From an optimization exercise on the open Yosys and OpenROAD flow, aimed at small area, a short achievable clock period and few clock cycles; shortcuts taken in it are not production practice. Function was checked by simulation only, so behaviour that the tests miss may differ from the original. Some runs may be left out. An edit can pass the tests and still lose a function that they never use.

### Supply network, run 1

Scale bar: 100 microns. Pins as bars on the die edge. Tap cells in gray.
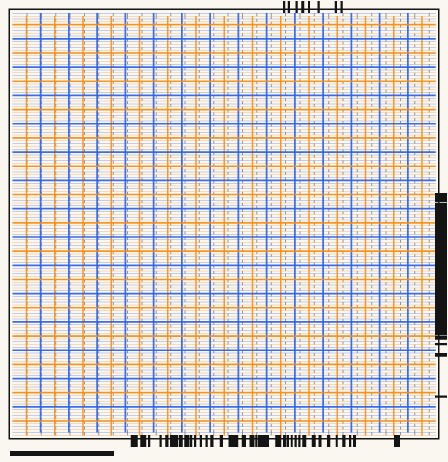
### Cells colored by class, run 1

Scale bar: 100 microns.
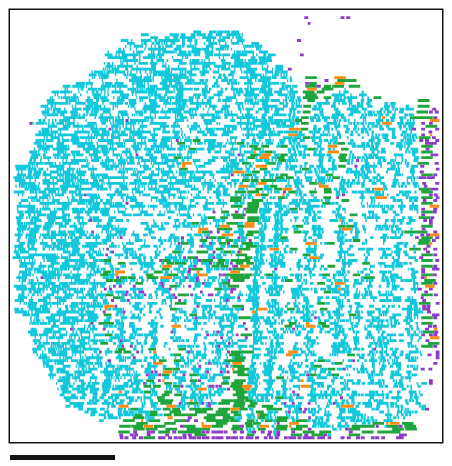
### Clock network drawn from the DEF, run 1

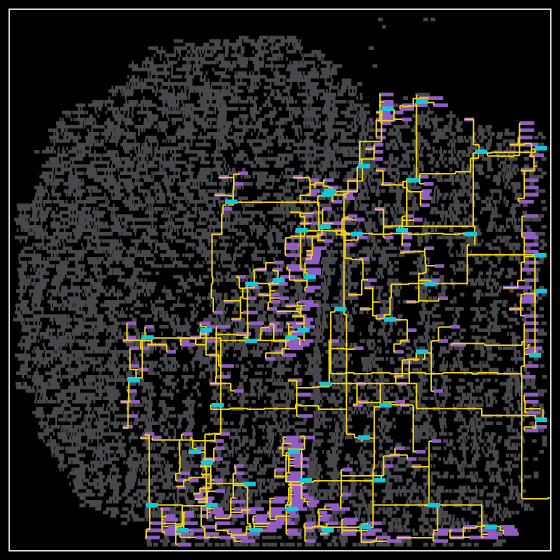
==> design.v <==
`timescale 1ns / 1ps
module Divider16t(
    input               clk,
    input               rst,
    input               en,
    input       [31:0]  divident,
    input       [31:0]  divisor,
    output      [31:0]  quotient,
    output      [31:0]  remainder,
    output  reg         div0,
    output              done
);
    parameter kDivFree = 2'b00, kDivByZero = 2'b01,
              kDivOn = 2'b10, kDivEnd = 2'b11;
    reg[64:0] reg_result;     
    reg[64:0] reg_d;          
    reg[5:0] i;
    reg[1:0] state;
    wire[64:0] mind;          
    wire[64:0] maxd;          
    reg[31:0] last_divident, last_divisor;
    wire start_flag = {last_divident, last_divisor} != {divident, divisor};
    assign mind = reg_d >> 1;
    assign maxd = reg_d + mind;
    assign quotient = reg_result[31:0];
    assign remainder = reg_result[64:33];
    assign done = state == kDivFree;
    always @(posedge clk) begin
        if (!rst) begin
            state <= kDivFree;
            div0 <= 0;
            reg_result <= 0;
            last_divident <= 0;
            last_divisor <= 0;
        end
        else begin
            case (state)
                kDivFree: begin
                    if (en && start_flag) begin
                        last_divident <= divident;
                        last_divisor <= divisor;
                        if (!divisor) begin
                            state <= kDivByZero;
                        end
                        else begin
                            state <= kDivOn;
                            reg_result <= {32'b0, divident, 1'b0};
                            reg_d <= {1'b0, divisor, 32'b0};
                            i <= 6'b0;
                        end
                    end
                    else begin
                        state <= kDivFree;
                    end
                end
                kDivByZero: begin
                    div0 <= 1;
                    state <= kDivEnd;
                end
                kDivOn: begin
                    i <= i + 1;
                    div0 <= 0;
                    if (reg_result >= maxd) begin
                        reg_result <= ((reg_result - maxd) << 2) + 2'b11;
                    end
                    else if (reg_result < maxd && reg_result >= reg_d) begin
                        reg_result <= ((reg_result - reg_d) << 2) + 2'b10;
                    end
                    else if (reg_result < reg_d && reg_result >= mind) begin
                        reg_result <= ((reg_result - mind) << 2) + 2'b01;
                    end
                    else begin
                        reg_result <= reg_result << 2;
                    end
                    if (i == 15) begin
                        i <= 0;
                        state <= kDivEnd;
                    end
                end
                kDivEnd: begin
                    div0 <= 0;
                    state <= kDivFree;
                end
                default:;
            endcase
        end
    end
endmodule   
`timescale 1ns / 1ps
module MultDiv(
    input                           clk,
    input                           rst,
    input                           flush,
    input                           stall,       
    input       [5:0]        funct,
    input       [31:0]         operand_1,
    input       [31:0]         operand_2,
    input       [31:0]         hi,
    input       [31:0]         lo,
    output                          done,
    output  reg [63:0]  result
);
    parameter kDivCycle = 17, kMultCycle = 1;
    reg[kDivCycle - 1:0] cycle_counter;
    reg ex_new;      
    reg[63:0] mult_result;
    reg done_flag;
    wire signed_flag, result_neg_flag, remainder_neg_flag;
    wire div_div0, div_done;
    wire[31:0] op_1, op_2;
    wire[31:0] quotient, remainder;
    assign signed_flag = funct == 6'b011000 || funct == 6'b011010   || 
                        funct == 6'b111010 || funct == 6'b111000 ||
                        funct == 6'b111011;
    assign result_neg_flag = signed_flag && (operand_1[31] ^ operand_2[31]);
    assign remainder_neg_flag = signed_flag && (operand_1[31] ^ remainder[31]);
    assign op_1 = (signed_flag && operand_1[31]) ? -operand_1 : operand_1;
    assign op_2 = (signed_flag && operand_2[31]) ? -operand_2 : operand_2;
    assign done = !ex_new && (cycle_counter[0] | done_flag);
    Divider16t divider(
        clk, rst && !flush, funct == 6'b011010 || funct == 6'b011011,
        op_1, op_2, quotient, remainder,
        div_div0, div_done
    );
    always @(posedge clk) begin
        mult_result <= op_1 * op_2;
    end
    always @(*) begin
        case (funct)
            6'b011000, 6'b011001,
            6'b111010: begin
                result <= result_neg_flag ? -mult_result : mult_result;
            end
            6'b111000, 6'b111001:    begin
                result <= result_neg_flag ? -mult_result + {hi, lo} : mult_result + {hi, lo};
            end
            6'b111011, 6'b111100: begin
                result <= result_neg_flag ? mult_result + {hi, lo} : -mult_result + {hi, lo};
            end
            6'b011010, 6'b011011: begin
                result <= {
                    remainder_neg_flag ? -remainder : remainder,
                    result_neg_flag ? -quotient : quotient
                };
            end
            default: result <= 0;
        endcase
    end
    always @(posedge clk) begin
        if (!rst || flush) begin
            ex_new <= 1;
        end
        else begin
            ex_new <= !stall;
        end
    end
    always @(posedge clk) begin
        if (!rst || flush) begin
            cycle_counter <= 0;
        end
        else if (ex_new) begin
            case (funct)
                6'b011000, 6'b011001,
                6'b111010, 6'b111000, 6'b111001,
                6'b111011, 6'b111100: begin
                    cycle_counter <= 1'b1 << (kMultCycle - 1);
                end
                6'b011010, 6'b011011: begin
                    cycle_counter <= 1'b1 << (kDivCycle - 1);
                end
                default: begin
                    cycle_counter <= 0;
                end
            endcase
        end
        else if (cycle_counter) begin
            cycle_counter <= cycle_counter >> 1;
        end
    end
    always @(posedge clk) begin
        if (!rst || flush) begin
            done_flag <= 0;
        end
        else if (ex_new) begin
            done_flag <= 0;
        end
        else if (cycle_counter[0]) begin
            done_flag <= 1;
        end
    end
endmodule  
`timescale 1ns / 1ps
module muldiv_unit (
    input               clk,
    input               resetn,
    input               req_valid,
    output              req_ready,
    input       [2:0]   req_op,      
    input       [31:0]  req_a,
    input       [31:0]  req_b,
    input       [31:0]  req_hi,      
    input       [31:0]  req_lo,
    output              resp_valid,
    output      [31:0]  resp_hi,
    output      [31:0]  resp_lo
);
    reg         busy;
    reg [5:0]   funct_r;
    reg [31:0]  a_r, b_r, hi_r, lo_r;
    reg [5:0]   req_funct;
    wire        done;
    wire [63:0] result;
    always @(*) begin
        case (req_op)
            3'd0: req_funct = 6'b011000;
            3'd1: req_funct = 6'b011001;
            3'd2: req_funct = 6'b011010;
            3'd3: req_funct = 6'b011011;
            3'd4: req_funct = 6'b111000;
            3'd5: req_funct = 6'b111001;
            3'd6: req_funct = 6'b111011;
            default: req_funct = 6'b111100;
        endcase
    end
    assign resp_valid = busy && done;
    assign req_ready  = !busy || done;
    assign resp_hi    = result[63:32];
    assign resp_lo    = result[31:0];
    always @(posedge clk) begin
        if (!resetn) begin
            busy <= 1'b0;
        end
        else if (req_valid && req_ready) begin
            busy    <= 1'b1;
            funct_r <= req_funct;
            a_r     <= req_a;
            b_r     <= req_b;
            hi_r    <= req_hi;
            lo_r    <= req_lo;
        end
        else if (done) begin
            busy <= 1'b0;
        end
    end
    MultDiv u_MultDiv (
        .clk         ( clk                        ),
        .rst         ( resetn                     ),
        .flush       ( 1'b0                       ),
        .stall       ( busy && !done              ),
        .funct       ( busy ? funct_r : 6'b111111 ),
        .operand_1   ( a_r                        ),
        .operand_2   ( b_r                        ),
        .hi          ( hi_r                       ),
        .lo          ( lo_r                       ),
        .done        ( done                       ),
        .result      ( result                     )
    );
endmodule
==> run.sh <==
#!/bin/bash
# synth_recipe.tcl (not shown) runs the flow's synth.tcl, then flattens the netlist and writes it again
# the make line also repeats each setting of config.mk as NAME=value (left out here)
make -C /OpenROAD-flow-scripts/flow DESIGN_CONFIG=/design/flow/config.mk WORK_HOME=/design/flow/orfs CLKGATE_MAP_FILE= SYNTH_SCRIPT=/design/flow/synth_recipe.tcl finish
==> config.mk <==
export PLATFORM = sky130hd
export DESIGN_NAME = muldiv_unit
export DESIGN_NICKNAME = muldiv_unit
export VERILOG_FILES = /design/flow/design.v
export SDC_FILE = /design/flow/constraint.sdc
export NUM_CORES = 8
export LEC_CHECK = 0
export CAP_MARGIN = 20
export CORE_MARGIN = 2
export CORE_UTILIZATION = 40
export SLEW_MARGIN = 20
==> constraint.sdc <==
create_clock -name core_clock -period 20.0 [get_ports {clk}]
set_input_delay 4.0000 -clock core_clock [delete_from_list [all_inputs] [get_ports {clk}]]
set_output_delay 4.0000 -clock core_clock [all_outputs]
set_load 0.01 [all_outputs]
==> metrics.md, run 1 <==
| Metric | Value |
|---|---|
| Min-delay src | u_MultDiv.cycle_counter[2] |
| Commonest cells in the netlist | inv_1, nor2_1, fa_1 |
| Die extent in y | 411 microns |
| Final setup violation count | 0 |
| Max stage delay cell, worst path | o31ai_1 |
| Clock buf count | 59 |
| Die ar. | 169,000 sq um |
| Remaining routing DRC violations | 0 |
| Core area | 165,000 sq um |
| Comb_multi_in | 6,042 |
| Syn Inst Count | 7,854 |
| Most frequent cells in the layout | inv_1, nor2_1, fa_1 |
| Critical path class | flip-flop to flip-flop |
| Antenna cells | 11 |
| Post-Synth XOR/XNOR Area | 8.04% |
| Post-synth EDFFs | 170 |
| Layout non-clock buf frac | 4.36% |
| Top-area cell type share of the netlist area | 27.2% |
| Synth Area in Simple Gates | 16.3% |
| Worst EP arrival | 12,940 ps |
| Syn_area_per_cell | 8.45 sq um |
| Fin crit period | 12,380 ps |
| Routed len/inst | 27.4 microns |
| Gr usage total | 32.3% |
| Cell with the most instances on the worst path | fa_1 |
| Final Max Slew Viols | 0 |
| Highest Clock Rate | 80.8 MHz |
| Synth area leaders | fa_1, ha_1, edfxtp_1, dfxtp_1, inv_1 |
| Root buf cell | clkbuf_16 |
| Leading cell kind | multi-input gates |
| CP Max Fanout | 14 |
| Seq cells | 385 |
| Pre-CTS setup slack | 7720 ps |
| Slew Limit Headroom | 24.6% |
| Skew-Pair Late Insertion Delay | 690 ps |
| Vias in the first global route | 59.0k |
| Setup crit start kind | flip-flop |
| Initial core utilization | 40.2% |
| Tapcell Cnt | 2,189 |
| Initial antenna violation count | 14 |
| Drt pass-1 iters | 9 |
| Logic inverters | 1,056 |
| Top cell type by total area after synthesis | fa_1 |
| Largest family of logic cells by synthesized area | adder cells |
| Seq area share | 12.9% |
| Share of cells above drive strength 1 | 5.04% |
| Clock sink count | 385 |
| Vias per cell | 5.87 |
| Row Count | 149 |
| Hold crit path type | flip-flop to flip-flop |
| Clk pin slew, worst setup/hold paths | 60 ps |
| Fraction of area in multi-input gates | 71.1% |
| # fillers | 16.4k |
| Critical R2R Launch | a_r[0] |
| Die width | 411 microns |
| Count leader, synth | inv_1 |
| Total negative slack | 0 ps |
| Crit path from | a_r[0] |
| CTS Buf Count | 50 |
| Yosys warns | 3 |
| Slowest stage delay, CP | 720 ps |
| Via count | 59.5k |
| Ys async rst share | 0% |
| Area of the multi-input gates | 52,100 sq um |
| Fin crit share | 61.9% |
| First-pass GRT wire length | 402,000 microns |
| Port bufs | 199 |
| Final hold vios | 0 |
| Status | finished clean |
| HPWL after DPL | 216,000 microns |
| Part of the Yosys area used for sequential elements | 14.2% |
| Max_cap viols | 0 |
| Nets@finish | 9,457 |
| Adder-cell share of the synthesized area | 37.2% |
| CTS tree | done |
| Gates resized, CTS repair | 0 |
| Synth Area in Compound Gates | 13.9% |
| Area Overhead vs Synth | 10.3% |
| Yosys cell types | 100 |
| Commonest non-fill, non-tap cell in the layout | inv_1 |
| Routability cong. | 1.00 |
| Clock buf/inv share | 2.45% |
| Antenna Nets Post-Route | 0 |
| Largest net degree at the start of global routing | 76 |
| Plain + repair buffers | 359 |
| CTS max path bufs | 3 |
| FF/Latch Area | 9410 sq um |
| Worst Tran Pin Value | 1100 ps |
| Grt ovf | 0 |
| Setup repair bufs after CTS | 0 |
| Initial DRC count | 5,908 |
| Post-synth top flop | dfxtp_1 |
| Crit. End Element | flip-flop |
| Routed wire length | 278,000 microns |
| Slack of the critical path | 7620 ps |
| Worst EP required | 20,560 ps |
| #FFs+latches synth | 385 |
| Mapped Area | 66,300 sq um |
| Mux contribution to synthesized area | 2.09% |
| I/O pin cnt | 200 |
| RSZ-0062 raised after global routing | false |
| CTS H-tree lvls | 2 |
| Final setup skew | 79.5 ps |
| Post-CTS Hold Buffers | 0 |
Testbench counts for the RTL of run 1, summed over its fixed seeds: cycles 18,568.
-- 'Supply network' (at the start) --
VSS -> orange
VDD -> blue
met1 rails = 150
tap cells = 2,189

-- 'Cells colored by class' (at the start) --
flops -> green  # cells 385, share of their area 13%
other buffers and delay cells -> purple  # cells 359, share of their area 4.5%
clock drivers and dummy loads -> orange  # cells 94, share of their area 2.5%
combinational and other logic -> cyan  # cells 7,098, share of their area 80%

-- 'Clock network drawn from the DEF' (at the start) --
clock drivers -> cyan  # count 50
clock wires -> yellow  # length 7,060 microns
flip-flops -> purple  # count 385
routed clock nets = 51

[run 1: flip-flops by register name (all words and copies together), names as in the netlist]
name	count
a_r	32
b_r	32
busy	1
funct_r	4
hi_r	32
lo_r	32
u_MultDiv.cycle_counter	17
u_MultDiv.divider.i	6
u_MultDiv.divider.last_divident	32
u_MultDiv.divider.last_divisor	32
u_MultDiv.divider.reg_d	32
u_MultDiv.divider.reg_result	65
u_MultDiv.divider.state	2
u_MultDiv.done_flag	1
u_MultDiv.ex_new	1
u_MultDiv.mult_result	64
[run 1: per-stage QoR]
step	utilization [%]	cell area [sq um]	std cells	hold WS, ps
detailed placement	43.3	71300	10000	444
global placement	43.3	71300	10000	431
floorplan	-	66300	7854	420
finish	44.4	73200	10100	456
global route	44.4	73200	10100	480
CTS	44.4	73100	10100	460
[run 1: worst max-delay path: cells and delay by family, from the launching register on]
family | cells | cell delay (ps)
adder cells (fa/ha/maj) | 10 | 4470
XOR/XNOR | 2 | 680
AND/OR/NAND/NOR | 6 | 1960
buffers and inverters | 6 | 740
AO/OA/AOI/OAI | 10 | 3760
flip-flops | 1 | 660
[run 1: kinds of logic (layout without fill, tap and decap cells)]
group                    count (synthesis)  count (layout)
flip-flops                             385             385
multiplexers                           138             138
XOR/XNOR                               602             602
AO/OA/AOI/OAI                         1429            1429
AND/OR/NAND/NOR                       2443            2443
other                                    0              11
adder cells (fa/ha/maj)               1430            1430
buffers and inverters                 1427            1509
[run 1: worst paths after layout]
check | end | slack, ps | depth (start not counted)
setup / recovery | u_MultDiv.mult_result[57] | 7620 | 34
hold / removal | u_MultDiv.cycle_counter[1] | 460 | 1
setup reg to reg | u_MultDiv.mult_result[57] | 7620 | 34
hold reg to reg | u_MultDiv.cycle_counter[1] | 460 | 1
[run 1: routing by layer]
metal | vias to the layer above | track usage [%] | wire (microns)
met1 | 29900 | 42.7 | 112000
met2 | 2968 | 50.7 | 123000
met3 | 626 | 6.61 | 27400
met4 | 8 | 15.3 | 15800
li1 | 26100 | - | -
met5 | - | 0 | 60
## Run 2: large edit since run 1, in outline
design.v: 258 -> 3289 lines; modules unchanged: 0
  Divider16t: edited, 87 -> 98 lines
  MultDiv: edited, 102 -> 3118 lines
  muldiv_unit: edited, 66 -> 71 lines
==> module muldiv_unit as of run 2 <==
module muldiv_unit (
    input               clk,
    input               resetn,
    input               req_valid,
    output              req_ready,
    input       [2:0]   req_op,      
    input       [31:0]  req_a,
    input       [31:0]  req_b,
    input       [31:0]  req_hi,      
    input       [31:0]  req_lo,
    output              resp_valid,
    output      [31:0]  resp_hi,
    output      [31:0]  resp_lo
);
    reg         ir_valid;
    reg [2:0]   ir_op;
    reg [31:0]  ir_a, ir_b, ir_hi, ir_lo;
    reg         out_valid;
    reg [63:0]  out_res;
    wire        ir_div = !ir_op[2] && ir_op[1];
    wire        ir_sgn = !ir_op[0];
    wire        ir_sub = ir_op[2] && ir_op[1];
    wire        div_idle, div_wr;
    wire [63:0] div_res, mac_res;
    wire        mul_issue = ir_valid && !ir_div && div_idle;
    wire        div_issue = ir_valid &&  ir_div && div_idle;
    wire        consume   = mul_issue || div_issue;
    assign req_ready  = !ir_valid || consume;
    assign resp_valid = out_valid;
    assign resp_hi    = out_res[63:32];
    assign resp_lo    = out_res[31:0];
    always @(posedge clk) begin
        if (!resetn) begin
            ir_valid  <= 1'b0;
            out_valid <= 1'b0;
        end
        else begin
            ir_valid  <= req_ready ? req_valid : ir_valid;
            out_valid <= mul_issue || div_wr;
        end
    end
    always @(posedge clk) begin
        if (req_ready) begin
            ir_op <= req_op;
            ir_a  <= req_a;
            ir_b  <= req_b;
            ir_hi <= req_op[2] ? req_hi : 32'd0;
            ir_lo <= req_op[2] ? req_lo : 32'd0;
        end
        out_res <= div_wr ? div_res : mac_res;
    end
    MultDiv u_mac (
        .a   ( ir_a            ),
        .b   ( ir_b            ),
        .x   ( {ir_hi, ir_lo}  ),
        .sgn ( ir_sgn          ),
        .sub ( ir_sub          ),
        .p   ( mac_res         )
    );
    Divider16t u_div (
        .clk    ( clk       ),
        .resetn ( resetn    ),
        .start  ( div_issue ),
        .sgn    ( ir_sgn    ),
        .a      ( ir_a      ),
        .b      ( ir_b      ),
        .idle   ( div_idle  ),
        .wr     ( div_wr    ),
        .res    ( div_res   )
    );
endmodule
==> module Divider16t as of run 2 <==
module Divider16t (
    input               clk,
    input               resetn,
    input               start,       
    input               sgn,         
    input       [31:0]  a,
    input       [31:0]  b,
    output              idle,        
    output              wr,          
    output      [63:0]  res          
);
    localparam S_IDLE = 2'd0, S_ITER = 2'd1, S_POST = 2'd2;
    reg [1:0]   state;
    reg [3:0]   cnt;
    reg [31:0]  rr, qq;          
    reg [31:0]  dd;              
    reg [33:0]  d3;              
    reg         q_neg, r_neg;
    function [5:0] clz32;
        input [31:0] v;
        integer i;
        reg found;
        begin
            clz32 = 6'd32;
            found = 1'b0;
            for (i = 31; i >= 0; i = i - 1)
                if (!found && v[i]) begin
                    clz32 = 31 - i;
                    found = 1'b1;
                end
        end
    endfunction
    wire        a_neg = sgn & a[31];
    wire        b_neg = sgn & b[31];
    wire [31:0] aa = a_neg ? -a : a;
    wire [31:0] ab = b_neg ? -b : b;
    wire [5:0]  za = clz32(aa);
    wire [5:0]  zb = clz32(ab);
    wire        qzero = za > zb;                 
    wire [5:0]  nq = zb - za + 6'd1;             
    wire [3:0]  kq0 = (nq + 6'd3) >> 2;          
    wire [3:0]  kq = kq0[3] ? 4'd8 : kq0;
    wire [2:0]  sh = 3'd0 - kq[2:0];             
    wire [63:0] w0 = {32'd0, aa} << {sh, 2'b00};
    function [33:0] r4;      
        input [31:0] r;
        input [1:0]  nb;
        input [31:0] d;
        input [33:0] dx3;
        reg [33:0] x;
        reg [34:0] t1, t2, t3;
        begin
            x  = {r, nb};
            t1 = {1'b0, x} - {3'b0, d};
            t2 = {1'b0, x} - {2'b0, d, 1'b0};
            t3 = {1'b0, x} - {1'b0, dx3};
            if (!t3[34])      r4 = {t3[31:0], 2'd3};
            else if (!t2[34]) r4 = {t2[31:0], 2'd2};
            else if (!t1[34]) r4 = {t1[31:0], 2'd1};
            else              r4 = {x[31:0], 2'd0};
        end
    endfunction
    wire [33:0] st1 = r4(rr, qq[31:30], dd, d3);
    wire [33:0] st2 = r4(st1[33:2], qq[29:28], dd, d3);
    assign idle = state == S_IDLE;
    assign wr   = (start && qzero) || state == S_POST;
    wire [31:0] rem_f = r_neg ? -rr : rr;
    wire [31:0] quo_f = q_neg ? -qq : qq;
    assign res  = state == S_POST ? {rem_f, quo_f} : {a, 32'd0};
    always @(posedge clk) begin
        if (!resetn) begin
            state <= S_IDLE;
        end
        else begin
            case (state)
                S_IDLE: if (start && !qzero) state <= S_ITER;
                S_ITER: if (cnt == 4'd1) state <= S_POST;
                default: state <= S_IDLE;
            endcase
        end
    end
    always @(posedge clk) begin
        if (state == S_IDLE) begin
            cnt   <= kq;
            rr    <= w0[63:32];
            qq    <= w0[31:0];
            dd    <= ab;
            d3    <= {2'b0, ab} + {1'b0, ab, 1'b0};
            q_neg <= a_neg ^ b_neg;
            r_neg <= a_neg;
        end
        else if (state == S_ITER) begin
            cnt   <= cnt - 4'd1;
            rr    <= st2[33:2];
            qq    <= {qq[27:0], st1[1:0], st2[1:0]};
        end
    end
endmodule
### Cells colored by class, run 2

Scale bar: 100 microns.
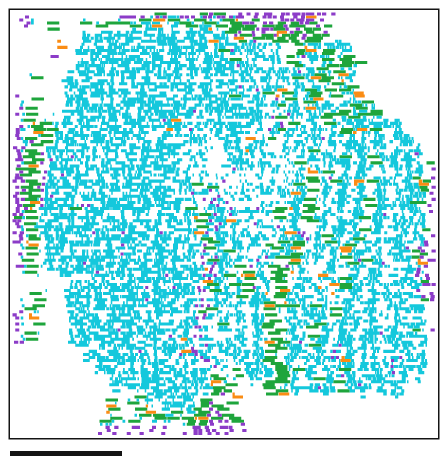
combinational and other logic -> cyan  # cells 5,845, share of their area 77%
flops -> green  # cells 334, share of their area 15%
clock drivers and dummy loads -> orange  # cells 84, share of their area 2.5%
other buffers and delay cells -> purple  # cells 339, share of their area 5.0%

### Clock tree branches, run 2

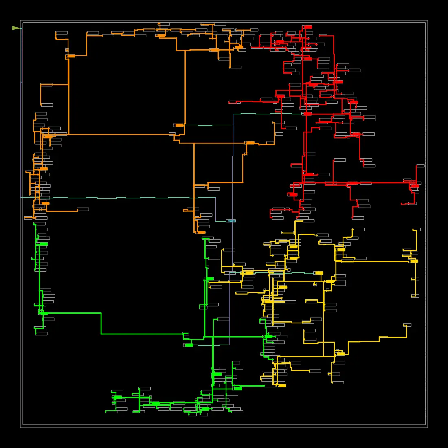
CTS Buf Count: 45
Seq cells: 334
CTS H-tree lvls: 2
root buf cell: clkbuf_16

### Supply network, run 2

Scale bar: 100 microns. Pins as bars on the die edge. Tap cells in gray.
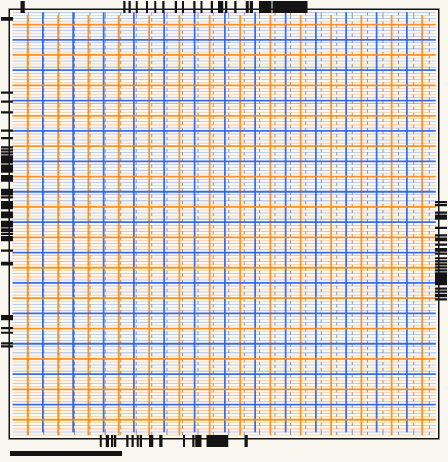
VSS -> orange
VDD -> blue
met1 rails = 140
met5 straps = 27
tap cells = 1,903
rows = 139
met4 straps = 27

==> metrics.md, run 2 <==
| Metric | Value |
|---|---|
| Final setup skew | 51.1 ps |
| Antenna Nets Post-Route | 0 |
| Core area | 143,000 sq um |
| Crit. End Element | flip-flop |
| Routed wire length | 233,000 microns |
| Ys async rst share | 0% |
| Worst Tran Pin Value | 1140 ps |
| Nets@finish | 7,636 |
| Antenna cells | 0 |
| Routed len/inst | 27.4 microns |
| Part of the Yosys area used for sequential elements | 16.3% |
| Routability cong. | 0.993 |
| Drt pass-1 iters | 6 |
| Slack of the critical path | 9930 ps |
| Yosys warns | 2 |
| Final setup violation count | 0 |
| Hold crit path type | flip-flop to flip-flop |
| Post-synth top flop | edfxtp_1 |
| Setup crit start kind | flip-flop |
| Share of cells above drive strength 1 | 5.38% |
| Met2 Routed Length | 101,000 microns |
| CTS tree | done |
| Syn Inst Count | 6,606 |
| Mapped Area | 57,400 sq um |
| CP Max Fanout | 40 |
| Commonest cells in the netlist | inv_1, xnor2_1, fa_1 |
| #FFs+latches synth | 334 |
| Setup repair bufs after CTS | 0 |
| Gr usage total | 31.1% |
| Most frequent cells in the layout | inv_1, xnor2_1, fa_1 |
| Vias in the first global route | 51.4k |
| Die ar. | 147,000 sq um |
| Initial antenna violation count | 13 |
| Total negative slack | 0 ps |
| Vias per cell | 6.09 |
| Final hold vios | 0 |
| Port bufs | 199 |
| HPWL after DPL | 167,000 microns |
| Met1 WL | 93,500 microns |
| Commonest non-fill, non-tap cell in the layout | inv_1 |
| Row Count | 139 |
| RSZ-0062 raised after global routing | false |
| Top cell type by total area after synthesis | fa_1 |
| Max layer used | met5 |
| Area Overhead vs Synth | 9.69% |
| Worst EP arrival | 10,430 ps |
| Synth area leaders | fa_1, edfxtp_1, xnor2_1, ha_1, a22oi_1 |
| Met3 WL | 26,600 microns |
| Max_cap viols | 0 |
| Clock sink count | 334 |
| Initial core utilization | 40.1% |
| Pre-CTS setup slack | 10,220 ps |
| CTS max path bufs | 3 |
| Skew-Pair Late Insertion Delay | 680 ps |
| Core Util, Final | 44.0% |
| Syn_area_per_cell | 8.70 sq um |
| Grt ovf | 0 |
| Count leader, synth | inv_1 |
| Die extent in y | 383 microns |
| Slowest stage delay, CP | 750 ps |
| Final Max Slew Viols | 0 |
| I/O pin cnt | 200 |
| Worst EP required | 20,360 ps |
| Biggest regs | out_res x64, u_div.d3 x34 |
| Max stage delay cell, worst path | clkinv_1 |
| Gates resized, CTS repair | 0 |
| Clk pin slew, worst setup/hold paths | 70 ps |
| Highest Clock Rate | 99.3 MHz |
| Final hold slack | 538 ps |
| Slew Limit Headroom | 23.2% |
| Fin crit share | 50.3% |
| Largest register by flop count | out_res |
| Yosys cell types | 102 |
| Status | finished clean |
| Largest net degree at the start of global routing | 113 |
| Post-CTS Hold Buffers | 0 |
| Initial DRC count | 6,142 |
| # fillers | 14.0k |
| Critical path class | flip-flop to flip-flop |
| Via count | 51.8k |
| First-pass GRT wire length | 340,000 microns |
| Remaining routing DRC violations | 0 |
| Fin crit period | 10,070 ps |
| Cell with the most instances on the worst path | ha_1 |
| Largest register FFs | 64 |
| Die width | 383 microns |
| Post-synth EDFFs | 266 |
| Top-area cell type share of the netlist area | 19.3% |
Testbench counts for the RTL of run 2, summed over its fixed seeds: cycles 6,101.
==> run 2: final cells by class <==
class | count | area (sq um) | area share (%)
clock buffers | 50 | 1190 | 1.88
clock inverters | 34 | 322 | 0.510
inverters | 850 | 3190 | 5.07
multi-input cells | 4995 | 43500 | 69.1
flip-flops and latches | 334 | 9350 | 14.8
well taps | 1903 | 2380 | 3.78
repair buffers | 339 | 3050 | 4.84
==> run 2: worst max-delay path, delay by kind of cell (launching register included) <==
kind	cells	cell delay, ps
XOR/XNOR	2	560
AND/OR/NAND/NOR	10	2340
buffers and inverters	7	2370
flip-flops	1	360
adder cells (fa/ha/maj)	5	1500
multiplexers	1	520
AO/OA/AOI/OAI	9	2040
==> run 2: final timing paths <==
path / startpoint / end / slack (ps) / depth (start not counted)
min reg2reg: u_div.state[0] / u_div.state[1] / 540 / 1
max: ir_b[0] / u_div.rr[8] / 9930 / 34
max reg2reg: ir_b[0] / u_div.rr[8] / 9930 / 34
min: u_div.state[0] / u_div.state[1] / 540 / 1
==> run 2: kinds of logic after synthesis <==
| kind of cell | after synthesis | share of synthesized area (%) |
|---|---|---|
| fa+ha+maj | 937 | 27.6 |
| flops | 334 | 16.3 |
| compound gates | 1903 | 22.5 |
| xor+xnor | 944 | 14.4 |
| buf+inv | 1277 | 8.39 |
| mux | 56 | 0.995 |
| simple gates | 1155 | 9.84 |
==> run 2: stage by stage <==
stage,std cells,area (sq um)
final,8505,63000
after global routing,8505,63000
after CTS,8505,63000
after detailed placement,8421,61500
after global placement,8421,61500
after floorplan,6606,57400
==> run 2: layer usage <==
layer  GRT usage, %  up-vias
met4           13.5        8
met5              0        -
met2           47.8     3090
met1           41.0    25300
met3           8.12      628
li1               -    22800
## Run 3: what changed since run 2
--- a/design.v
+++ b/design.v
@@ -8,7 +8,8 @@
     input       [31:0]  b,
+    input               take,        
     output              idle,        
-    output              wr,          
+    output              done,        
     output      [63:0]  res          
 );
-    localparam S_IDLE = 2'd0, S_ITER = 2'd1, S_POST = 2'd2;
+    localparam S_IDLE = 2'd0, S_ITER = 2'd1, S_DONE = 2'd2;
     reg [1:0]   state;
@@ -65,7 +66,7 @@
     wire [33:0] st2 = r4(st1[33:2], qq[29:28], dd, d3);
+    wire        load = start && (state == S_IDLE || (state == S_DONE && take));
     assign idle = state == S_IDLE;
-    assign wr   = (start && qzero) || state == S_POST;
-    wire [31:0] rem_f = r_neg ? -rr : rr;
-    wire [31:0] quo_f = q_neg ? -qq : qq;
-    assign res  = state == S_POST ? {rem_f, quo_f} : {a, 32'd0};
+    assign done = state == S_DONE;
+    assign res  = {(rr ^ {32{r_neg}}) + {31'd0, r_neg},
+                   (qq ^ {32{q_neg}}) + {31'd0, q_neg}};
     always @(posedge clk) begin
@@ -74,7 +75,10 @@
         end
+        else if (load) begin
+            state <= qzero ? S_DONE : S_ITER;
+        end
         else begin
             case (state)
-                S_IDLE: if (start && !qzero) state <= S_ITER;
-                S_ITER: if (cnt == 4'd1) state <= S_POST;
-                default: state <= S_IDLE;
+                S_ITER: if (cnt == 4'd1) state <= S_DONE;
+                S_DONE: if (take) state <= S_IDLE;
+                default: ;
             endcase
@@ -83,10 +87,10 @@
     always @(posedge clk) begin
-        if (state == S_IDLE) begin
+        if (load) begin
             cnt   <= kq;
-            rr    <= w0[63:32];
-            qq    <= w0[31:0];
+            rr    <= qzero ? a : w0[63:32];
+            qq    <= qzero ? 32'd0 : w0[31:0];
             dd    <= ab;
             d3    <= {2'b0, ab} + {1'b0, ab, 1'b0};
-            q_neg <= a_neg ^ b_neg;
-            r_neg <= a_neg;
+            q_neg <= !qzero && (a_neg ^ b_neg);
+            r_neg <= !qzero && a_neg;
         end
@@ -3235,4 +3239,5 @@
     reg [31:0]  ir_a, ir_b, ir_hi, ir_lo;
-    reg         out_valid;
-    reg [63:0]  out_res;
+    reg         or_full;         
+    reg         or_wait;         
+    reg [63:0]  or_res;
     wire        ir_div = !ir_op[2] && ir_op[1];
@@ -3240,19 +3245,30 @@
     wire        ir_sub = ir_op[2] && ir_op[1];
-    wire        div_idle, div_wr;
+    wire        div_idle, div_done;
     wire [63:0] div_res, mac_res;
-    wire        mul_issue = ir_valid && !ir_div && div_idle;
-    wire        div_issue = ir_valid &&  ir_div && div_idle;
+    wire        or_resp   = or_full && !or_wait;
+    wire        div_resp  = div_done && !or_resp;
+    wire        mul_issue = ir_valid && !ir_div && (!or_full || or_resp);
+    wire        div_issue = ir_valid &&  ir_div && (div_idle || div_resp);
     wire        consume   = mul_issue || div_issue;
+    wire        div_busy  = div_issue || !(div_idle || div_resp);
     assign req_ready  = !ir_valid || consume;
-    assign resp_valid = out_valid;
-    assign resp_hi    = out_res[63:32];
-    assign resp_lo    = out_res[31:0];
+    assign resp_valid = or_resp || div_resp;
+    assign resp_hi    = div_resp ? div_res[63:32] : or_res[63:32];
+    assign resp_lo    = div_resp ? div_res[31:0]  : or_res[31:0];
     always @(posedge clk) begin
         if (!resetn) begin
-            ir_valid  <= 1'b0;
-            out_valid <= 1'b0;
+            ir_valid <= 1'b0;
+            or_full  <= 1'b0;
+            or_wait  <= 1'b0;
         end
         else begin
-            ir_valid  <= req_ready ? req_valid : ir_valid;
-            out_valid <= mul_issue || div_wr;
+            ir_valid <= req_ready ? req_valid : ir_valid;
+            if (mul_issue) begin
+                or_full <= 1'b1;
+                or_wait <= div_busy;
+            end
+            else begin
+                if (or_resp) or_full <= 1'b0;
+                if (div_resp) or_wait <= 1'b0;
+            end
         end
@@ -3267,3 +3283,4 @@
         end
-        out_res <= div_wr ? div_res : mac_res;
+        if (mul_issue)
+            or_res <= mac_res;
     end
@@ -3284,4 +3301,5 @@
         .b      ( ir_b      ),
+        .take   ( div_resp  ),
         .idle   ( div_idle  ),
-        .wr     ( div_wr    ),
+        .done   ( div_done  ),
         .res    ( div_res   )
### Signal wires by layer, run 3

Scale bar: 100 microns. Two of the layers only.
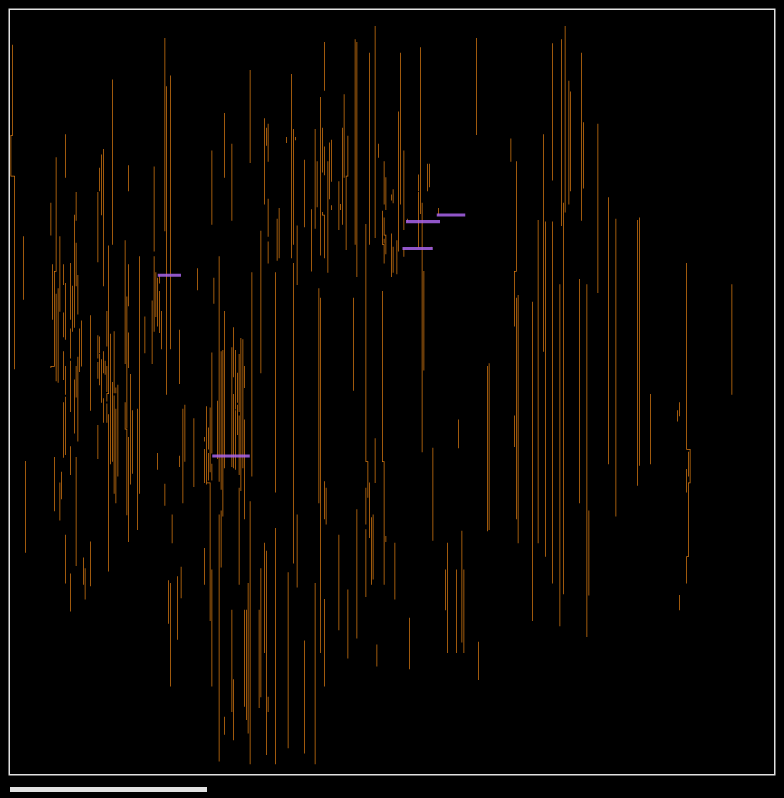
metal 4 -> orange  # wire length 13,600 microns
metal 5 -> purple  # wire length 69.9 microns

### Cells colored by class, run 3

Scale bar: 100 microns.
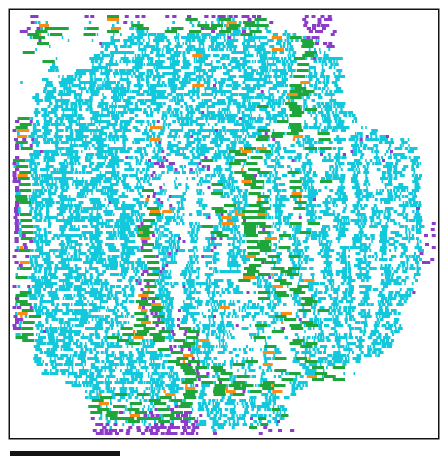
combinational and other logic -> cyan  # cells 6,022, share of their area 77%
clock drivers and dummy loads -> orange  # cells 79, share of their area 2.4%
other buffers and delay cells -> purple  # cells 340, share of their area 4.9%
flops -> green  # cells 335, share of their area 16%

### Clock network drawn from the DEF, run 3

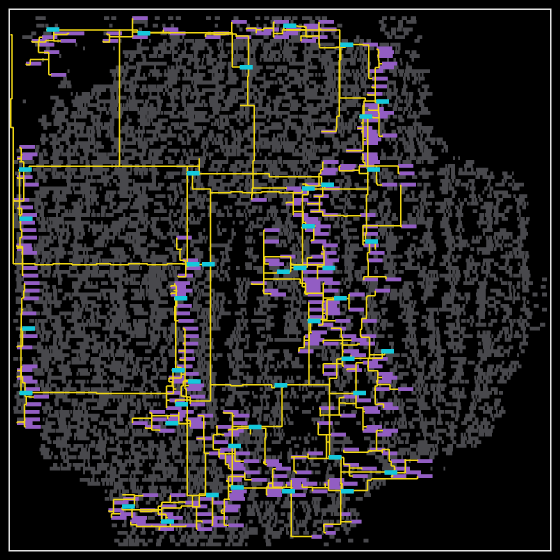
flip-flops -> purple  # count 335
clock wires -> yellow  # length 6,150 microns
clock drivers -> cyan  # count 43
flops lie = all over the die
routed clock nets = 44

==> metrics.md, run 3 <==
| Metric | Value |
|---|---|
| Post-synth top flop | edfxtp_1 |
| First-pass GRT wire length | 344,000 microns |
| Die width | 388 microns |
| Final instance area | 64,600 sq um |
| #FFs+latches synth | 335 |
| Count leader, synth | inv_1 |
| Highest Clock Rate | 94.2 MHz |
| CTS tree | done |
| Cell with the most instances on the worst path | ha_1 |
| Top cell type by total area after synthesis | fa_1 |
| Share of cells above drive strength 1 | 4.88% |
| Area of the multi-input gates | 44,400 sq um |
| Largest net degree at the start of global routing | 69 |
| Commonest cells in the netlist | inv_1, xnor2_1, fa_1 |
| CTS Buf Count | 43 |
| Max stage delay cell, worst path | ha_1 |
| Post-CTS Hold Buffers | 0 |
| Root buf cell | clkbuf_16 |
| Worst Tran Pin Value | 1180 ps |
| Port bufs | 199 |
| Clk pin slew, worst setup/hold paths | 70 ps |
| Final setup violation count | 0 |
| Status | finished clean |
| Synth area leaders | fa_1, edfxtp_1, xnor2_1, ha_1, a22oi_1 |
| # fillers | 14.3k |
| Register-to-register path setup slack | 9380 ps |
| FF/Latch Area | 10,000 sq um |
| Row Count | 140 |
| Slew Limit Headroom | 20.5% |
| Worst EP arrival | 11,010 ps |
| Drt pass-1 iters | 6 |
| Crit. End Element | flip-flop |
| Setup crit start kind | flip-flop |
| Vias per cell | 6.09 |
| Fin crit period | 10,620 ps |
| Top delay family on crit path | simple AND/OR/NAND/NOR gates |
| RSZ-0062 raised after global routing | false |
| Die extent in y | 388 microns |
| Post-Place Cell Area | 63,100 sq um |
| Mapped Area | 59,000 sq um |
| Slowest stage delay, CP | 1140 ps |
| Die ar. | 151,000 sq um |
| Vias in the first global route | 52.1k |
| Core Util, Final | 44.2% |
| Routed wire length | 236,000 microns |
| Syn_area_per_cell | 8.69 sq um |
| CTS H-tree lvls | 2 |
| CP Max Fanout | 33 |
| Yosys cell types | 99 |
| Worst EP required | 20,390 ps |
| Remaining routing DRC violations | 0 |
| Most frequent cells in the layout | inv_1, xnor2_1, fa_1 |
| Via count | 52.9k |
| Final hold vios | 0 |
| Skew-Pair Late Insertion Delay | 660 ps |
| CTS max path bufs | 3 |
| Grt ovf | 0 |
| Part of the Yosys area used for sequential elements | 17.0% |
| Clock sink count | 335 |
| Top-area cell type share of the netlist area | 18.8% |
Testbench counts for the RTL of run 3, summed over its fixed seeds: cycles 5,426.
## run 3: area by class of cell
| cell class | count | share of cell area (%) |
|---|---|---|
| Clock buffer | 52 | 1.72 |
| Sequential cell | 335 | 15.5 |
| Timing Repair Buffer | 340 | 4.72 |
| Multi-Input combinational cell | 5162 | 68.8 |
| Inverter | 860 | 5.00 |
| Antenna cell | 3 | 0.0116 |
| Tap cell | 1917 | 3.72 |
| Clock inverter | 27 | 0.560 |
## run 3: path summary, 6_finish.rpt
check | startpoint | to | depth (start not counted)
max | ir_b[0] | u_div.rr[11] | 30
min | or_full | or_full | 2
max reg2reg | ir_b[0] | u_div.rr[11] | 30
min reg2reg | or_full | or_full | 2
## run 3: kinds of logic (layout without fill, tap and decap cells)
family,Yosys count,count (layout),share of synthesized area [%]
buf+inv,1287,1279,8.24
simple gates,1272,1272,10.7
fa+ha+maj,942,942,27.0
mux,53,53,0.914
xor+xnor,967,967,14.4
compound gates,1928,1928,21.8
other cells,0,3,0
flops,335,335,17.0
## run 3: tightest hold or removal path: cells and delay by family (launching register included)
| family | cells | cell delay [ps] |
|---|---|---|
| AOI/OAI and AO/OA | 1 | 70 |
| DFF | 1 | 320 |
| and+or+nand+nor | 1 | 80 |
## run 3: layer usage
layer | vias up | global-route usage (%) | routed length, microns | share of wire, %
li1 | 23400 | - | - | -
met1 | 26000 | 40.0 | 94800 | 40
met2 | 2914 | 47.0 | 103000 | 44
met3 | 652 | 6.79 | 24400 | 10
met4 | 10 | 14.9 | 13600 | 5.8
met5 | - | 0 | 69 | 0.029
## run 3: per-stage QoR
stage          hold WS (ps)  std cells  setup slack (ps)
6_report                523       8696              9380
5_1_grt                 597       8693              8590
4_1_cts                 524       8693              9500
3_5_place_dp            514       8614              9530
3_3_place_gp            517       8614              9610
2_1_floorplan           470       6784             11390
## Run 4: large edit since run 3, in outline
design.v: 3307 -> 3258 lines; modules unchanged: 0
  Divider16t: edited, 102 -> 103 lines
  MultDiv: edited, 3118 -> 3048 lines
  muldiv_unit: edited, 85 -> 105 lines
==> module muldiv_unit as of run 4 <==
module muldiv_unit (
    input               clk,
    input               resetn,
    input               req_valid,
    output              req_ready,
    input       [2:0]   req_op,      
    input       [31:0]  req_a,
    input       [31:0]  req_b,
    input       [31:0]  req_hi,      
    input       [31:0]  req_lo,
    output              resp_valid,
    output      [31:0]  resp_hi,
    output      [31:0]  resp_lo
);
    reg         ir_valid;
    reg         ir_div, ir_sa, ir_sb;
    reg [31:0]  ir_a, ir_b, ir_hi, ir_lo;
    reg [16:0]  ir_one, ir_two, ir_neg;
    reg         or_full;         
    reg         or_wait;         
    reg [63:0]  or_res;
    wire        rq_sgn = !req_op[0];
    wire        rq_sub = req_op[2] && req_op[1];
    wire        rq_sa  = rq_sgn && req_a[31];
    wire        rq_sb  = rq_sgn && req_b[31];
    wire [34:0] rq_bx  = {{2{rq_sb}}, req_b, 1'b0};
    wire        rq_flip = rq_sub ^ rq_sa;       
    reg  [16:0] rq_one, rq_two, rq_neg;
    integer j;
    always @(*) begin
        for (j = 0; j < 17; j = j + 1) begin
            rq_one[j] = rq_bx[2*j+1] ^ rq_bx[2*j];
            rq_two[j] = (rq_bx[2*j+2] & !rq_bx[2*j+1] & !rq_bx[2*j]) |
                        (!rq_bx[2*j+2] & rq_bx[2*j+1] & rq_bx[2*j]);
            rq_neg[j] = rq_bx[2*j+2] ^ rq_flip;
        end
    end
    wire        div_idle, div_done;
    wire [63:0] div_res, mac_res;
    wire        or_resp   = or_full && !or_wait;
    wire        div_resp  = div_done && !or_resp;
    wire        mul_issue = ir_valid && !ir_div && (!or_full || or_resp);
    wire        div_issue = ir_valid &&  ir_div && (div_idle || div_resp);
    wire        consume   = mul_issue || div_issue;
    wire        div_busy  = div_issue || !(div_idle || div_resp);
    assign req_ready  = !ir_valid || consume;
    assign resp_valid = or_resp || div_resp;
    assign resp_hi    = div_resp ? div_res[63:32] : or_res[63:32];
    assign resp_lo    = div_resp ? div_res[31:0]  : or_res[31:0];
    always @(posedge clk) begin
        if (!resetn) begin
            ir_valid <= 1'b0;
            or_full  <= 1'b0;
            or_wait  <= 1'b0;
        end
        else begin
            ir_valid <= req_ready ? req_valid : ir_valid;
            if (mul_issue) begin
                or_full <= 1'b1;
                or_wait <= div_busy;
            end
            else begin
                if (or_resp) or_full <= 1'b0;
                if (div_resp) or_wait <= 1'b0;
            end
        end
    end
    always @(posedge clk) begin
        if (req_ready) begin
            ir_div <= !req_op[2] && req_op[1];
            ir_sa  <= rq_sa;
            ir_sb  <= rq_sb;
            ir_a   <= rq_sa ? -req_a : req_a;
            ir_b   <= rq_sb ? -req_b : req_b;
            ir_one <= rq_one;
            ir_two <= rq_two;
            ir_neg <= rq_neg;
            ir_hi <= req_op[2] ? req_hi : 32'd0;
            ir_lo <= req_op[2] ? req_lo : 32'd0;
        end
        if (mul_issue)
            or_res <= mac_res;
    end
    MultDiv u_mac (
        .a   ( ir_a            ),
        .one ( ir_one          ),
        .two ( ir_two          ),
        .neg ( ir_neg          ),
        .x   ( {ir_hi, ir_lo}  ),
        .p   ( mac_res         )
    );
    Divider16t u_div (
        .clk    ( clk       ),
        .resetn ( resetn    ),
        .start  ( div_issue ),
        .sa     ( ir_sa     ),
        .sb     ( ir_sb     ),
        .a      ( ir_a      ),
        .b      ( ir_b      ),
        .take   ( div_resp  ),
        .idle   ( div_idle  ),
        .done   ( div_done  ),
        .res    ( div_res   )
    );
endmodule
==> module Divider16t as of run 4 <==
module Divider16t (
    input               clk,
    input               resetn,
    input               start,       
    input               sa,          
    input               sb,          
    input       [31:0]  a,           
    input       [31:0]  b,           
    input               take,        
    output              idle,        
    output              done,        
    output      [63:0]  res          
);
    localparam S_IDLE = 2'd0, S_ITER = 2'd1, S_DONE = 2'd2;
    reg [1:0]   state;
    reg [3:0]   cnt;
    reg [31:0]  rr, qq;          
    reg [31:0]  dd;              
    reg [33:0]  d3;              
    reg         q_neg, r_neg;
    function [5:0] clz32;
        input [31:0] v;
        integer i;
        reg found;
        begin
            clz32 = 6'd32;
            found = 1'b0;
            for (i = 31; i >= 0; i = i - 1)
                if (!found && v[i]) begin
                    clz32 = 31 - i;
                    found = 1'b1;
                end
        end
    endfunction
    wire        a_neg = sa;
    wire        b_neg = sb;
    wire [31:0] aa = a;
    wire [31:0] ab = b;
    wire [5:0]  za = clz32(aa);
    wire [5:0]  zb = clz32(ab);
    wire        qzero = za > zb;                 
    wire [5:0]  nq = zb - za + 6'd1;             
    wire [3:0]  kq0 = (nq + 6'd3) >> 2;          
    wire [3:0]  kq = kq0[3] ? 4'd8 : kq0;
    wire [2:0]  sh = 3'd0 - kq[2:0];             
    wire [63:0] w0 = {32'd0, aa} << {sh, 2'b00};
    function [33:0] r4;      
        input [31:0] r;
        input [1:0]  nb;
        input [31:0] d;
        input [33:0] dx3;
        reg [33:0] x;
        reg [34:0] t1, t2, t3;
        begin
            x  = {r, nb};
            t1 = {1'b0, x} - {3'b0, d};
            t2 = {1'b0, x} - {2'b0, d, 1'b0};
            t3 = {1'b0, x} - {1'b0, dx3};
            if (!t3[34])      r4 = {t3[31:0], 2'd3};
            else if (!t2[34]) r4 = {t2[31:0], 2'd2};
            else if (!t1[34]) r4 = {t1[31:0], 2'd1};
            else              r4 = {x[31:0], 2'd0};
        end
    endfunction
    wire [33:0] st1 = r4(rr, qq[31:30], dd, d3);
    wire [33:0] st2 = r4(st1[33:2], qq[29:28], dd, d3);
    wire        load = start && (state == S_IDLE || (state == S_DONE && take));
    assign idle = state == S_IDLE;
    assign done = state == S_DONE;
    assign res  = {(rr ^ {32{r_neg}}) + {31'd0, r_neg},
                   (qq ^ {32{q_neg}}) + {31'd0, q_neg}};
    always @(posedge clk) begin
        if (!resetn) begin
            state <= S_IDLE;
        end
        else if (load) begin
            state <= qzero ? S_DONE : S_ITER;
        end
        else begin
            case (state)
                S_ITER: if (cnt == 4'd1) state <= S_DONE;
                S_DONE: if (take) state <= S_IDLE;
                default: ;
            endcase
        end
    end
    always @(posedge clk) begin
        if (load) begin
            cnt   <= kq;
            rr    <= qzero ? a : w0[63:32];
            qq    <= qzero ? 32'd0 : w0[31:0];
            dd    <= ab;
            d3    <= {2'b0, ab} + {1'b0, ab, 1'b0};
            q_neg <= !qzero && (a_neg ^ b_neg);
            r_neg <= a_neg;
        end
        else if (state == S_ITER) begin
            cnt   <= cnt - 4'd1;
            rr    <= st2[33:2];
            qq    <= {qq[27:0], st1[1:0], st2[1:0]};
        end
    end
endmodule
==> flow/run.sh (new file) <==
#!/bin/bash
# The standard layout (standard.sh), with ORFS's setup repair asked to leave a
# larger slack margin: the design's 20 ns clock leaves every path with slack,
# so without a margin the repair never works on the critical paths.
set -euo pipefail
MARGIN=13
sed "s|\"\${@:-finish}\"|SETUP_SLACK_MARGIN=$MARGIN \"\${@:-finish}\"|" standard.sh > standard_margin.sh
grep -q "SETUP_SLACK_MARGIN=$MARGIN" standard_margin.sh
bash standard_margin.sh > layout.log 2>&1
==> standard.sh (new file) <==
#!/bin/bash
# synth_recipe.tcl (not shown) runs the flow's synth.tcl, then flattens the netlist and writes it again
# the make line also repeats each setting of config.mk as NAME=value (left out here)
make -C /OpenROAD-flow-scripts/flow DESIGN_CONFIG=/design/flow/config.mk WORK_HOME=/design/flow/orfs CLKGATE_MAP_FILE= SYNTH_SCRIPT=/design/flow/synth_recipe.tcl "${@:-finish}"
removed: run.sh
### Routing congestion, run 4

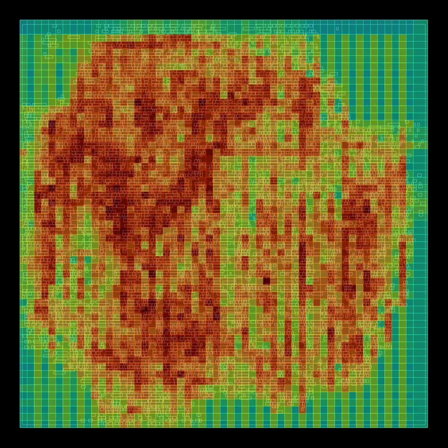
gr busiest metal: met2
gr usage total: 32.1%
met1 Resource Use GR: 41.7%
GRT met3 Usage: 7.62%
routed len/inst: 28.9 microns

### Cells colored by class, run 4

Scale bar: 100 microns.
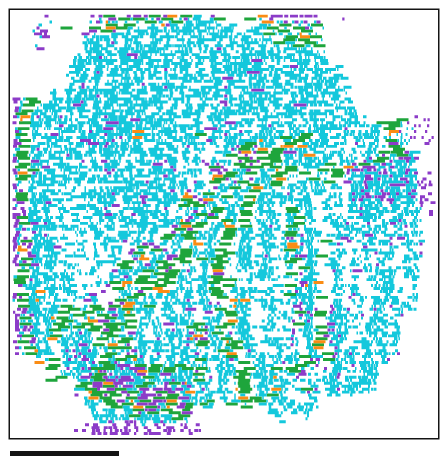
combinational and other logic -> cyan  # cells 6,035, share of their area 71%
clock drivers and dummy loads -> orange  # cells 89, share of their area 2.3%
flops -> green  # cells 384, share of their area 17%
other buffers and delay cells -> purple  # cells 615, share of their area 9.7%

### Signal wires by layer, run 4

Scale bar: 100 microns. Two of the layers only.
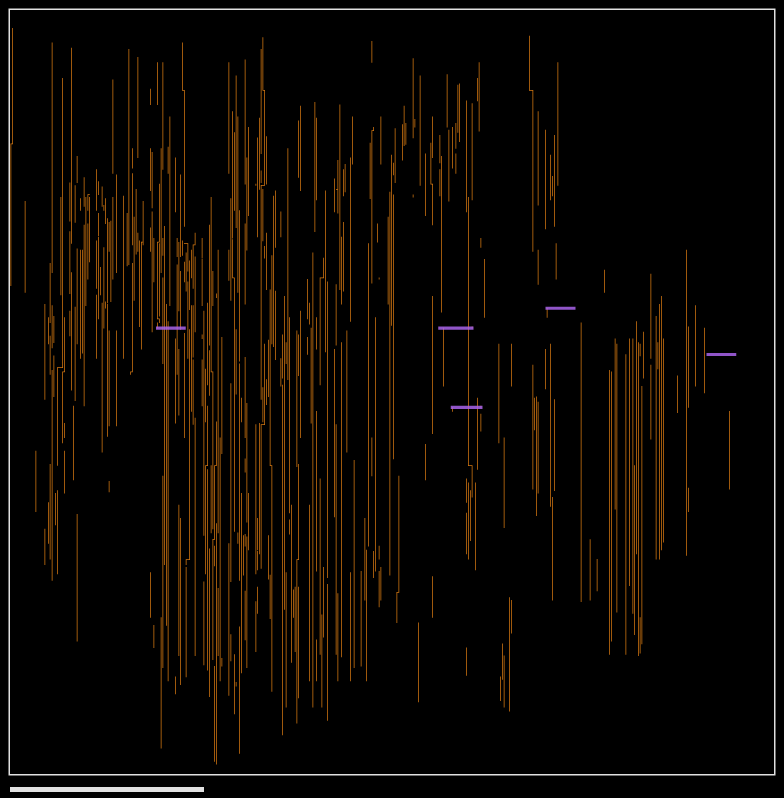
metal 5 -> purple  # wire length 72.7 microns
metal 4 -> orange  # wire length 19,800 microns

==> metrics.md, run 4 <==
| Metric | Value |
|---|---|
| CP Max Fanout | 8 |
| #FFs+latches synth | 384 |
| CTS tree | done |
| Share of cells above drive strength 1 | 13.2% |
| Core Util, Final | 47.9% |
| Ys async rst share | 0% |
| Crit. End Element | output pin |
| Post-synth EDFFs | 379 |
| Remaining routing DRC violations | 0 |
| Biggest regs | or_res x64, u_div.d3 x33 |
| Worst EP arrival | 3620 ps |
| FF/Latch Area | 11,500 sq um |
| RSZ-0062 raised after global routing | true |
| Initial antenna violation count | 7 |
| Top-area cell type share of the netlist area | 18.8% |
| Drt pass-1 iters | 6 |
| Syn_area_per_cell | 8.84 sq um |
| Highest Clock Rate | 131 MHz |
| Post-synth top flop | edfxtp_1 |
| Clk pin slew, worst setup/hold paths | 60 ps |
| Fin crit period | 7620 ps |
| HPWL after DPL | 180,000 microns |
| Final Max Slew Viols | 0 |
| Met2 Routed Length | 113,000 microns |
| Skew-Pair Late Insertion Delay | 690 ps |
| Most frequent cells in the layout | inv_1, xnor2_1, fa_1 |
| Final setup violation count | 0 |
| Die extent in y | 393 microns |
| Fin crit share | 38.1% |
| Mux contribution to synthesized area | 1.35% |
| Nets@finish | 8,161 |
| Largest net degree at the start of global routing | 108 |
| Core area | 150,000 sq um |
| Commonest cells in the netlist | inv_1, xnor2_1, fa_1 |
| Adder-cell share of the synthesized area | 26.3% |
| Status | finished clean |
| Final setup skew | 45.6 ps |
| I/O pin cnt | 200 |
| Hold crit path type | flip-flop to flip-flop |
| Port bufs | 199 |
| Synth Area in Simple Gates | 10.3% |
| Largest family of logic cells by synthesized area | adder cells |
| First-pass GRT wire length | 366,000 microns |
| Worst Tran Pin Value | 1100 ps |
| Total negative slack | 0 ps |
| Synth Area in Compound Gates | 20.9% |
| Met1 WL | 100,000 microns |
| Die width | 393 microns |
| CTS max path bufs | 3 |
| Post-CTS Hold Buffers | 0 |
| Vias in the first global route | 55.0k |
| CTS H-tree lvls | 2 |
| Initial core utilization | 40.4% |
| Routability cong. | 0.989 |
| Clock sink count | 384 |
| Slowest stage delay, CP | 410 ps |
| Syn Inst Count | 6,852 |
| # fillers | 14.2k |
| CTS Buf Count | 48 |
| Antenna Nets Post-Route | 0 |
| Worst EP required | 16,000 ps |
| Yosys cell types | 97 |
Testbench counts for the RTL of run 4, summed over its fixed seeds: cycles 5,426.
[run 4: final cells by class]
cell class	count	share of cell area [%]
inverters	881	4.69
repair buffers	615	9.34
diodes	3	0.0104
well taps	2016	3.50
multi-input cells	5154	64.3
clock inverters	36	0.551
flip-flops and latches	384	15.9
clock buffers	53	1.69
[run 4: per-stage QoR]
stage	instances	hold WS [ps]	cell area (sq um)	worst slack, ps
after floorplan	6852	449	60700	13000
after global placement	8772	495	64600	11400
after detailed placement	8773	508	64600	11400
after CTS	8979	528	68900	12370
after global routing	9139	562	72000	12270
final	9142	542	72000	12380
[run 4: worst paths after layout]
path,slack (ps),from,cells past startpoint,end
worst max-delay path,12380,u_div.q_neg,13,resp_lo[31]
worst min-delay path,540,or_full,2,or_full
worst max register to register,13070,ir_a[20],20,or_res[63]
worst min register to register,540,or_full,2,or_full
[run 4: timing repair]
| item | CTS | global route |
|---|---|---|
| pin swaps | 59 | 137 |
| cloned | 14 | 19 |
| buffers inserted | 103 | 141 |
| gates resized for setup | 557 | 422 |
| setup endpoints to repair | 145 | 141 |
| endpoints found under the hold margin | 0 | 0 |
[run 4: logic make-up (layout without fill, tap and decap cells)]
| family | count (synthesis) | after routing |
|---|---|---|
| AOI/OAI and AO/OA | 1865 | 1865 |
| buffers and inverters | 1317 | 1585 |
| and+or+nand+nor | 1298 | 1301 |
| xor gates and xnor gates | 967 | 967 |
| adders and majority gates | 943 | 943 |
| DFF | 384 | 384 |
| muxes | 78 | 78 |
| other | 0 | 3 |
[run 4: routing by layer]
layer	global-route usage (%)	up-vias
li1	-	24200
met1	41.7	27800
met2	48.9	3631
met3	7.62	893
met4	17.7	10
met5	0	-
[run 4: critical path: cells and delay by family, from the launching register on]
| family | cells | cell delay [ps] |
|---|---|---|
| xor+xnor | 1 | 70 |
| buf+inv | 2 | 340 |
| flops | 1 | 410 |
| simple gates | 5 | 1030 |
| compound gates | 5 | 1090 |
## Run 5: what changed since run 4
==> run.sh (new file) <==
#!/bin/bash
# synth_recipe.tcl (not shown) runs the flow's synth.tcl, then flattens the netlist and writes it again
# the make line also repeats each setting of config.mk as NAME=value (left out here)
make -C /OpenROAD-flow-scripts/flow DESIGN_CONFIG=/design/flow/config.mk WORK_HOME=/design/flow/orfs CLKGATE_MAP_FILE= SYNTH_SCRIPT=/design/flow/synth_recipe.tcl finish
removed: flow/run.sh
removed: standard.sh
### Clock network drawn from the DEF, run 5

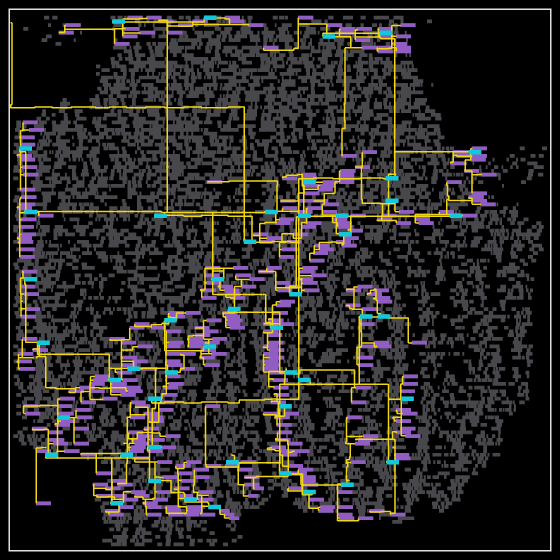
flip-flops -> purple  # count 384
clock drivers -> cyan  # count 48
clock wires -> yellow  # length 6,960 microns
routed clock nets = 49
flops lie = all over the die

### Cells colored by class, run 5

Scale bar: 100 microns.
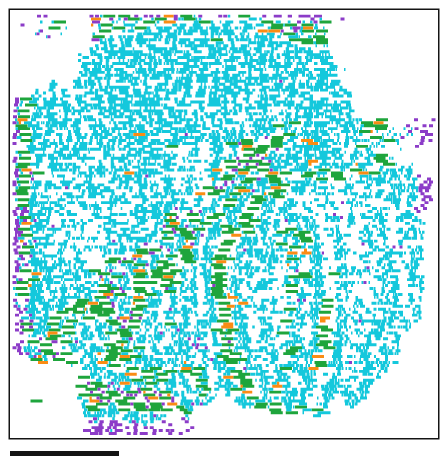
flops -> green  # cells 384, share of their area 18%
clock drivers and dummy loads -> orange  # cells 88, share of their area 2.6%
combinational and other logic -> cyan  # cells 6,032, share of their area 75%
other buffers and delay cells -> purple  # cells 335, share of their area 4.7%

### Signal wires by layer, run 5

Scale bar: 100 microns. Two of the layers only.
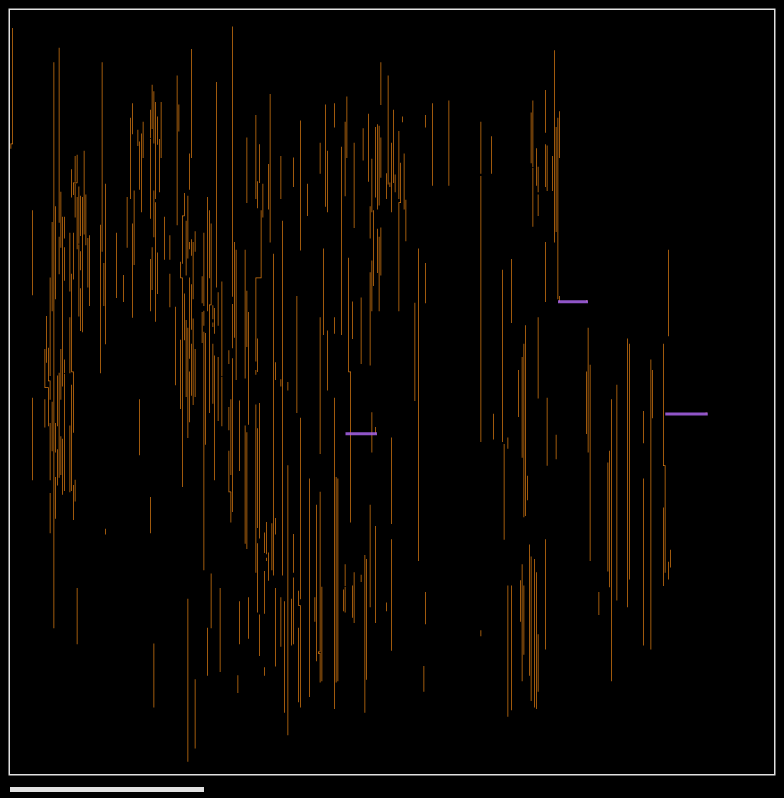
metal 4 -> orange  # wire length 13,700 microns
metal 5 -> purple  # wire length 48.8 microns

==> metrics.md, run 5 <==
| Metric | Value |
|---|---|
| Total negative slack | 0 ps |
| First-pass GRT wire length | 355,000 microns |
| CTS max path bufs | 3 |
| Initial DRC count | 6,441 |
| Skew-Pair Late Insertion Delay | 680 ps |
| Port bufs | 199 |
| Top delay family on crit path | compound AO/OA/AOI/OAI gates |
| Routability cong. | 0.979 |
| Most frequent cells in the layout | inv_1, xnor2_1, fa_1 |
| Setup crit start kind | flip-flop |
| CTS Buf Count | 48 |
| Remaining routing DRC violations | 0 |
| Status | finished clean |
| Worst Tran Pin Value | 1130 ps |
| Largest register by flop count | or_res |
| Vias per cell | 6.14 |
| Worst EP arrival | 5590 ps |
| Final hold vios | 0 |
| Nets@finish | 7,878 |
| Grt ovf | 0 |
| Critical path class | flip-flop to output pin |
| Final setup skew | 29.6 ps |
| Max_cap viols | 0 |
| Final Max Slew Viols | 0 |
| Yosys cell types | 97 |
| CTS tree | done |
| Area Overhead vs Synth | 9.28% |
| Fin crit period | 9590 ps |
| Final instance area | 66,200 sq um |
| Worst EP required | 16,000 ps |
| Gates resized, CTS repair | 0 |
| HPWL after DPL | 179,000 microns |
| Post-synth EDFFs | 379 |
| Setup repair bufs after CTS | 0 |
| Root buf cell | clkbuf_16 |
| Clock sink count | 384 |
| Part of the Yosys area used for sequential elements | 18.9% |
| Count leader, synth | inv_1 |
| Ys async rst share | 0% |
| Syn_area_per_cell | 8.84 sq um |
| Drt pass-1 iters | 6 |
| Mapped Area | 60,600 sq um |
| Slack of the critical path | 10,410 ps |
| Final setup violation count | 0 |
| Final hold slack | 515 ps |
| Post-CTS Hold Buffers | 0 |
| Core area | 150,000 sq um |
| Die extent in y | 393 microns |
| RSZ-0062 raised after global routing | false |
| Routed len/inst | 27.6 microns |
| Antenna Nets Post-Route | 0 |
| Fin crit share | 48.0% |
| Share of cells above drive strength 1 | 4.26% |
| Largest register FFs | 64 |
| CTS H-tree lvls | 2 |
| Largest net degree at the start of global routing | 116 |
| Initial core utilization | 40.4% |
| Commonest cells in the netlist | inv_1, xnor2_1, fa_1 |
| Hold crit path type | flip-flop to flip-flop |
| Top cell type by total area after synthesis | edfxtp_1 |
| Row Count | 142 |
| Vias in the first global route | 53.9k |
| Post-Place Cell Area | 64,500 sq um |
| Worst Path Buf+Inv | 2 |
| Gr usage total | 31.0% |
| Clk pin slew, worst setup/hold paths | 60 ps |
| Die ar. | 155,000 sq um |
| I/O pin cnt | 200 |
| Top-area cell type share of the netlist area | 18.8% |
| Yosys warns | 2 |
| CP Max Fanout | 61 |
| Pre-CTS setup slack | 11,330 ps |
| Die width | 393 microns |
| Highest Clock Rate | 104 MHz |
| Routed wire length | 244,000 microns |
| Biggest regs | or_res x64, u_div.d3 x33 |
| Commonest non-fill, non-tap cell in the layout | inv_1 |
| Via count | 54.4k |
| Initial antenna violation count | 11 |
| Critical-path cell list | buf_4 > ha_1 > ha_1 > nand2_1 > a211oi_1 > and2_1 > o21ai_0 > a21o_1 > nor3b_1 > a21boi_0 > o21ai_0 > xnor2_1 > o21ai_0 > clkdlybuf4s50_1 |
| Max stage delay cell, worst path | clkdlybuf4s50_1 |
| Slew Limit Headroom | 24.7% |
| Crit. End Element | output pin |
| Post-synth top flop | edfxtp_1 |
| Syn Inst Count | 6,852 |
| Synth area leaders | edfxtp_1, fa_1, xnor2_1, ha_1, a22oi_1 |
| Cell with the most instances on the worst path | o21ai_0 |
| Slowest stage delay, CP | 610 ps |
| #FFs+latches synth | 384 |
==> run 5: cell counts after synthesis <==
Identical to the previous run, type by type.
==> run 5: kinds of logic (layout without fill, tap and decap cells) <==
group | count (synthesis) | count (layout) | synth area share, %
compound gates | 1865 | 1865 | 20.9
buf+inv | 1317 | 1304 | 8.19
simple gates | 1298 | 1298 | 10.3
xor+xnor | 967 | 967 | 14.0
fa+ha+maj | 943 | 943 | 26.3
flops | 384 | 384 | 18.9
mux | 78 | 78 | 1.35
other cells | 0 | 3 | 0
==> run 5: through the flow <==
step / util, % / cells
detailed placement: 43.0 / 8766
global route: 44.1 / 8856
finish: 44.1 / 8858
CTS: 44.1 / 8854
floorplan: - / 6852
global placement: 43.0 / 8766
==> run 5: path summary, 6_finish.rpt <==
path              cells past startpoint  slack, ps         from     endpoint
setup reg to reg                     21      11130    ir_neg[9]   or_res[61]
hold reg to reg                       2        520      or_full      or_full
hold / removal                        2        520      or_full      or_full
setup / recovery                     14      10410  u_div.q_neg  resp_lo[30]
==> run 5: area by class of cell <==
type                    count  area, sq um
clock buffers              59         1250
clock inverters            29          400
diodes                      3         7.51
fillers                 14700        83900
inverters                 881         3310
repair buffers            335         3020
well taps                2016         2520
multi-input cells        5151        44200
flip-flops and latches    384        11500
==> run 5: worst min-delay path, stage by stage (launching register included) <==
cell and delay [ps]:
dfxtp_1 320, nand2_1 70, a21boi_0 80
==> run 5: layer usage <==
metal	vias up	track usage (%)	part of all wire, %
met2	3304	47.9	43
li1	23600	-	-
met5	-	0	0.020
met3	760	6.67	10
met1	26700	41.3	40
met4	6	14.7	5.6
## Run 6: what changed since run 5
--- a/design.v
+++ b/design.v
@@ -14,3 +14,3 @@
 );
-    localparam S_IDLE = 2'd0, S_ITER = 2'd1, S_DONE = 2'd2;
+    localparam S_IDLE = 2'd0, S_ITER = 2'd1, S_DONE = 2'd2, S_FIX = 2'd3;
     reg [1:0]   state;
@@ -70,4 +70,4 @@
     assign done = state == S_DONE;
-    assign res  = {(rr ^ {32{r_neg}}) + {31'd0, r_neg},
-                   (qq ^ {32{q_neg}}) + {31'd0, q_neg}};
+    assign res  = {rr, qq};
+    wire        fix = r_neg || q_neg;
     always @(posedge clk) begin
@@ -77,3 +77,3 @@
         else if (load) begin
-            state <= qzero ? S_DONE : S_ITER;
+            state <= !qzero ? S_ITER : a_neg ? S_FIX : S_DONE;
         end
@@ -81,3 +81,4 @@
             case (state)
-                S_ITER: if (cnt == 4'd1) state <= S_DONE;
+                S_ITER: if (cnt == 4'd1) state <= fix ? S_FIX : S_DONE;
+                S_FIX:  state <= S_DONE;
                 S_DONE: if (take) state <= S_IDLE;
@@ -102,2 +103,6 @@
         end
+        else if (state == S_FIX) begin
+            rr    <= (rr ^ {32{r_neg}}) + {31'd0, r_neg};
+            qq    <= (qq ^ {32{q_neg}}) + {31'd0, q_neg};
+        end
     end
@@ -3171,5 +3176,5 @@
     reg [16:0]  ir_one, ir_two, ir_neg;
-    reg         or_full;         
-    reg         or_wait;         
-    reg [63:0]  or_res;
+    reg         e0_full, e1_full;    
+    reg         e0_wait, e1_wait;    
+    reg [63:0]  e0_res, e1_res;
     wire        rq_sgn = !req_op[0];
@@ -3192,5 +3197,7 @@
     wire [63:0] div_res, mac_res;
-    wire        or_resp   = or_full && !or_wait;
+    wire        or_resp   = e0_full && !e0_wait;
     wire        div_resp  = div_done && !or_resp;
-    wire        mul_issue = ir_valid && !ir_div && (!or_full || or_resp);
+    wire        q_one     = or_resp ? e1_full : (e0_full && !e1_full);
+    wire        q_two     = !or_resp && e1_full;
+    wire        mul_issue = ir_valid && !ir_div && !q_two;
     wire        div_issue = ir_valid &&  ir_div && (div_idle || div_resp);
@@ -3200,4 +3207,4 @@
     assign resp_valid = or_resp || div_resp;
-    assign resp_hi    = div_resp ? div_res[63:32] : or_res[63:32];
-    assign resp_lo    = div_resp ? div_res[31:0]  : or_res[31:0];
+    assign resp_hi    = div_resp ? div_res[63:32] : e0_res[63:32];
+    assign resp_lo    = div_resp ? div_res[31:0]  : e0_res[31:0];
     always @(posedge clk) begin
@@ -3205,4 +3212,6 @@
             ir_valid <= 1'b0;
-            or_full  <= 1'b0;
-            or_wait  <= 1'b0;
+            e0_full  <= 1'b0;
+            e1_full  <= 1'b0;
+            e0_wait  <= 1'b0;
+            e1_wait  <= 1'b0;
         end
@@ -3210,10 +3219,14 @@
             ir_valid <= req_ready ? req_valid : ir_valid;
-            if (mul_issue) begin
-                or_full <= 1'b1;
-                or_wait <= div_busy;
-            end
-            else begin
-                if (or_resp) or_full <= 1'b0;
-                if (div_resp) or_wait <= 1'b0;
-            end
+            e0_full  <= q_one || q_two || mul_issue;
+            e1_full  <= q_two || (q_one && mul_issue);
+            if (or_resp)
+                e0_wait <= e1_full ? e1_wait : div_busy;
+            else if (!e0_full)
+                e0_wait <= div_busy;
+            else if (div_resp)
+                e0_wait <= 1'b0;
+            if (q_one)
+                e1_wait <= div_busy;
+            else if (div_resp)
+                e1_wait <= 1'b0;
         end
@@ -3233,4 +3246,8 @@
         end
-        if (mul_issue)
-            or_res <= mac_res;
+        if (or_resp && e1_full)
+            e0_res <= e1_res;
+        else if (!q_one && !q_two)
+            e0_res <= mac_res;
+        if (q_one)
+            e1_res <= mac_res;
     end
==> flow/run.sh (new file) <==
#!/bin/bash
# The standard layout (standard.sh), with ORFS's setup repair asked to leave a
# larger slack margin: the design's 20 ns clock leaves every path with slack,
# so without a margin the repair never works on the critical paths.
set -euo pipefail
MARGIN=14
sed "s|\"\${@:-finish}\"|SETUP_SLACK_MARGIN=$MARGIN \"\${@:-finish}\"|" standard.sh > standard_margin.sh
grep -q "SETUP_SLACK_MARGIN=$MARGIN" standard_margin.sh
bash standard_margin.sh > layout.log 2>&1
==> standard.sh (new file) <==
#!/bin/bash
# synth_recipe.tcl (not shown) runs the flow's synth.tcl, then flattens the netlist and writes it again
# the make line also repeats each setting of config.mk as NAME=value (left out here)
make -C /OpenROAD-flow-scripts/flow DESIGN_CONFIG=/design/flow/config.mk WORK_HOME=/design/flow/orfs CLKGATE_MAP_FILE= SYNTH_SCRIPT=/design/flow/synth_recipe.tcl "${@:-finish}"
removed: run.sh
### Clock network drawn from the DEF, run 6

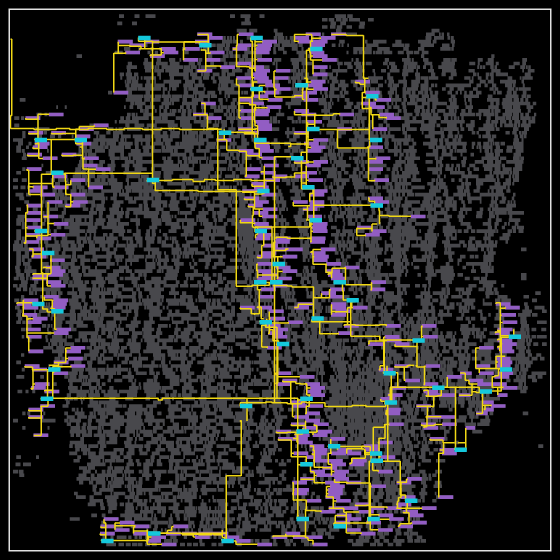
clock drivers -> cyan  # count 57
flip-flops -> purple  # count 450
clock wires -> yellow  # length 7,690 microns
flops lie = all over the die

### Signal wires by layer, run 6

Scale bar: 100 microns. Two of the layers only.
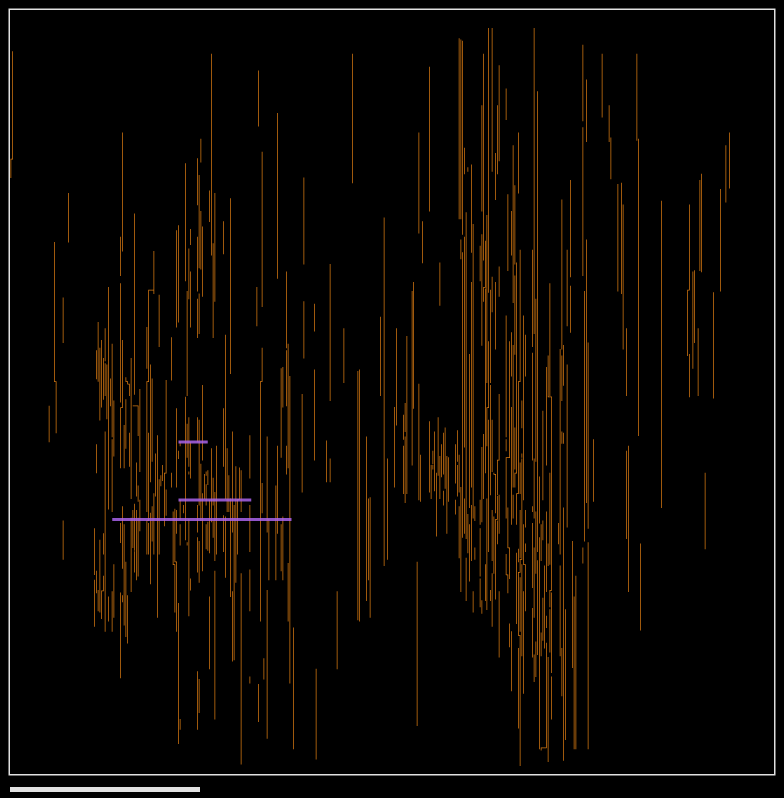
metal 5 -> purple  # wire length 144 microns
metal 4 -> orange  # wire length 18,300 microns

### Cells colored by class, run 6

Scale bar: 100 microns.
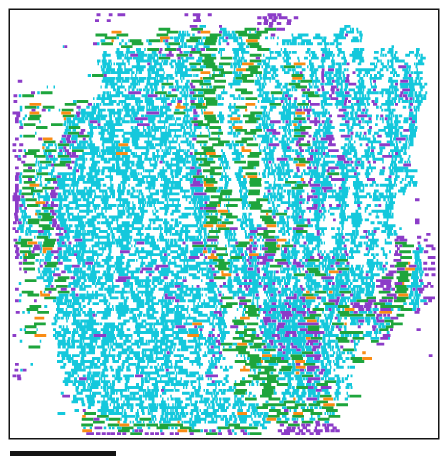
clock drivers and dummy loads -> orange  # cells 105, share of their area 2.4%
flops -> green  # cells 450, share of their area 17%
other buffers and delay cells -> purple  # cells 798, share of their area 12%
combinational and other logic -> cyan  # cells 6,193, share of their area 68%

==> metrics.md, run 6 <==
| Metric | Value |
|---|---|
| Commonest cells in the netlist | inv_1, xnor2_1, fa_1 |
| Post-Place Cell Area | 69,100 sq um |
| Remaining routing DRC violations | 0 |
| Synth Area in Compound Gates | 19.9% |
| Top delay family on crit path | adder cells |
| CTS max path bufs | 3 |
| Antenna Nets Post-Route | 0 |
| Largest family of logic cells by synthesized area | adder cells |
| Routed wire length | 276,000 microns |
| Vias per cell | 6.17 |
| Routability cong. | 1.01 |
| Initial antenna violation count | 3 |
| Highest Clock Rate | 139 MHz |
| CP Max Fanout | 10 |
| First-pass GRT wire length | 395,000 microns |
| Core area | 158,000 sq um |
| Slew Limit Headroom | 28.7% |
| Top cell type by total area after synthesis | edfxtp_1 |
| Nets@finish | 8,574 |
| Worst Tran Pin Value | 1070 ps |
| Final setup violation count | 0 |
| Gr usage total | 32.7% |
| Ys async rst share | 0% |
| Setup crit start kind | flip-flop |
| Row Count | 146 |
| Critical path class | flip-flop to flip-flop |
| Final setup skew | 52.4 ps |
| Worst hold path stage count | 2 |
| Routed len/inst | 28.7 microns |
| R2R Path End | e0_res[62] |
| Yosys cell types | 112 |
| Adder-cell share of the synthesized area | 25.0% |
| Cell with the most instances on the worst path | fa_1 |
| Synth area leaders | edfxtp_1, fa_1, xnor2_1, ha_1, a22oi_1 |
| Die extent in y | 403 microns |
| Die width | 403 microns |
| Part of the Yosys area used for sequential elements | 21.1% |
| Die ar. | 162,000 sq um |
| Register-to-register path setup slack | 12,790 ps |
| CTS tree | done |
| Synth Area in Simple Gates | 10.8% |
| Max_cap viols | 0 |
| Largest net degree at the start of global routing | 71 |
| RSZ-0062 raised after global routing | true |
| Grt ovf | 0 |
| Total negative slack | 0 ps |
| Biggest regs | e0_res x64, e1_res x64, u_div.d3 x33 |
| CTS Buf Count | 57 |
| Critical-path cell list | buf_4 > buf_12 > a22oi_2 > xnor2_1 > ha_1 > fa_1 > inv_1 > fa_1 > inv_1 > fa_2 > fa_1 > fa_2 > ha_4 > buf_4 > nand4_1 > or4_4 > a211oi_4 > o41ai_4 > o21a_2 > o31a_1 > a21oi_2 > a21oi_1 > xnor2_1 > mux2_4 |
| Max stage delay cell, worst path | or4_4 |
| Final instance area | 80,300 sq um |
| Hold crit path type | flip-flop to flip-flop |
| Share of cells above drive strength 1 | 20.8% |
| Post-Synth XOR/XNOR Area | 13.1% |
| Vias in the first global route | 58.5k |
| Fin crit period | 7210 ps |
| Mapped Area | 63,700 sq um |
| Mux contribution to synthesized area | 2.40% |
| Post-synth EDFFs | 443 |
| Post-CTS Hold Buffers | 0 |
| Via count | 59.3k |
| Post-synth top flop | edfxtp_1 |
| Fin crit share | 36.1% |
| Top-area cell type share of the netlist area | 20.9% |
| Count leader, synth | inv_1 |
| R2R depth | 24 |
| Hold EP | e0_res[37] |
| Worst Path Buf+Inv | 5 |
| CTS H-tree lvls | 2 |
| Status | finished clean |
| HPWL after DPL | 185,000 microns |
| Final hold vios | 0 |
| Final Max Slew Viols | 0 |
| Syn Inst Count | 7,091 |
| #FFs+latches synth | 450 |
| Final hold slack | 474 ps |
| Clk pin slew, worst setup/hold paths | 70 ps |
| Commonest non-fill, non-tap cell in the layout | inv_1 |
| Area Overhead vs Synth | 26.1% |
| Critical R2R Launch | ir_a[20] |
| Clock sink count | 450 |
| Min-delay src | e1_res[37] |
| Drt pass-1 iters | 9 |
| Root buf cell | clkbuf_16 |
| Initial DRC count | 7,672 |
| Yosys warns | 2 |
| Slowest stage delay, CP | 610 ps |
| Most frequent cells in the layout | inv_1, xnor2_1, fa_1 |
| Skew-Pair Late Insertion Delay | 710 ps |
| Crit. End Element | flip-flop |
| Initial core utilization | 40.3% |
| Worst EP required | 20,430 ps |
| I/O pin cnt | 200 |
| Syn_area_per_cell | 8.98 sq um |
| Non-filler cells, final | 9,621 |
| Port bufs | 199 |
Testbench counts for the RTL of run 6, summed over its fixed seeds: cycles 5,243.
## run 6: changes by cell type after synthesis, moves of 14 or more
cell	previous run	this run
a21o_1	165	123
a21oi_1	359	402
a22oi_1	510	524
buf_1	84	104
clkbuf_1	342	323
edfxtp_1	379	443
inv_1	866	827
mux2_2	8	70
nand2_1	450	522
nor2_1	275	313
o22ai_1	14	31
o31ai_1	38	20
## run 6: metal layers
layer  track usage (%)  share of wire, %  up-vias  wire, microns
li1                  -                 -    25500              -
met1              42.9                38    29000         106000
met2              48.3                42     3927         116000
met3              10.0                13      966          36500
met4              17.0               6.6        6          18300
met5                 0             0.052        -            143
## run 6: per-stage QoR
stage / setup WS, ps / util [%]
2_1_floorplan: 13380 / -
4_1_cts: 12860 / 48.8
5_1_grt: 12640 / 50.8
6_report: 12790 / 50.8
3_5_place_dp: 12040 / 43.7
3_3_place_gp: 12080 / 43.7
## run 6: layout make-up
class                           count  area (sq um)
Multi-Input combinational cell   5352         49800
Tap cell                         2072          2590
Clock buffer                       68          1490
Sequential cell                   450         13500
Inverter                          841          3310
Timing Repair Buffer              798          9260
Clock inverter                     37           415
Antenna cell                        3          7.51
Fill cell                       14300         77900
## run 6: worst max path at each step
stage	startpoint	to	slack (ps)	depth (start not counted)
after global routing	ir_a[27]	e0_res[62]	12640	27
after CTS	ir_a[27]	e0_res[62]	12860	27
final	ir_a[20]	e0_res[62]	12790	24
after detailed placement	req_b[1]	ir_b[30]	12040	14
after floorplan	e0_full	req_ready	13380	7
after global placement	req_b[1]	ir_b[30]	12080	14
## run 6: cell families after synthesis
group | count (synthesis)
buffers and inverters | 1290
xor gates and xnor gates | 955
and+or+nand+nor | 1442
muxes | 141
adders and majority gates | 940
AOI/OAI and AO/OA | 1873
DFF | 450
## run 6: repair_timing
action / in CTS / in global routing
buffers inserted: 271 / 133
gates cloned: 34 / 9
pin swaps: 189 / 178
endpoints found under the setup margin: 236 / 231
gates resized for setup: 1018 / 410
## Run 7: what changed since run 6
--- a/flow/run.sh
+++ b/flow/run.sh
@@ -5,3 +5,3 @@
 set -euo pipefail
-MARGIN=14
+MARGIN=13
 sed "s|\"\${@:-finish}\"|SETUP_SLACK_MARGIN=$MARGIN \"\${@:-finish}\"|" standard.sh > standard_margin.sh
### Signal wires by layer, run 7

Scale bar: 100 microns. Two of the layers only.
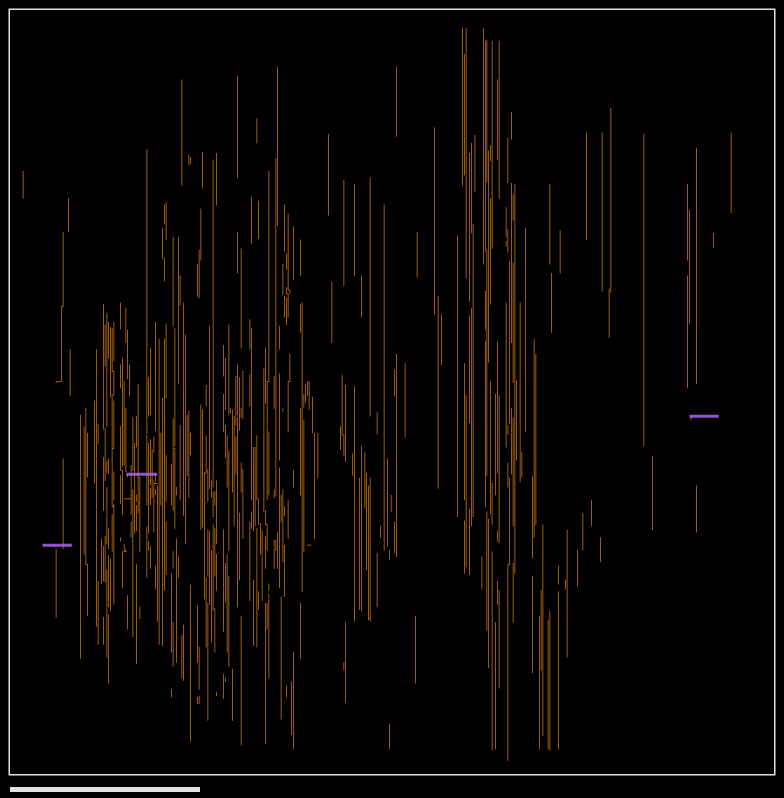
metal 4 -> orange  # wire length 16,500 microns
metal 5 -> purple  # wire length 42.3 microns

### Routing congestion, run 7

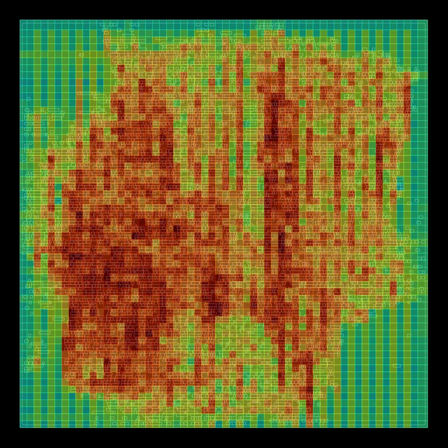
gr usage total: 31.9%
Core Util, Final: 48.4%
met1 Resource Use GR: 40.8%

### Supply network, run 7

Scale bar: 100 microns. Pins as bars on the die edge. Tap cells in gray.
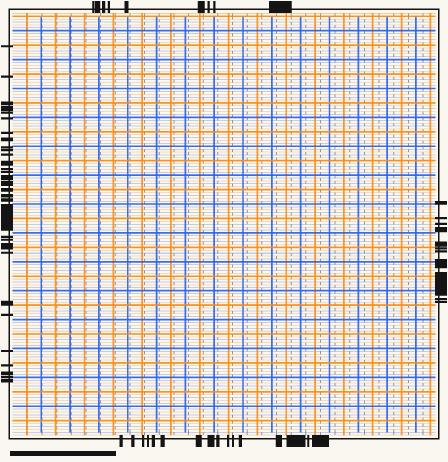
VSS -> orange
VDD -> blue
met1 rails = 147
signal pins = 200
rows = 146
met4 straps = 29

==> metrics.md, run 7 <==
| Metric | Value |
|---|---|
| Routability cong. | 0.998 |
| RSZ-0062 raised after global routing | true |
| CTS max path bufs | 3 |
| Clock sink count | 450 |
| Non-filler cells, final | 9,451 |
| M2 GR Usage | 47.3% |
| CP Max Fanout | 6 |
| Largest net degree at the start of global routing | 122 |
| Count leader, synth | inv_1 |
| Yosys warns | 2 |
| Status | finished clean |
| I/O pin cnt | 200 |
| Post-synth EDFFs | 443 |
| Mapped Area | 63,700 sq um |
| Routed len/inst | 28.4 microns |
| Pre-CTS setup slack | 11,370 ps |
| Remaining routing DRC violations | 0 |
| Die extent in y | 403 microns |
| Die width | 403 microns |
| Top-area cell type share of the netlist area | 20.9% |
| Commonest non-fill, non-tap cell in the layout | inv_1 |
| Fin crit period | 7180 ps |
| Ys async rst share | 0% |
| Crit. End Element | flip-flop |
| Nets@finish | 8,404 |
| Biggest regs | e0_res x64, e1_res x64, u_div.d3 x33 |
| Skew-Pair Late Insertion Delay | 730 ps |
| Root buf cell | clkbuf_16 |
| Slack of the critical path | 12,820 ps |
| Post-synth top flop | edfxtp_1 |
| Max_cap viols | 0 |
| Part of the Yosys area used for sequential elements | 21.1% |
| Drt pass-1 iters | 9 |
| CTS Buf Count | 57 |
| Syn_area_per_cell | 8.98 sq um |
| Hold crit path type | flip-flop to flip-flop |
| Final setup violation count | 0 |
| Initial core utilization | 40.3% |
| Antenna Nets Post-Route | 0 |
| GRT met3 Usage | 11.8% |
| Max stage delay cell, worst path | or4_4 |
| Worst Tran Pin Value | 1330 ps |
| Critical path class | flip-flop to flip-flop |
| Highest Clock Rate | 139 MHz |
| Initial antenna violation count | 6 |
| Cell with the most instances on the worst path | fa_1 |
| CTS tree | done |
| Yosys cell types | 112 |
| Top cell type by total area after synthesis | edfxtp_1 |
| Port bufs | 199 |
| HPWL after DPL | 181,000 microns |
| Commonest cells in the netlist | inv_1, xnor2_1, fa_1 |
| Final Max Slew Viols | 0 |
| #FFs+latches synth | 450 |
| Synth area leaders | edfxtp_1, fa_1, xnor2_1, ha_1, a22oi_1 |
| Worst EP arrival | 7600 ps |
| Routed wire length | 268,000 microns |
| Cells after DPL | 9,072 |
| Share of cells above drive strength 1 | 14.7% |
| Area Overhead vs Synth | 20.1% |
run 7: cell counts after synthesis:
Identical to the previous run, type by type.
run 7: metal layers:
| metal | vias to the layer above | share of wire, % |
|---|---|---|
| li1 | 25100 | - |
| met1 | 28500 | 38 |
| met2 | 3848 | 42 |
| met3 | 889 | 13 |
| met4 | 6 | 6.1 |
| met5 | - | 0.016 |
run 7: timing repair:
item	in CTS	in global routing
endpoints found under the setup margin	198	103
pin swaps	189	144
buffers inserted	148	85
gates cloned	32	6
gates resized for setup	642	214
run 7: final cells by class:
class                      instances  area, sq um
antenna                            4         10.0
clock buffer                      63         1450
clock inverter                    41          503
fill                           14800        81700
inverter                         841         3260
multi-input combinational       5355        47900
sequential                       450        13400
tap                             2072         2590
timing repair buffer             625         7350
run 7: critical path: cells and delay by family, from the launching register on:
kind,cells,cell delay (ps)
adder cells (fa/ha/maj),7,3080
AO/OA/AOI/OAI,7,1340
AND/OR/NAND/NOR,3,900
buffers and inverters,4,510
flip-flops,1,480
XOR/XNOR,2,300
multiplexers,1,250
run 7: through the flow:
stage / util, % / area [sq um] / hold slack, ps
2_1_floorplan: - / 63800 / 455
3_5_place_dp: 42.9 / 67800 / 492
5_1_grt: 48.3 / 76500 / 509
3_3_place_gp: 42.9 / 67800 / 485
6_report: 48.4 / 76500 / 483
4_1_cts: 47.2 / 74700 / 489
run 7: final timing paths:
check	start	to	slack, ps	depth (start not counted)
max	ir_a[24]	e0_res[62]	12820	24
min	e1_res[24]	e0_res[24]	480	2
min reg2reg	e1_res[24]	e0_res[24]	480	2
max reg2reg	ir_a[24]	e0_res[62]	12820	24
run 7: kinds of logic after synthesis:
group	Yosys count	share of synthesized area, %
flops	450	21.1
mux	141	2.40
simple gates	1442	10.8
xor+xnor	955	13.1
buf+inv	1290	7.68
compound gates	1873	19.9
fa+ha+maj	940	25.0
--- run 8: outline of the changes from run 7 ---
design.v: 3275 -> 2696 lines; modules unchanged: 2
  MultDiv: edited, 3048 -> 2458 lines
  mac_fa: new, 4 lines
  mac_ha: new, 4 lines
  mac_pp: new, 3 lines
==> module mac_pp as of run 8 <==
module mac_pp (input one, input two, input neg, input ak, input ak1, output p);
    assign p = ((one & ak) | (two & ak1)) ^ neg;
endmodule
==> module mac_ha as of run 8 <==
module mac_ha (input a, input b, output s, output co);
    assign s  = a ^ b;
    assign co = a & b;
endmodule
==> module mac_fa as of run 8 <==
module mac_fa (input a, input b, input c, output s, output co);
    assign s  = a ^ b ^ c;
    assign co = (a & b) | (a & c) | (b & c);
endmodule
==> flow/run.sh (replaced) <==
#!/bin/bash
# The standard layout (standard.sh) with two changes to how it is made:
#  - ORFS's setup repair is asked to leave a larger slack margin: the design's
#    20 ns clock leaves every path with slack, so without a margin the repair
#    never works on the critical paths;
#  - the port buffers that placement inserts on every input and output are
#    plain buffers (buf_4) rather than the slow delay cells it picks by itself.
set -euo pipefail
MARGIN=13
PORTBUF=sky130_fd_sc_hd__buf_4
sed "s|\"\${@:-finish}\"|SETUP_SLACK_MARGIN=$MARGIN 'BUFFER_PORTS_ARGS=-buffer_cell $PORTBUF' \"\${@:-finish}\"|" standard.sh > standard_mod.sh
grep -q "SETUP_SLACK_MARGIN=$MARGIN" standard_mod.sh
bash standard_mod.sh > layout.log 2>&1
--- a/config.mk
+++ b/config.mk
@@ -10,2 +10,4 @@
 export CORE_UTILIZATION = 40
 export SLEW_MARGIN = 20
+export SYNTH_HIERARCHICAL = 1
+export SYNTH_MINIMUM_KEEP_SIZE = 0
### Cells colored by class, run 8

Scale bar: 100 microns.
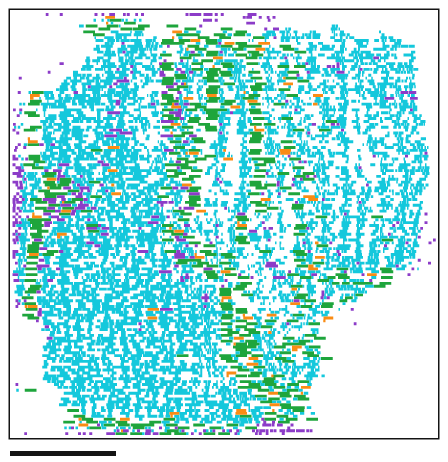
clock drivers and dummy loads -> orange  # cells 103, share of their area 2.6%
flops -> green  # cells 450, share of their area 19%
other buffers and delay cells -> purple  # cells 448, share of their area 6.6%
combinational and other logic -> cyan  # cells 5,525, share of their area 72%

### Clock network drawn from the DEF, run 8

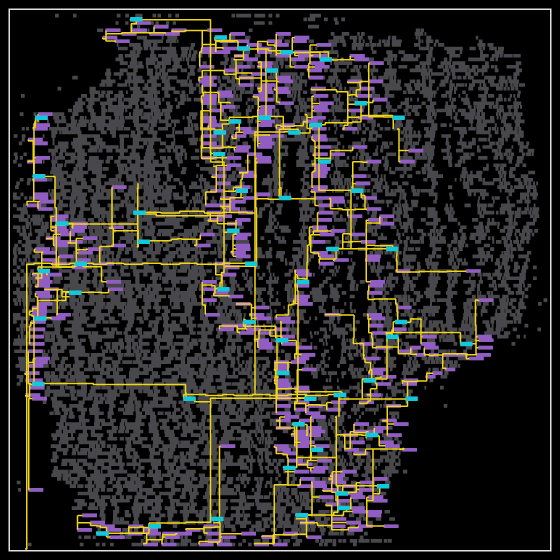
clock wires -> yellow  # length 8,100 microns
clock drivers -> cyan  # count 56
flip-flops -> purple  # count 450
routed clock nets = 57

### Clock tree branches, run 8

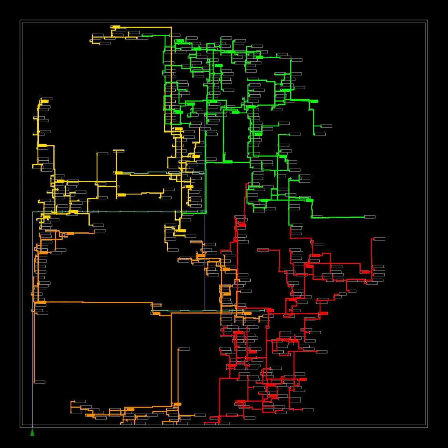
CTS Buf Count: 56
clock sink count: 450
Seq cells: 450

==> metrics.md, run 8 <==
| Metric | Value |
|---|---|
| GRT met3 Usage | 6.87% |
| Clk pin slew, worst setup/hold paths | 60 ps |
| Vias in the first global route | 55.0k |
| Via count | 54.5k |
| Yosys warns | 8 |
| Ys async rst share | 0% |
| Gr usage total | 30.5% |
| Remaining routing DRC violations | 0 |
| Routability cong. | 0.952 |
| Synth area leaders | edfxtp_1, fa_1, xnor2_1, a22oi_2, ha_1 |
| Top-area cell type share of the netlist area | 20.9% |
| Cell with the most instances on the worst path | fa_1 |
| Biggest regs | e0_res x64, e1_res x64, u_div.d3 x33 |
| Final setup violation count | 0 |
| Slew Limit Headroom | 26.9% |
| Commonest cells in the netlist | xnor2_1, fa_1, a22oi_2 |
| Worst EP required | 20,430 ps |
| Grt ovf | 0 |
| Vias per cell | 6.34 |
| Post-synth top flop | edfxtp_1 |
| Die ar. | 162,000 sq um |
| CTS tree | done |
| Final setup skew | 32.0 ps |
| Final Max Slew Viols | 0 |
| Skew-Pair Late Insertion Delay | 700 ps |
| CTS H-tree lvls | 2 |
| Max_cap viols | 0 |
| RSZ-0062 raised after global routing | true |
| Die extent in y | 403 microns |
| Post-synth EDFFs | 443 |
| Critical path class | flip-flop to flip-flop |
| Initial core utilization | 40.2% |
| M2 GR Usage | 47.4% |
| Routed len/inst | 29.6 microns |
| Area Overhead vs Synth | 14.9% |
| Share of cells above drive strength 1 | 22.2% |
| Die width | 403 microns |
| Critical-path cell list | buf_4 > buf_6 > xnor2_1 > fa_1 > fa_1 > fa_1 > fa_1 > fa_1 > fa_1 > ha_2 > a21oi_1 > o21ai_0 > a21oi_1 > o41ai_4 > a21o_4 > a21bo_2 > a21oi_1 > xnor2_1 > mux2_2 |
| Final hold slack | 503 ps |
| Row Count | 146 |
| Cells after DPL | 8,391 |
| Top cell type by total area after synthesis | edfxtp_1 |
| Core area | 158,000 sq um |
| Final hold vios | 0 |
| Worst EP arrival | 7410 ps |
| Drt pass-1 iters | 6 |
| Count leader, synth | xnor2_1 |
| Setup crit start kind | flip-flop |
| Largest net degree at the start of global routing | 70 |
| Antenna Nets Post-Route | 0 |
| #FFs+latches synth | 450 |
| Gr busiest metal | met2 |
| Mapped Area | 63,600 sq um |
| Initial antenna violation count | 8 |
| Status | finished clean |
| First-pass GRT wire length | 369,000 microns |
| Post-CTS Hold Buffers | 0 |
| Fin crit share | 34.9% |
| Max stage delay cell, worst path | fa_1 |
| CTS max path bufs | 3 |
| CP Max Fanout | 19 |
| Worst Tran Pin Value | 1100 ps |
| Most frequent cells in the layout | xnor2_1, fa_1, a22oi_2 |
| Part of the Yosys area used for sequential elements | 21.1% |
| Initial DRC count | 5,875 |
| Syn_area_per_cell | 10.4 sq um |
| I/O pin cnt | 200 |
| Total negative slack | 0 ps |
| Hold crit path type | flip-flop to flip-flop |
| Nets@finish | 7,557 |
| Met1 Resource Use GR | 40.9% |
| Non-filler cells, final | 8,601 |
| HPWL after DPL | 177,000 microns |
| Root buf cell | clkbuf_16 |
| Yosys cell types | 124 |
| Port bufs | 199 |
| Fin crit period | 6980 ps |
| Crit. End Element | flip-flop |
| Slowest stage delay, CP | 620 ps |
| Highest Clock Rate | 143 MHz |
| Commonest non-fill, non-tap cell in the layout | xnor2_1 |
| Routed wire length | 255,000 microns |
| Syn Inst Count | 6,112 |
Testbench counts for the RTL of run 8, summed over its fixed seeds: cycles 5,243.
[run 8: logic make-up after synthesis]
family                     share of synthesized area [%]
AOI/OAI and AO/OA                                   24.5
xor gates and xnor gates                            13.3
adders and majority gates                           25.1
buffers and inverters                               2.86
DFF                                                 21.1
muxes                                               3.49
other                                            0.00590
and+or+nand+nor                                     9.57
[run 8: through the flow]
stage | area (sq um) | setup slack, ps | util [%]
5_1_grt | 73100 | 12950 | 46.2
3_5_place_dp | 68300 | 11420 | 43.1
6_report | 73100 | 13020 | 46.2
3_3_place_gp | 68300 | 11370 | 43.1
4_1_cts | 71800 | 12990 | 45.4
2_1_floorplan | 63800 | 12420 | -
[run 8: final cells by class]
type,count,area [sq um]
clock inverters,32,355
fillers,14800,85100
well taps,2072,2590
inverters,282,1070
multi-input cells,5243,49400
diodes,3,7.51
repair buffers,448,4670
flip-flops and latches,450,13400
clock buffers,71,1490
[run 8: final timing paths]
path / start / endpoint / slack (ps) / cells past startpoint
setup / recovery: ir_neg[14] / e0_res[54] / 13020 / 19
hold / removal: e1_wait / e1_wait / 500 / 2
setup reg to reg: ir_neg[14] / e0_res[54] / 13020 / 19
hold reg to reg: e1_wait / e1_wait / 500 / 2
[run 8: critical path, delay by kind of cell, from the launching register on]
| family | cells | cell delay [ps] |
|---|---|---|
| adders and majority gates | 7 | 3340 |
| AOI/OAI and AO/OA | 7 | 1640 |
| buffers and inverters | 2 | 740 |
| DFF | 1 | 330 |
| xor gates and xnor gates | 2 | 320 |
| muxes | 1 | 300 |
[run 8: what timing repair did]
item | CTS | global route
cloned | 13 | 5
setup endpoints to repair | 131 | 98
gates resized for setup | 245 | 177
pin swaps | 11 | 33
setup buffers | 37 | 49
[run 8: layer usage]
layer | part of all wire [%] | wire length [microns] | vias to the layer above
met3 | 11 | 27100 | 630
met1 | 40 | 103000 | 27200
li1 | - | - | 23300
met2 | 44 | 113000 | 3316
met4 | 4.7 | 11900 | 6
met5 | 0.013 | 34 | -
[run 8: modules after synthesis, one instance, submodules excluded]
module       times used  flip-flops and latches
MultDiv               1                       0
muldiv_unit           1                     313
mac_fa              545                       0
mac_ha               45                       0
Divider16t            1                     137
mac_pp              527                       0
## Run 9: what changed since run 8
--- a/flow/run.sh
+++ b/flow/run.sh
@@ -8,3 +8,3 @@
 set -euo pipefail
-MARGIN=13
+MARGIN=12.5
 PORTBUF=sky130_fd_sc_hd__buf_4
### Supply network, run 9

Scale bar: 100 microns. Pins as bars on the die edge. Tap cells in gray.
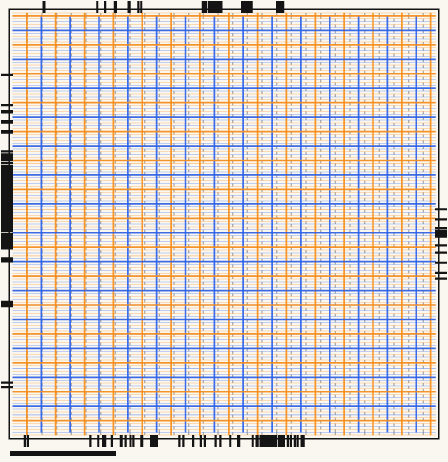
VDD -> blue
VSS -> orange
met1 rails = 147
met5 straps = 29

### Signal wires by layer, run 9

Scale bar: 100 microns. Two of the layers only.
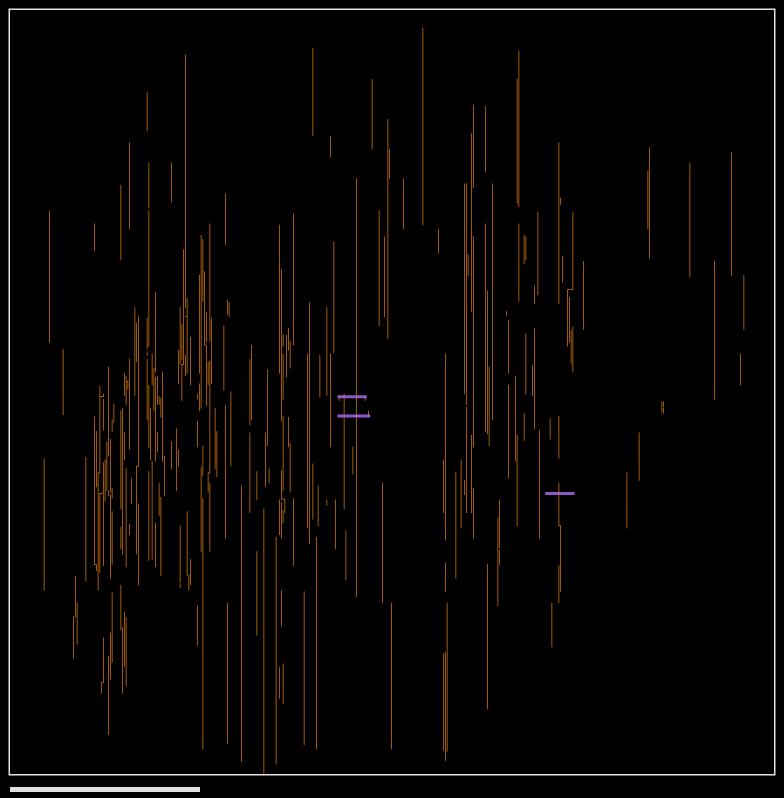
metal 4 -> orange  # wire length 9,750 microns
metal 5 -> purple  # wire length 43.2 microns

### Cells colored by class, run 9

Scale bar: 100 microns.
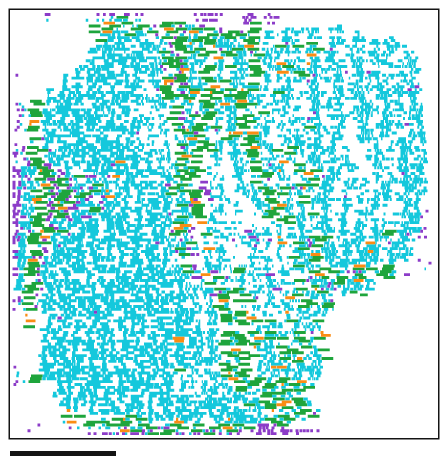
clock drivers and dummy loads -> orange  # cells 99, share of their area 2.6%
other buffers and delay cells -> purple  # cells 358, share of their area 4.5%
combinational and other logic -> cyan  # cells 5,525, share of their area 73%
flops -> green  # cells 450, share of their area 20%

==> metrics.md, run 9 <==
| Metric | Value |
|---|---|
| Core Util, Final | 44.8% |
| CTS max path bufs | 3 |
| RSZ-0062 raised after global routing | true |
| Area of the multi-input gates | 48,900 sq um |
| CTS H-tree lvls | 2 |
| Vias in the first global route | 54.9k |
| Clk pin slew, worst setup/hold paths | 70 ps |
| First-pass GRT wire length | 365,000 microns |
| Top-area cell type share of the netlist area | 20.9% |
| Area Overhead vs Synth | 11.5% |
| Syn Inst Count | 6,112 |
| Post-synth top flop | edfxtp_1 |
| Non-filler cells, final | 8,504 |
| Synth area leaders | edfxtp_1, fa_1, xnor2_1, a22oi_2, ha_1 |
| Core area | 158,000 sq um |
| Slowest stage delay, CP | 720 ps |
| Min-delay src | e1_wait |
| Critical R2R Launch | ir_a[7] |
| Port bufs | 199 |
| Commonest cells in the netlist | xnor2_1, fa_1, a22oi_2 |
| Initial DRC count | 6,062 |
| CTS Buf Count | 54 |
| Die extent in y | 403 microns |
| Ys async rst share | 0% |
| Post-Place Cell Area | 68,200 sq um |
| Gr usage total | 30.0% |
| Hold crit path type | flip-flop to flip-flop |
| Worst EP required | 20,410 ps |
| Die width | 403 microns |
| Highest Clock Rate | 134 MHz |
| Fin crit period | 7470 ps |
| Row Count | 146 |
| Crit. End Element | flip-flop |
| I/O pin cnt | 200 |
| #FFs+latches synth | 450 |
| Most frequent cells in the layout | xnor2_1, fa_1, a22oi_2 |
| Critical path class | flip-flop to flip-flop |
| Initial antenna violation count | 5 |
| Total negative slack | 0 ps |
| Mapped Area | 63,600 sq um |
| Count leader, synth | xnor2_1 |
| Nets@finish | 7,465 |
| Cell with the most instances on the worst path | fa_1 |
| Drt pass-1 iters | 6 |
| Fin crit share | 37.4% |
| # fillers | 15.0k |
| Vias per cell | 6.31 |
| Status | finished clean |
| Largest net degree at the start of global routing | 73 |
| Final setup violation count | 0 |
| Initial core utilization | 40.2% |
| Worst Tran Pin Value | 1210 ps |
| Antenna cells | 0 |
| Routability cong. | 0.979 |
| Share of cells above drive strength 1 | 20.0% |
| Crit path from | ir_a[7] |
| Cells after DPL | 8,383 |
| Slew Limit Headroom | 19.5% |
| CTS tree | done |
| HPWL after DPL | 177,000 microns |
| Yosys warns | 8 |
| FF/Latch Area | 13,400 sq um |
| Routed len/inst | 29.3 microns |
| Routed wire length | 249,000 microns |
| Syn_area_per_cell | 10.4 sq um |
| Final instance area | 70,900 sq um |
| Max_cap viols | 0 |
| Top cell type by total area after synthesis | edfxtp_1 |
| Commonest non-fill, non-tap cell in the layout | xnor2_1 |
[run 9: cell counts after synthesis]
Identical to the previous run, type by type.
[run 9: through the flow]
stage                     hold slack (ps)  setup WS, ps
after floorplan                       467         12420
after global placement                483         11320
after detailed placement              486         11270
after CTS                             497         12500
after global routing                  541         12450
final                                 495         12530
[run 9: worst paths after layout]
check / to / slack [ps] / cells past startpoint
worst max-delay path: e0_res[56] / 12530 / 19
worst min-delay path: e1_wait / 490 / 2
worst max register to register: e0_res[56] / 12530 / 19
worst min register to register: e1_wait / 490 / 2
[run 9: per-module statistics from Yosys, one instance, submodules excluded]
module,flip-flops and latches,cells,cell area (sq um)
Divider16t,137,2918,22800
muldiv_unit,313,865,13600
mac_ha,0,1,12.5
mac_fa,0,1,20.0
MultDiv,0,685,4500
mac_pp,0,2,21.3
[run 9: layer usage]
metal	global-route usage [%]	part of all wire, %
met1	40.0	41
met2	46.8	44
met3	7.56	11
met4	11.4	3.9
met5	0	0.017
[run 9: cells by family after synthesis]
family	Yosys count	synth area share, %
AOI/OAI and AO/OA	1889	24.5
adders and majority gates	942	25.1
and+or+nand+nor	1209	9.57
other	1	0.00590
muxes	205	3.49
DFF	450	21.1
buffers and inverters	450	2.86
xor gates and xnor gates	966	13.3
[run 9: critical path: cells and delay by family (launching register included)]
kind                       cells  cell delay, ps
adders and majority gates      7            3460
AOI/OAI and AO/OA              5            1000
buffers and inverters          2             880
and+or+nand+nor                2             840
xor gates and xnor gates       2             350
muxes                          1             330
DFF                            1             320
[run 9: timing repair]
action | CTS | global route
setup buffers | 6 | 13
gates resized for setup | 76 | 92
pin swaps | 1 | 4
cloned | 0 | 3
endpoints found under the setup margin | 102 | 68
[run 9: area by class of cell]
cell class                      count  share of cell area (%)
Timing Repair Buffer              358                    4.34
Clock inverter                     30                   0.517
Multi-Input combinational cell   5243                    69.0
Clock buffer                       69                    2.03
Sequential cell                   450                    19.0
Tap cell                         2072                    3.66
Inverter                          282                    1.50
## Run 10: what changed since run 9
--- a/flow/run.sh
+++ b/flow/run.sh
@@ -8,3 +8,3 @@
 set -euo pipefail
-MARGIN=12.5
+MARGIN=13
 PORTBUF=sky130_fd_sc_hd__buf_4
--- a/config.mk
+++ b/config.mk
@@ -9,3 +9,4 @@
 export CORE_MARGIN = 2
-export CORE_UTILIZATION = 40
+export CORE_UTILIZATION = 55
+export PLACE_DENSITY = 0.75
 export SLEW_MARGIN = 20
### Clock network drawn from the DEF, run 10

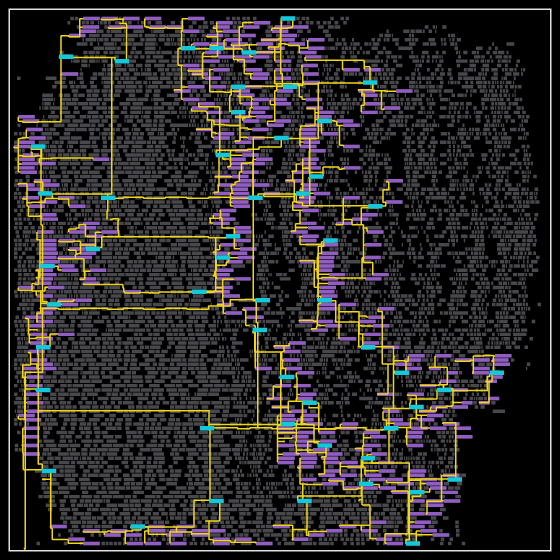
clock wires -> yellow  # length 7,050 microns
flip-flops -> purple  # count 450
clock drivers -> cyan  # count 52
routed clock nets = 53

### Clock tree branches, run 10

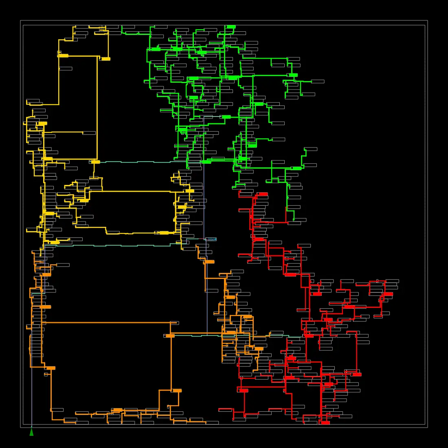
CTS Buf Count: 52

### Supply network, run 10

Scale bar: 100 microns. Pins as bars on the die edge. Tap cells in gray.
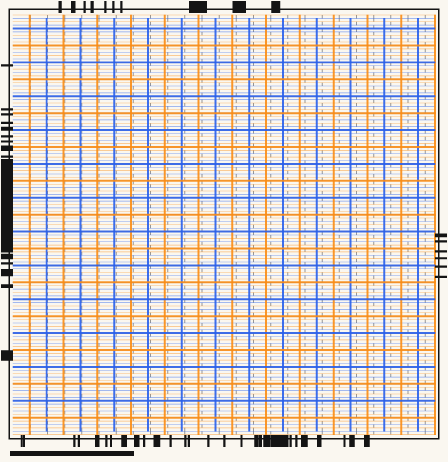
VDD -> blue
VSS -> orange
met5 straps = 24
signal pins = 200
tap cells = 1,512
rows = 124

==> metrics.md, run 10 <==
| Metric | Value |
|---|---|
| Status | finished clean |
| Biggest regs | e0_res x64, e1_res x64, u_div.d3 x33 |
| Synth area leaders | edfxtp_1, fa_1, xnor2_1, a22oi_2, ha_1 |
| Max layer used | met5 |
| CP Max Fanout | 40 |
| Final Max Slew Viols | 0 |
| Row Count | 124 |
| Die extent in y | 344 microns |
| RSZ-0062 raised after global routing | true |
| Share of cells above drive strength 1 | 21.9% |
| Total negative slack | 0 ps |
| Drt pass-1 iters | 8 |
| Vias in the first global route | 55.4k |
| Crit. End Element | flip-flop |
| Ys async rst share | 0% |
| CTS tree | done |
| Max_cap viols | 0 |
| Most frequent cells in the layout | xnor2_1, fa_1, a22oi_2 |
| First-pass GRT wire length | 350,000 microns |
| Worst Tran Pin Value | 1150 ps |
| Initial antenna violation count | 4 |
| Syn_area_per_cell | 10.4 sq um |
| Slowest stage delay, CP | 600 ps |
| Port bufs | 199 |
| Nets@finish | 7,544 |
| Vias per cell | 6.98 |
| Via count | 56.0k |
| Fin crit period | 7110 ps |
| Top cell type by total area after synthesis | edfxtp_1 |
| Commonest non-fill, non-tap cell in the layout | xnor2_1 |
| Part of the Yosys area used for sequential elements | 21.1% |
| Count leader, synth | xnor2_1 |
| Worst EP required | 20,410 ps |
| Initial core utilization | 55.5% |
| HPWL after DPL | 164,000 microns |
| Critical-path cell list | clkbuf_8 > a22oi_2 > xnor2_1 > fa_1 > fa_1 > fa_1 > fa_1 > fa_1 > fa_1 > ha_2 > a21oi_1 > o21ai_1 > a21oi_2 > o41ai_4 > buf_4 > a21o_4 > a21bo_2 > a21oi_1 > xnor2_1 > mux2_2 |
| Clk pin slew, worst setup/hold paths | 60 ps |
| Cell with the most instances on the worst path | fa_1 |
| Slew Limit Headroom | 23.4% |
| Post-synth EDFFs | 443 |
| Area Overhead vs Synth | 13.1% |
| Setup crit start kind | flip-flop |
| Met2 Routed Length | 102,000 microns |
| Remaining routing DRC violations | 0 |
| Largest net degree at the start of global routing | 84 |
| Commonest cells in the netlist | xnor2_1, fa_1, a22oi_2 |
| Top-area cell type share of the netlist area | 20.9% |
| Highest Clock Rate | 141 MHz |
| Yosys warns | 8 |
| I/O pin cnt | 200 |
| CTS max path bufs | 3 |
| Post-synth top flop | edfxtp_1 |
| Hold crit path type | flip-flop to flip-flop |
| Skew-Pair Late Insertion Delay | 680 ps |
| Mapped Area | 63,600 sq um |
| Gr usage total | 39.3% |
| Top delay family on crit path | adder cells |
| Die ar. | 118,000 sq um |
| CTS H-tree lvls | 2 |
| Post-Place Cell Area | 67,400 sq um |
| Final instance area | 71,900 sq um |
| Antenna Nets Post-Route | 0 |
| Die width | 344 microns |
| Max stage delay cell, worst path | fa_1 |
| Final hold slack | 501 ps |
| Grt ovf | 0 |
| Met1 WL | 89,600 microns |
| #FFs+latches synth | 450 |
| Initial DRC count | 7,321 |
| Syn Inst Count | 6,112 |
| Clock sink count | 450 |
| Root buf cell | clkbuf_16 |
| Final setup skew | 32.9 ps |
| Worst Path Buf+Inv | 2 |
| Critical path class | flip-flop to flip-flop |
| Routed len/inst | 29.9 microns |
| Yosys cell types | 124 |
| Routed wire length | 240,000 microns |
| Core area | 115,000 sq um |
| Routability cong. | 1.02 |
| Final setup violation count | 0 |
| Met3 WL | 33,200 microns |
| Final hold vios | 0 |
| Worst EP arrival | 7520 ps |
| Fin crit share | 35.6% |
==> run 10: cell counts after synthesis <==
No cell type changed its count.
==> run 10: final timing paths <==
kind,start,end,slack (ps),depth (start not counted)
hold reg to reg,e1_wait,e1_wait,500,2
setup reg to reg,ir_a[6],e0_res[54],12890,20
setup / recovery,ir_a[6],e0_res[54],12890,20
hold / removal,e1_wait,e1_wait,500,2
==> run 10: final cells by class <==
class	count	area, sq um
sequential	450	13400
fill	9161	42600
antenna	1	2.50
clock buffer	61	1360
timing repair buffer	439	4490
multi-input combinational	5243	49300
clock inverter	35	360
inverter	282	1070
tap	1512	1890
==> run 10: per-layer routing <==
layer,global-route usage (%),vias to the layer above
li1,-,23300
met1,51.0,27200
met2,58.7,4404
met3,13.1,1055
met4,19.6,14
met5,0.321,-
==> run 10: per-module statistics from Yosys, one instance, submodules excluded <==
module | copies in the design | cells inside | area [sq um]
mac_ha | 45 | 1 | 12.5
mac_fa | 545 | 1 | 20.0
muldiv_unit | 1 | 865 | 13600
Divider16t | 1 | 2918 | 22800
mac_pp | 527 | 2 | 21.3
MultDiv | 1 | 685 | 4500
==> run 10: per-stage QoR <==
stage	util, %	setup WS (ps)	cells
after floorplan	-	12420	6142
after global placement	58.9	11430	7814
after detailed placement	58.9	11350	7814
after CTS	61.4	12900	7935
after global routing	62.8	12920	8022
final	62.8	12890	8023
==> run 10: logic make-up after synthesis <==
family          count (synthesis)  share of synthesized area, %
compound gates               1889                          24.5
fa+ha+maj                     942                          25.1
other cells                     1                       0.00590
mux                           205                          3.49
buf+inv                       450                          2.86
xor+xnor                      966                          13.3
flops                         450                          21.1
simple gates                 1209                          9.57
==> run 10: worst min-delay path: stages, from the launching register on <==
cell and delay, ps:
dfxtp_1 310, nand3b_1 80, a21boi_0 70
==> run 10: repair_timing <==
item / CTS / global route
pin swaps: 8 / 31
buffers inserted: 19 / 79
cloned: 6 / 7
endpoints found under the setup margin: 127 / 91
hold buffers: 0 / 0
resized for setup: 199 / 203
## Run 11: what changed since run 10
==> flow/run.sh (replaced) <==
#!/bin/bash
# The standard layout (standard.sh), with ORFS's setup repair asked to leave a
# larger slack margin: the design's 20 ns clock leaves every path with slack,
# so without a margin the repair never works on the critical paths.
set -euo pipefail
MARGIN=13
sed "s|\"\${@:-finish}\"|SETUP_SLACK_MARGIN=$MARGIN \"\${@:-finish}\"|" standard.sh > standard_margin.sh
grep -q "SETUP_SLACK_MARGIN=$MARGIN" standard_margin.sh
bash standard_margin.sh > layout.log 2>&1
--- a/config.mk
+++ b/config.mk
@@ -9,4 +9,3 @@
 export CORE_MARGIN = 2
-export CORE_UTILIZATION = 55
-export PLACE_DENSITY = 0.75
+export CORE_UTILIZATION = 40
 export SLEW_MARGIN = 20
### Clock tree branches, run 11

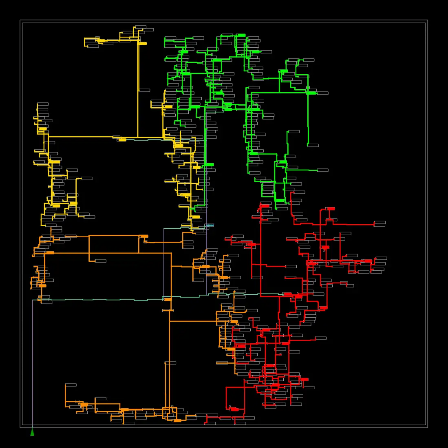
CTS Buf Count: 56

### Cells colored by class, run 11

Scale bar: 100 microns.
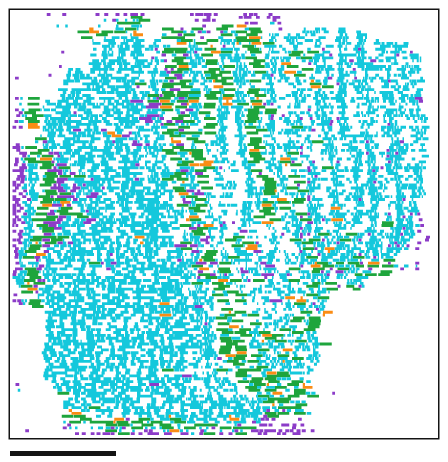
clock drivers and dummy loads -> orange  # cells 102, share of their area 2.6%
flops -> green  # cells 450, share of their area 19%
combinational and other logic -> cyan  # cells 5,525, share of their area 71%
other buffers and delay cells -> purple  # cells 450, share of their area 7.1%

### Routing congestion, run 11

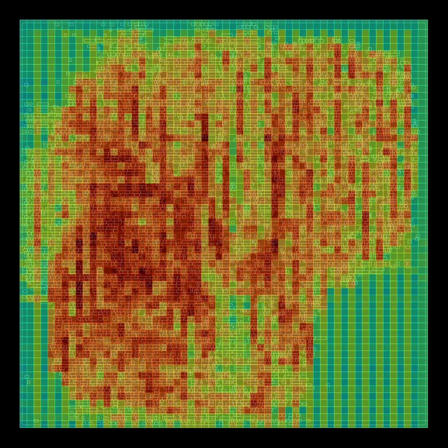
gr usage total: 30.2%
GRT met3 Usage: 8.05%
M2 GR Usage: 46.3%
routed len/inst: 29.4 microns

==> metrics.md, run 11 <==
| Metric | Value |
|---|---|
| Drt pass-1 iters | 7 |
| Gr busiest metal | met2 |
| RSZ-0062 raised after global routing | true |
| CTS H-tree lvls | 2 |
| #FFs+latches synth | 450 |
| CP Max Fanout | 35 |
| Post-synth EDFFs | 443 |
| Commonest non-fill, non-tap cell in the layout | xnor2_1 |
| Skew-Pair Late Insertion Delay | 700 ps |
| Die extent in y | 403 microns |
| Final Max Slew Viols | 0 |
| Root buf cell | clkbuf_16 |
| Met1 WL | 102,000 microns |
| Routability cong. | 0.974 |
| Slowest stage delay, CP | 620 ps |
| Post-CTS Hold Buffers | 0 |
| Remaining routing DRC violations | 0 |
| Highest Clock Rate | 144 MHz |
| Row Count | 146 |
| Crit. End Element | flip-flop |
| Routed wire length | 253,000 microns |
| Syn_area_per_cell | 10.4 sq um |
| Via count | 54.3k |
| Antenna Nets Post-Route | 0 |
| Worst EP arrival | 7350 ps |
| Vias per cell | 6.32 |
| Area Overhead vs Synth | 15.4% |
| Biggest regs | e0_res x64, e1_res x64, u_div.d3 x33 |
| Part of the Yosys area used for sequential elements | 21.1% |
| Met2 Routed Length | 111,000 microns |
| Met1 Resource Use GR | 40.2% |
| Final setup violation count | 0 |
| Share of cells above drive strength 1 | 18.8% |
| Initial DRC count | 6,286 |
| Final hold slack | 492 ps |
| Syn Inst Count | 6,112 |
| Port bufs | 199 |
| Initial core utilization | 40.2% |
| Fin crit period | 6930 ps |
| Critical-path cell list | buf_6 > a22oi_2 > xnor2_1 > fa_1 > fa_1 > fa_1 > fa_1 > fa_1 > ha_1 > nand4_1 > or3_4 > or4_1 > o22ai_2 > o31a_1 > buf_6 > a21oi_2 > o21ai_2 > xor2_2 > mux2_2 |
| Final hold vios | 0 |
| Status | finished clean |
| HPWL after DPL | 174,000 microns |
| Post-synth top flop | edfxtp_1 |
| Max layer used | met5 |
| Max_cap viols | 0 |
| Met3 WL | 28,400 microns |
| Worst EP required | 20,420 ps |
| Clk pin slew, worst setup/hold paths | 60 ps |
| Initial antenna violation count | 7 |
| Slew Limit Headroom | 27.9% |
| Grt ovf | 0 |
| CTS max path bufs | 3 |
| Worst Tran Pin Value | 1080 ps |
| Most frequent cells in the layout | xnor2_1, fa_1, a22oi_2 |
| Fin crit share | 34.7% |
| Nets@finish | 7,559 |
| First-pass GRT wire length | 366,000 microns |
| Synth area leaders | edfxtp_1, fa_1, xnor2_1, a22oi_2, ha_1 |
| Yosys cell types | 124 |
| Commonest cells in the netlist | xnor2_1, fa_1, a22oi_2 |
| Setup crit start kind | flip-flop |
| Cell with the most instances on the worst path | fa_1 |
| Yosys warns | 8 |
| Vias in the first global route | 55.0k |
| Critical path class | flip-flop to flip-flop |
| Top-area cell type share of the netlist area | 20.9% |
| CTS tree | done |
| Total negative slack | 0 ps |
| Count leader, synth | xnor2_1 |
| Core area | 158,000 sq um |
| Ys async rst share | 0% |
| Die ar. | 162,000 sq um |
| Max stage delay cell, worst path | fa_1 |
| Top cell type by total area after synthesis | edfxtp_1 |
| Die width | 403 microns |
| Clock sink count | 450 |
| Mapped Area | 63,600 sq um |
| Final setup skew | 36.7 ps |
| I/O pin cnt | 200 |
| Hold crit path type | flip-flop to flip-flop |
| Largest net degree at the start of global routing | 69 |
[run 11: path summary, 6_finish.rpt]
| check | startpoint | endpoint | slack [ps] | cells past startpoint |
|---|---|---|---|---|
| max reg2reg | ir_a[2] | e0_res[56] | 13070 | 19 |
| min reg2reg | e1_wait | e1_wait | 490 | 2 |
| min | e1_wait | e1_wait | 490 | 2 |
| max | ir_a[2] | e0_res[56] | 13070 | 19 |
[run 11: layout make-up]
class	count	area [sq um]
fillers	14700	84800
diodes	2	5.00
clock buffers	72	1460
flip-flops and latches	450	13400
multi-input cells	5243	49400
well taps	2072	2590
inverters	282	1070
clock inverters	30	409
repair buffers	450	5040
[run 11: metrics by stage]
| step | util [%] | area, sq um | worst slack (ps) | instances |
|---|---|---|---|---|
| 2_1_floorplan | - | 63800 | 12420 | 6142 |
| 3_3_place_gp | 43.4 | 68600 | 11030 | 8376 |
| 3_5_place_dp | 43.4 | 68600 | 10950 | 8376 |
| 4_1_cts | 45.5 | 71900 | 13010 | 8514 |
| 5_1_grt | 46.4 | 73400 | 12950 | 8600 |
| 6_report | 46.4 | 73400 | 13070 | 8601 |
[run 11: logic make-up after synthesis]
| kind of cell | synth area share, % |
|---|---|
| multiplexers | 3.49 |
| flip-flops | 21.1 |
| other | 0.00590 |
| AND/OR/NAND/NOR | 9.57 |
| adder cells (fa/ha/maj) | 25.1 |
| AO/OA/AOI/OAI | 24.5 |
| XOR/XNOR | 13.3 |
| buffers and inverters | 2.86 |
[run 11: worst max-delay path, delay by kind of cell (launching register included)]
kind            cells  cell delay (ps)
flops               1              460
compound gates      5              900
simple gates        3             1080
xor+xnor            2              370
buf+inv             2              630
mux                 1              290
fa+ha+maj           6             2900
[run 11: what timing repair did]
item / 4_1_cts / 5_1_grt
resized for setup: 225 / 179
cloned: 9 / 9
endpoints found under the setup margin: 176 / 87
pin swaps: 10 / 25
setup buffers: 27 / 76

==> what the ideal ports hide <==
The flow's constraints put no driver on any port. The routed layouts listed below were extracted and timed again, unchanged, in two steps. Step 1: set_driving_cell puts a clkbuf_16 on clk and a buf_2 on each other input, an assumption about the parent block. Step 2 adds t to the input delays and takes it off the output delays; t is the mean of the earliest and latest rising clock arrival at the registers after step 1. Input paths then give back, and output paths get back, about the clock's delay inside the block. Three values: ideal, step 1, step 2; two values: the first two.
run | shift t [ns] | slack for setup (ns) | clock arrival spread, ns | worst slew at a driven data input, ns
run 1 | 0.725 | 7.618 / 7.618 / 7.618 | 0.080 / 0.080 | 0.21
run 2 | 0.738 | 9.931 / 9.931 / 9.931 | 0.054 / 0.053 | 0.07
run 3 | 0.695 | 9.385 / 9.385 / 9.385 | 0.080 / 0.080 | 0.05
run 4 | 0.744 | 12.380 / 12.299 / 12.612 | 0.051 / 0.051 | 0.21
run 5 | 0.746 | 10.407 / 10.328 / 11.074 | 0.031 / 0.030 | 0.22
run 6 | 0.768 | 12.787 / 12.787 / 12.785 | 0.053 / 0.052 | 0.14
run 7 | 0.779 | 12.824 / 12.824 / 12.459 | 0.069 / 0.069 | 0.10
run 8 | 0.772 | 13.023 / 13.023 / 13.023 | 0.033 / 0.033 | 0.24
run 9 | 0.752 | 12.527 / 12.527 / 12.527 | 0.039 / 0.039 | 0.23
run 10 | 0.742 | 12.888 / 12.888 / 12.888 | 0.033 / 0.033 | 0.35
run 11 | 0.768 | 13.068 / 13.033 / 12.959 | 0.037 / 0.036 | 0.23
After both steps every run listed still meets setup and hold. For run 7, which loses most, drivers alone change the setup slack by 0.000 ns; drivers and shift together by -0.365 ns.
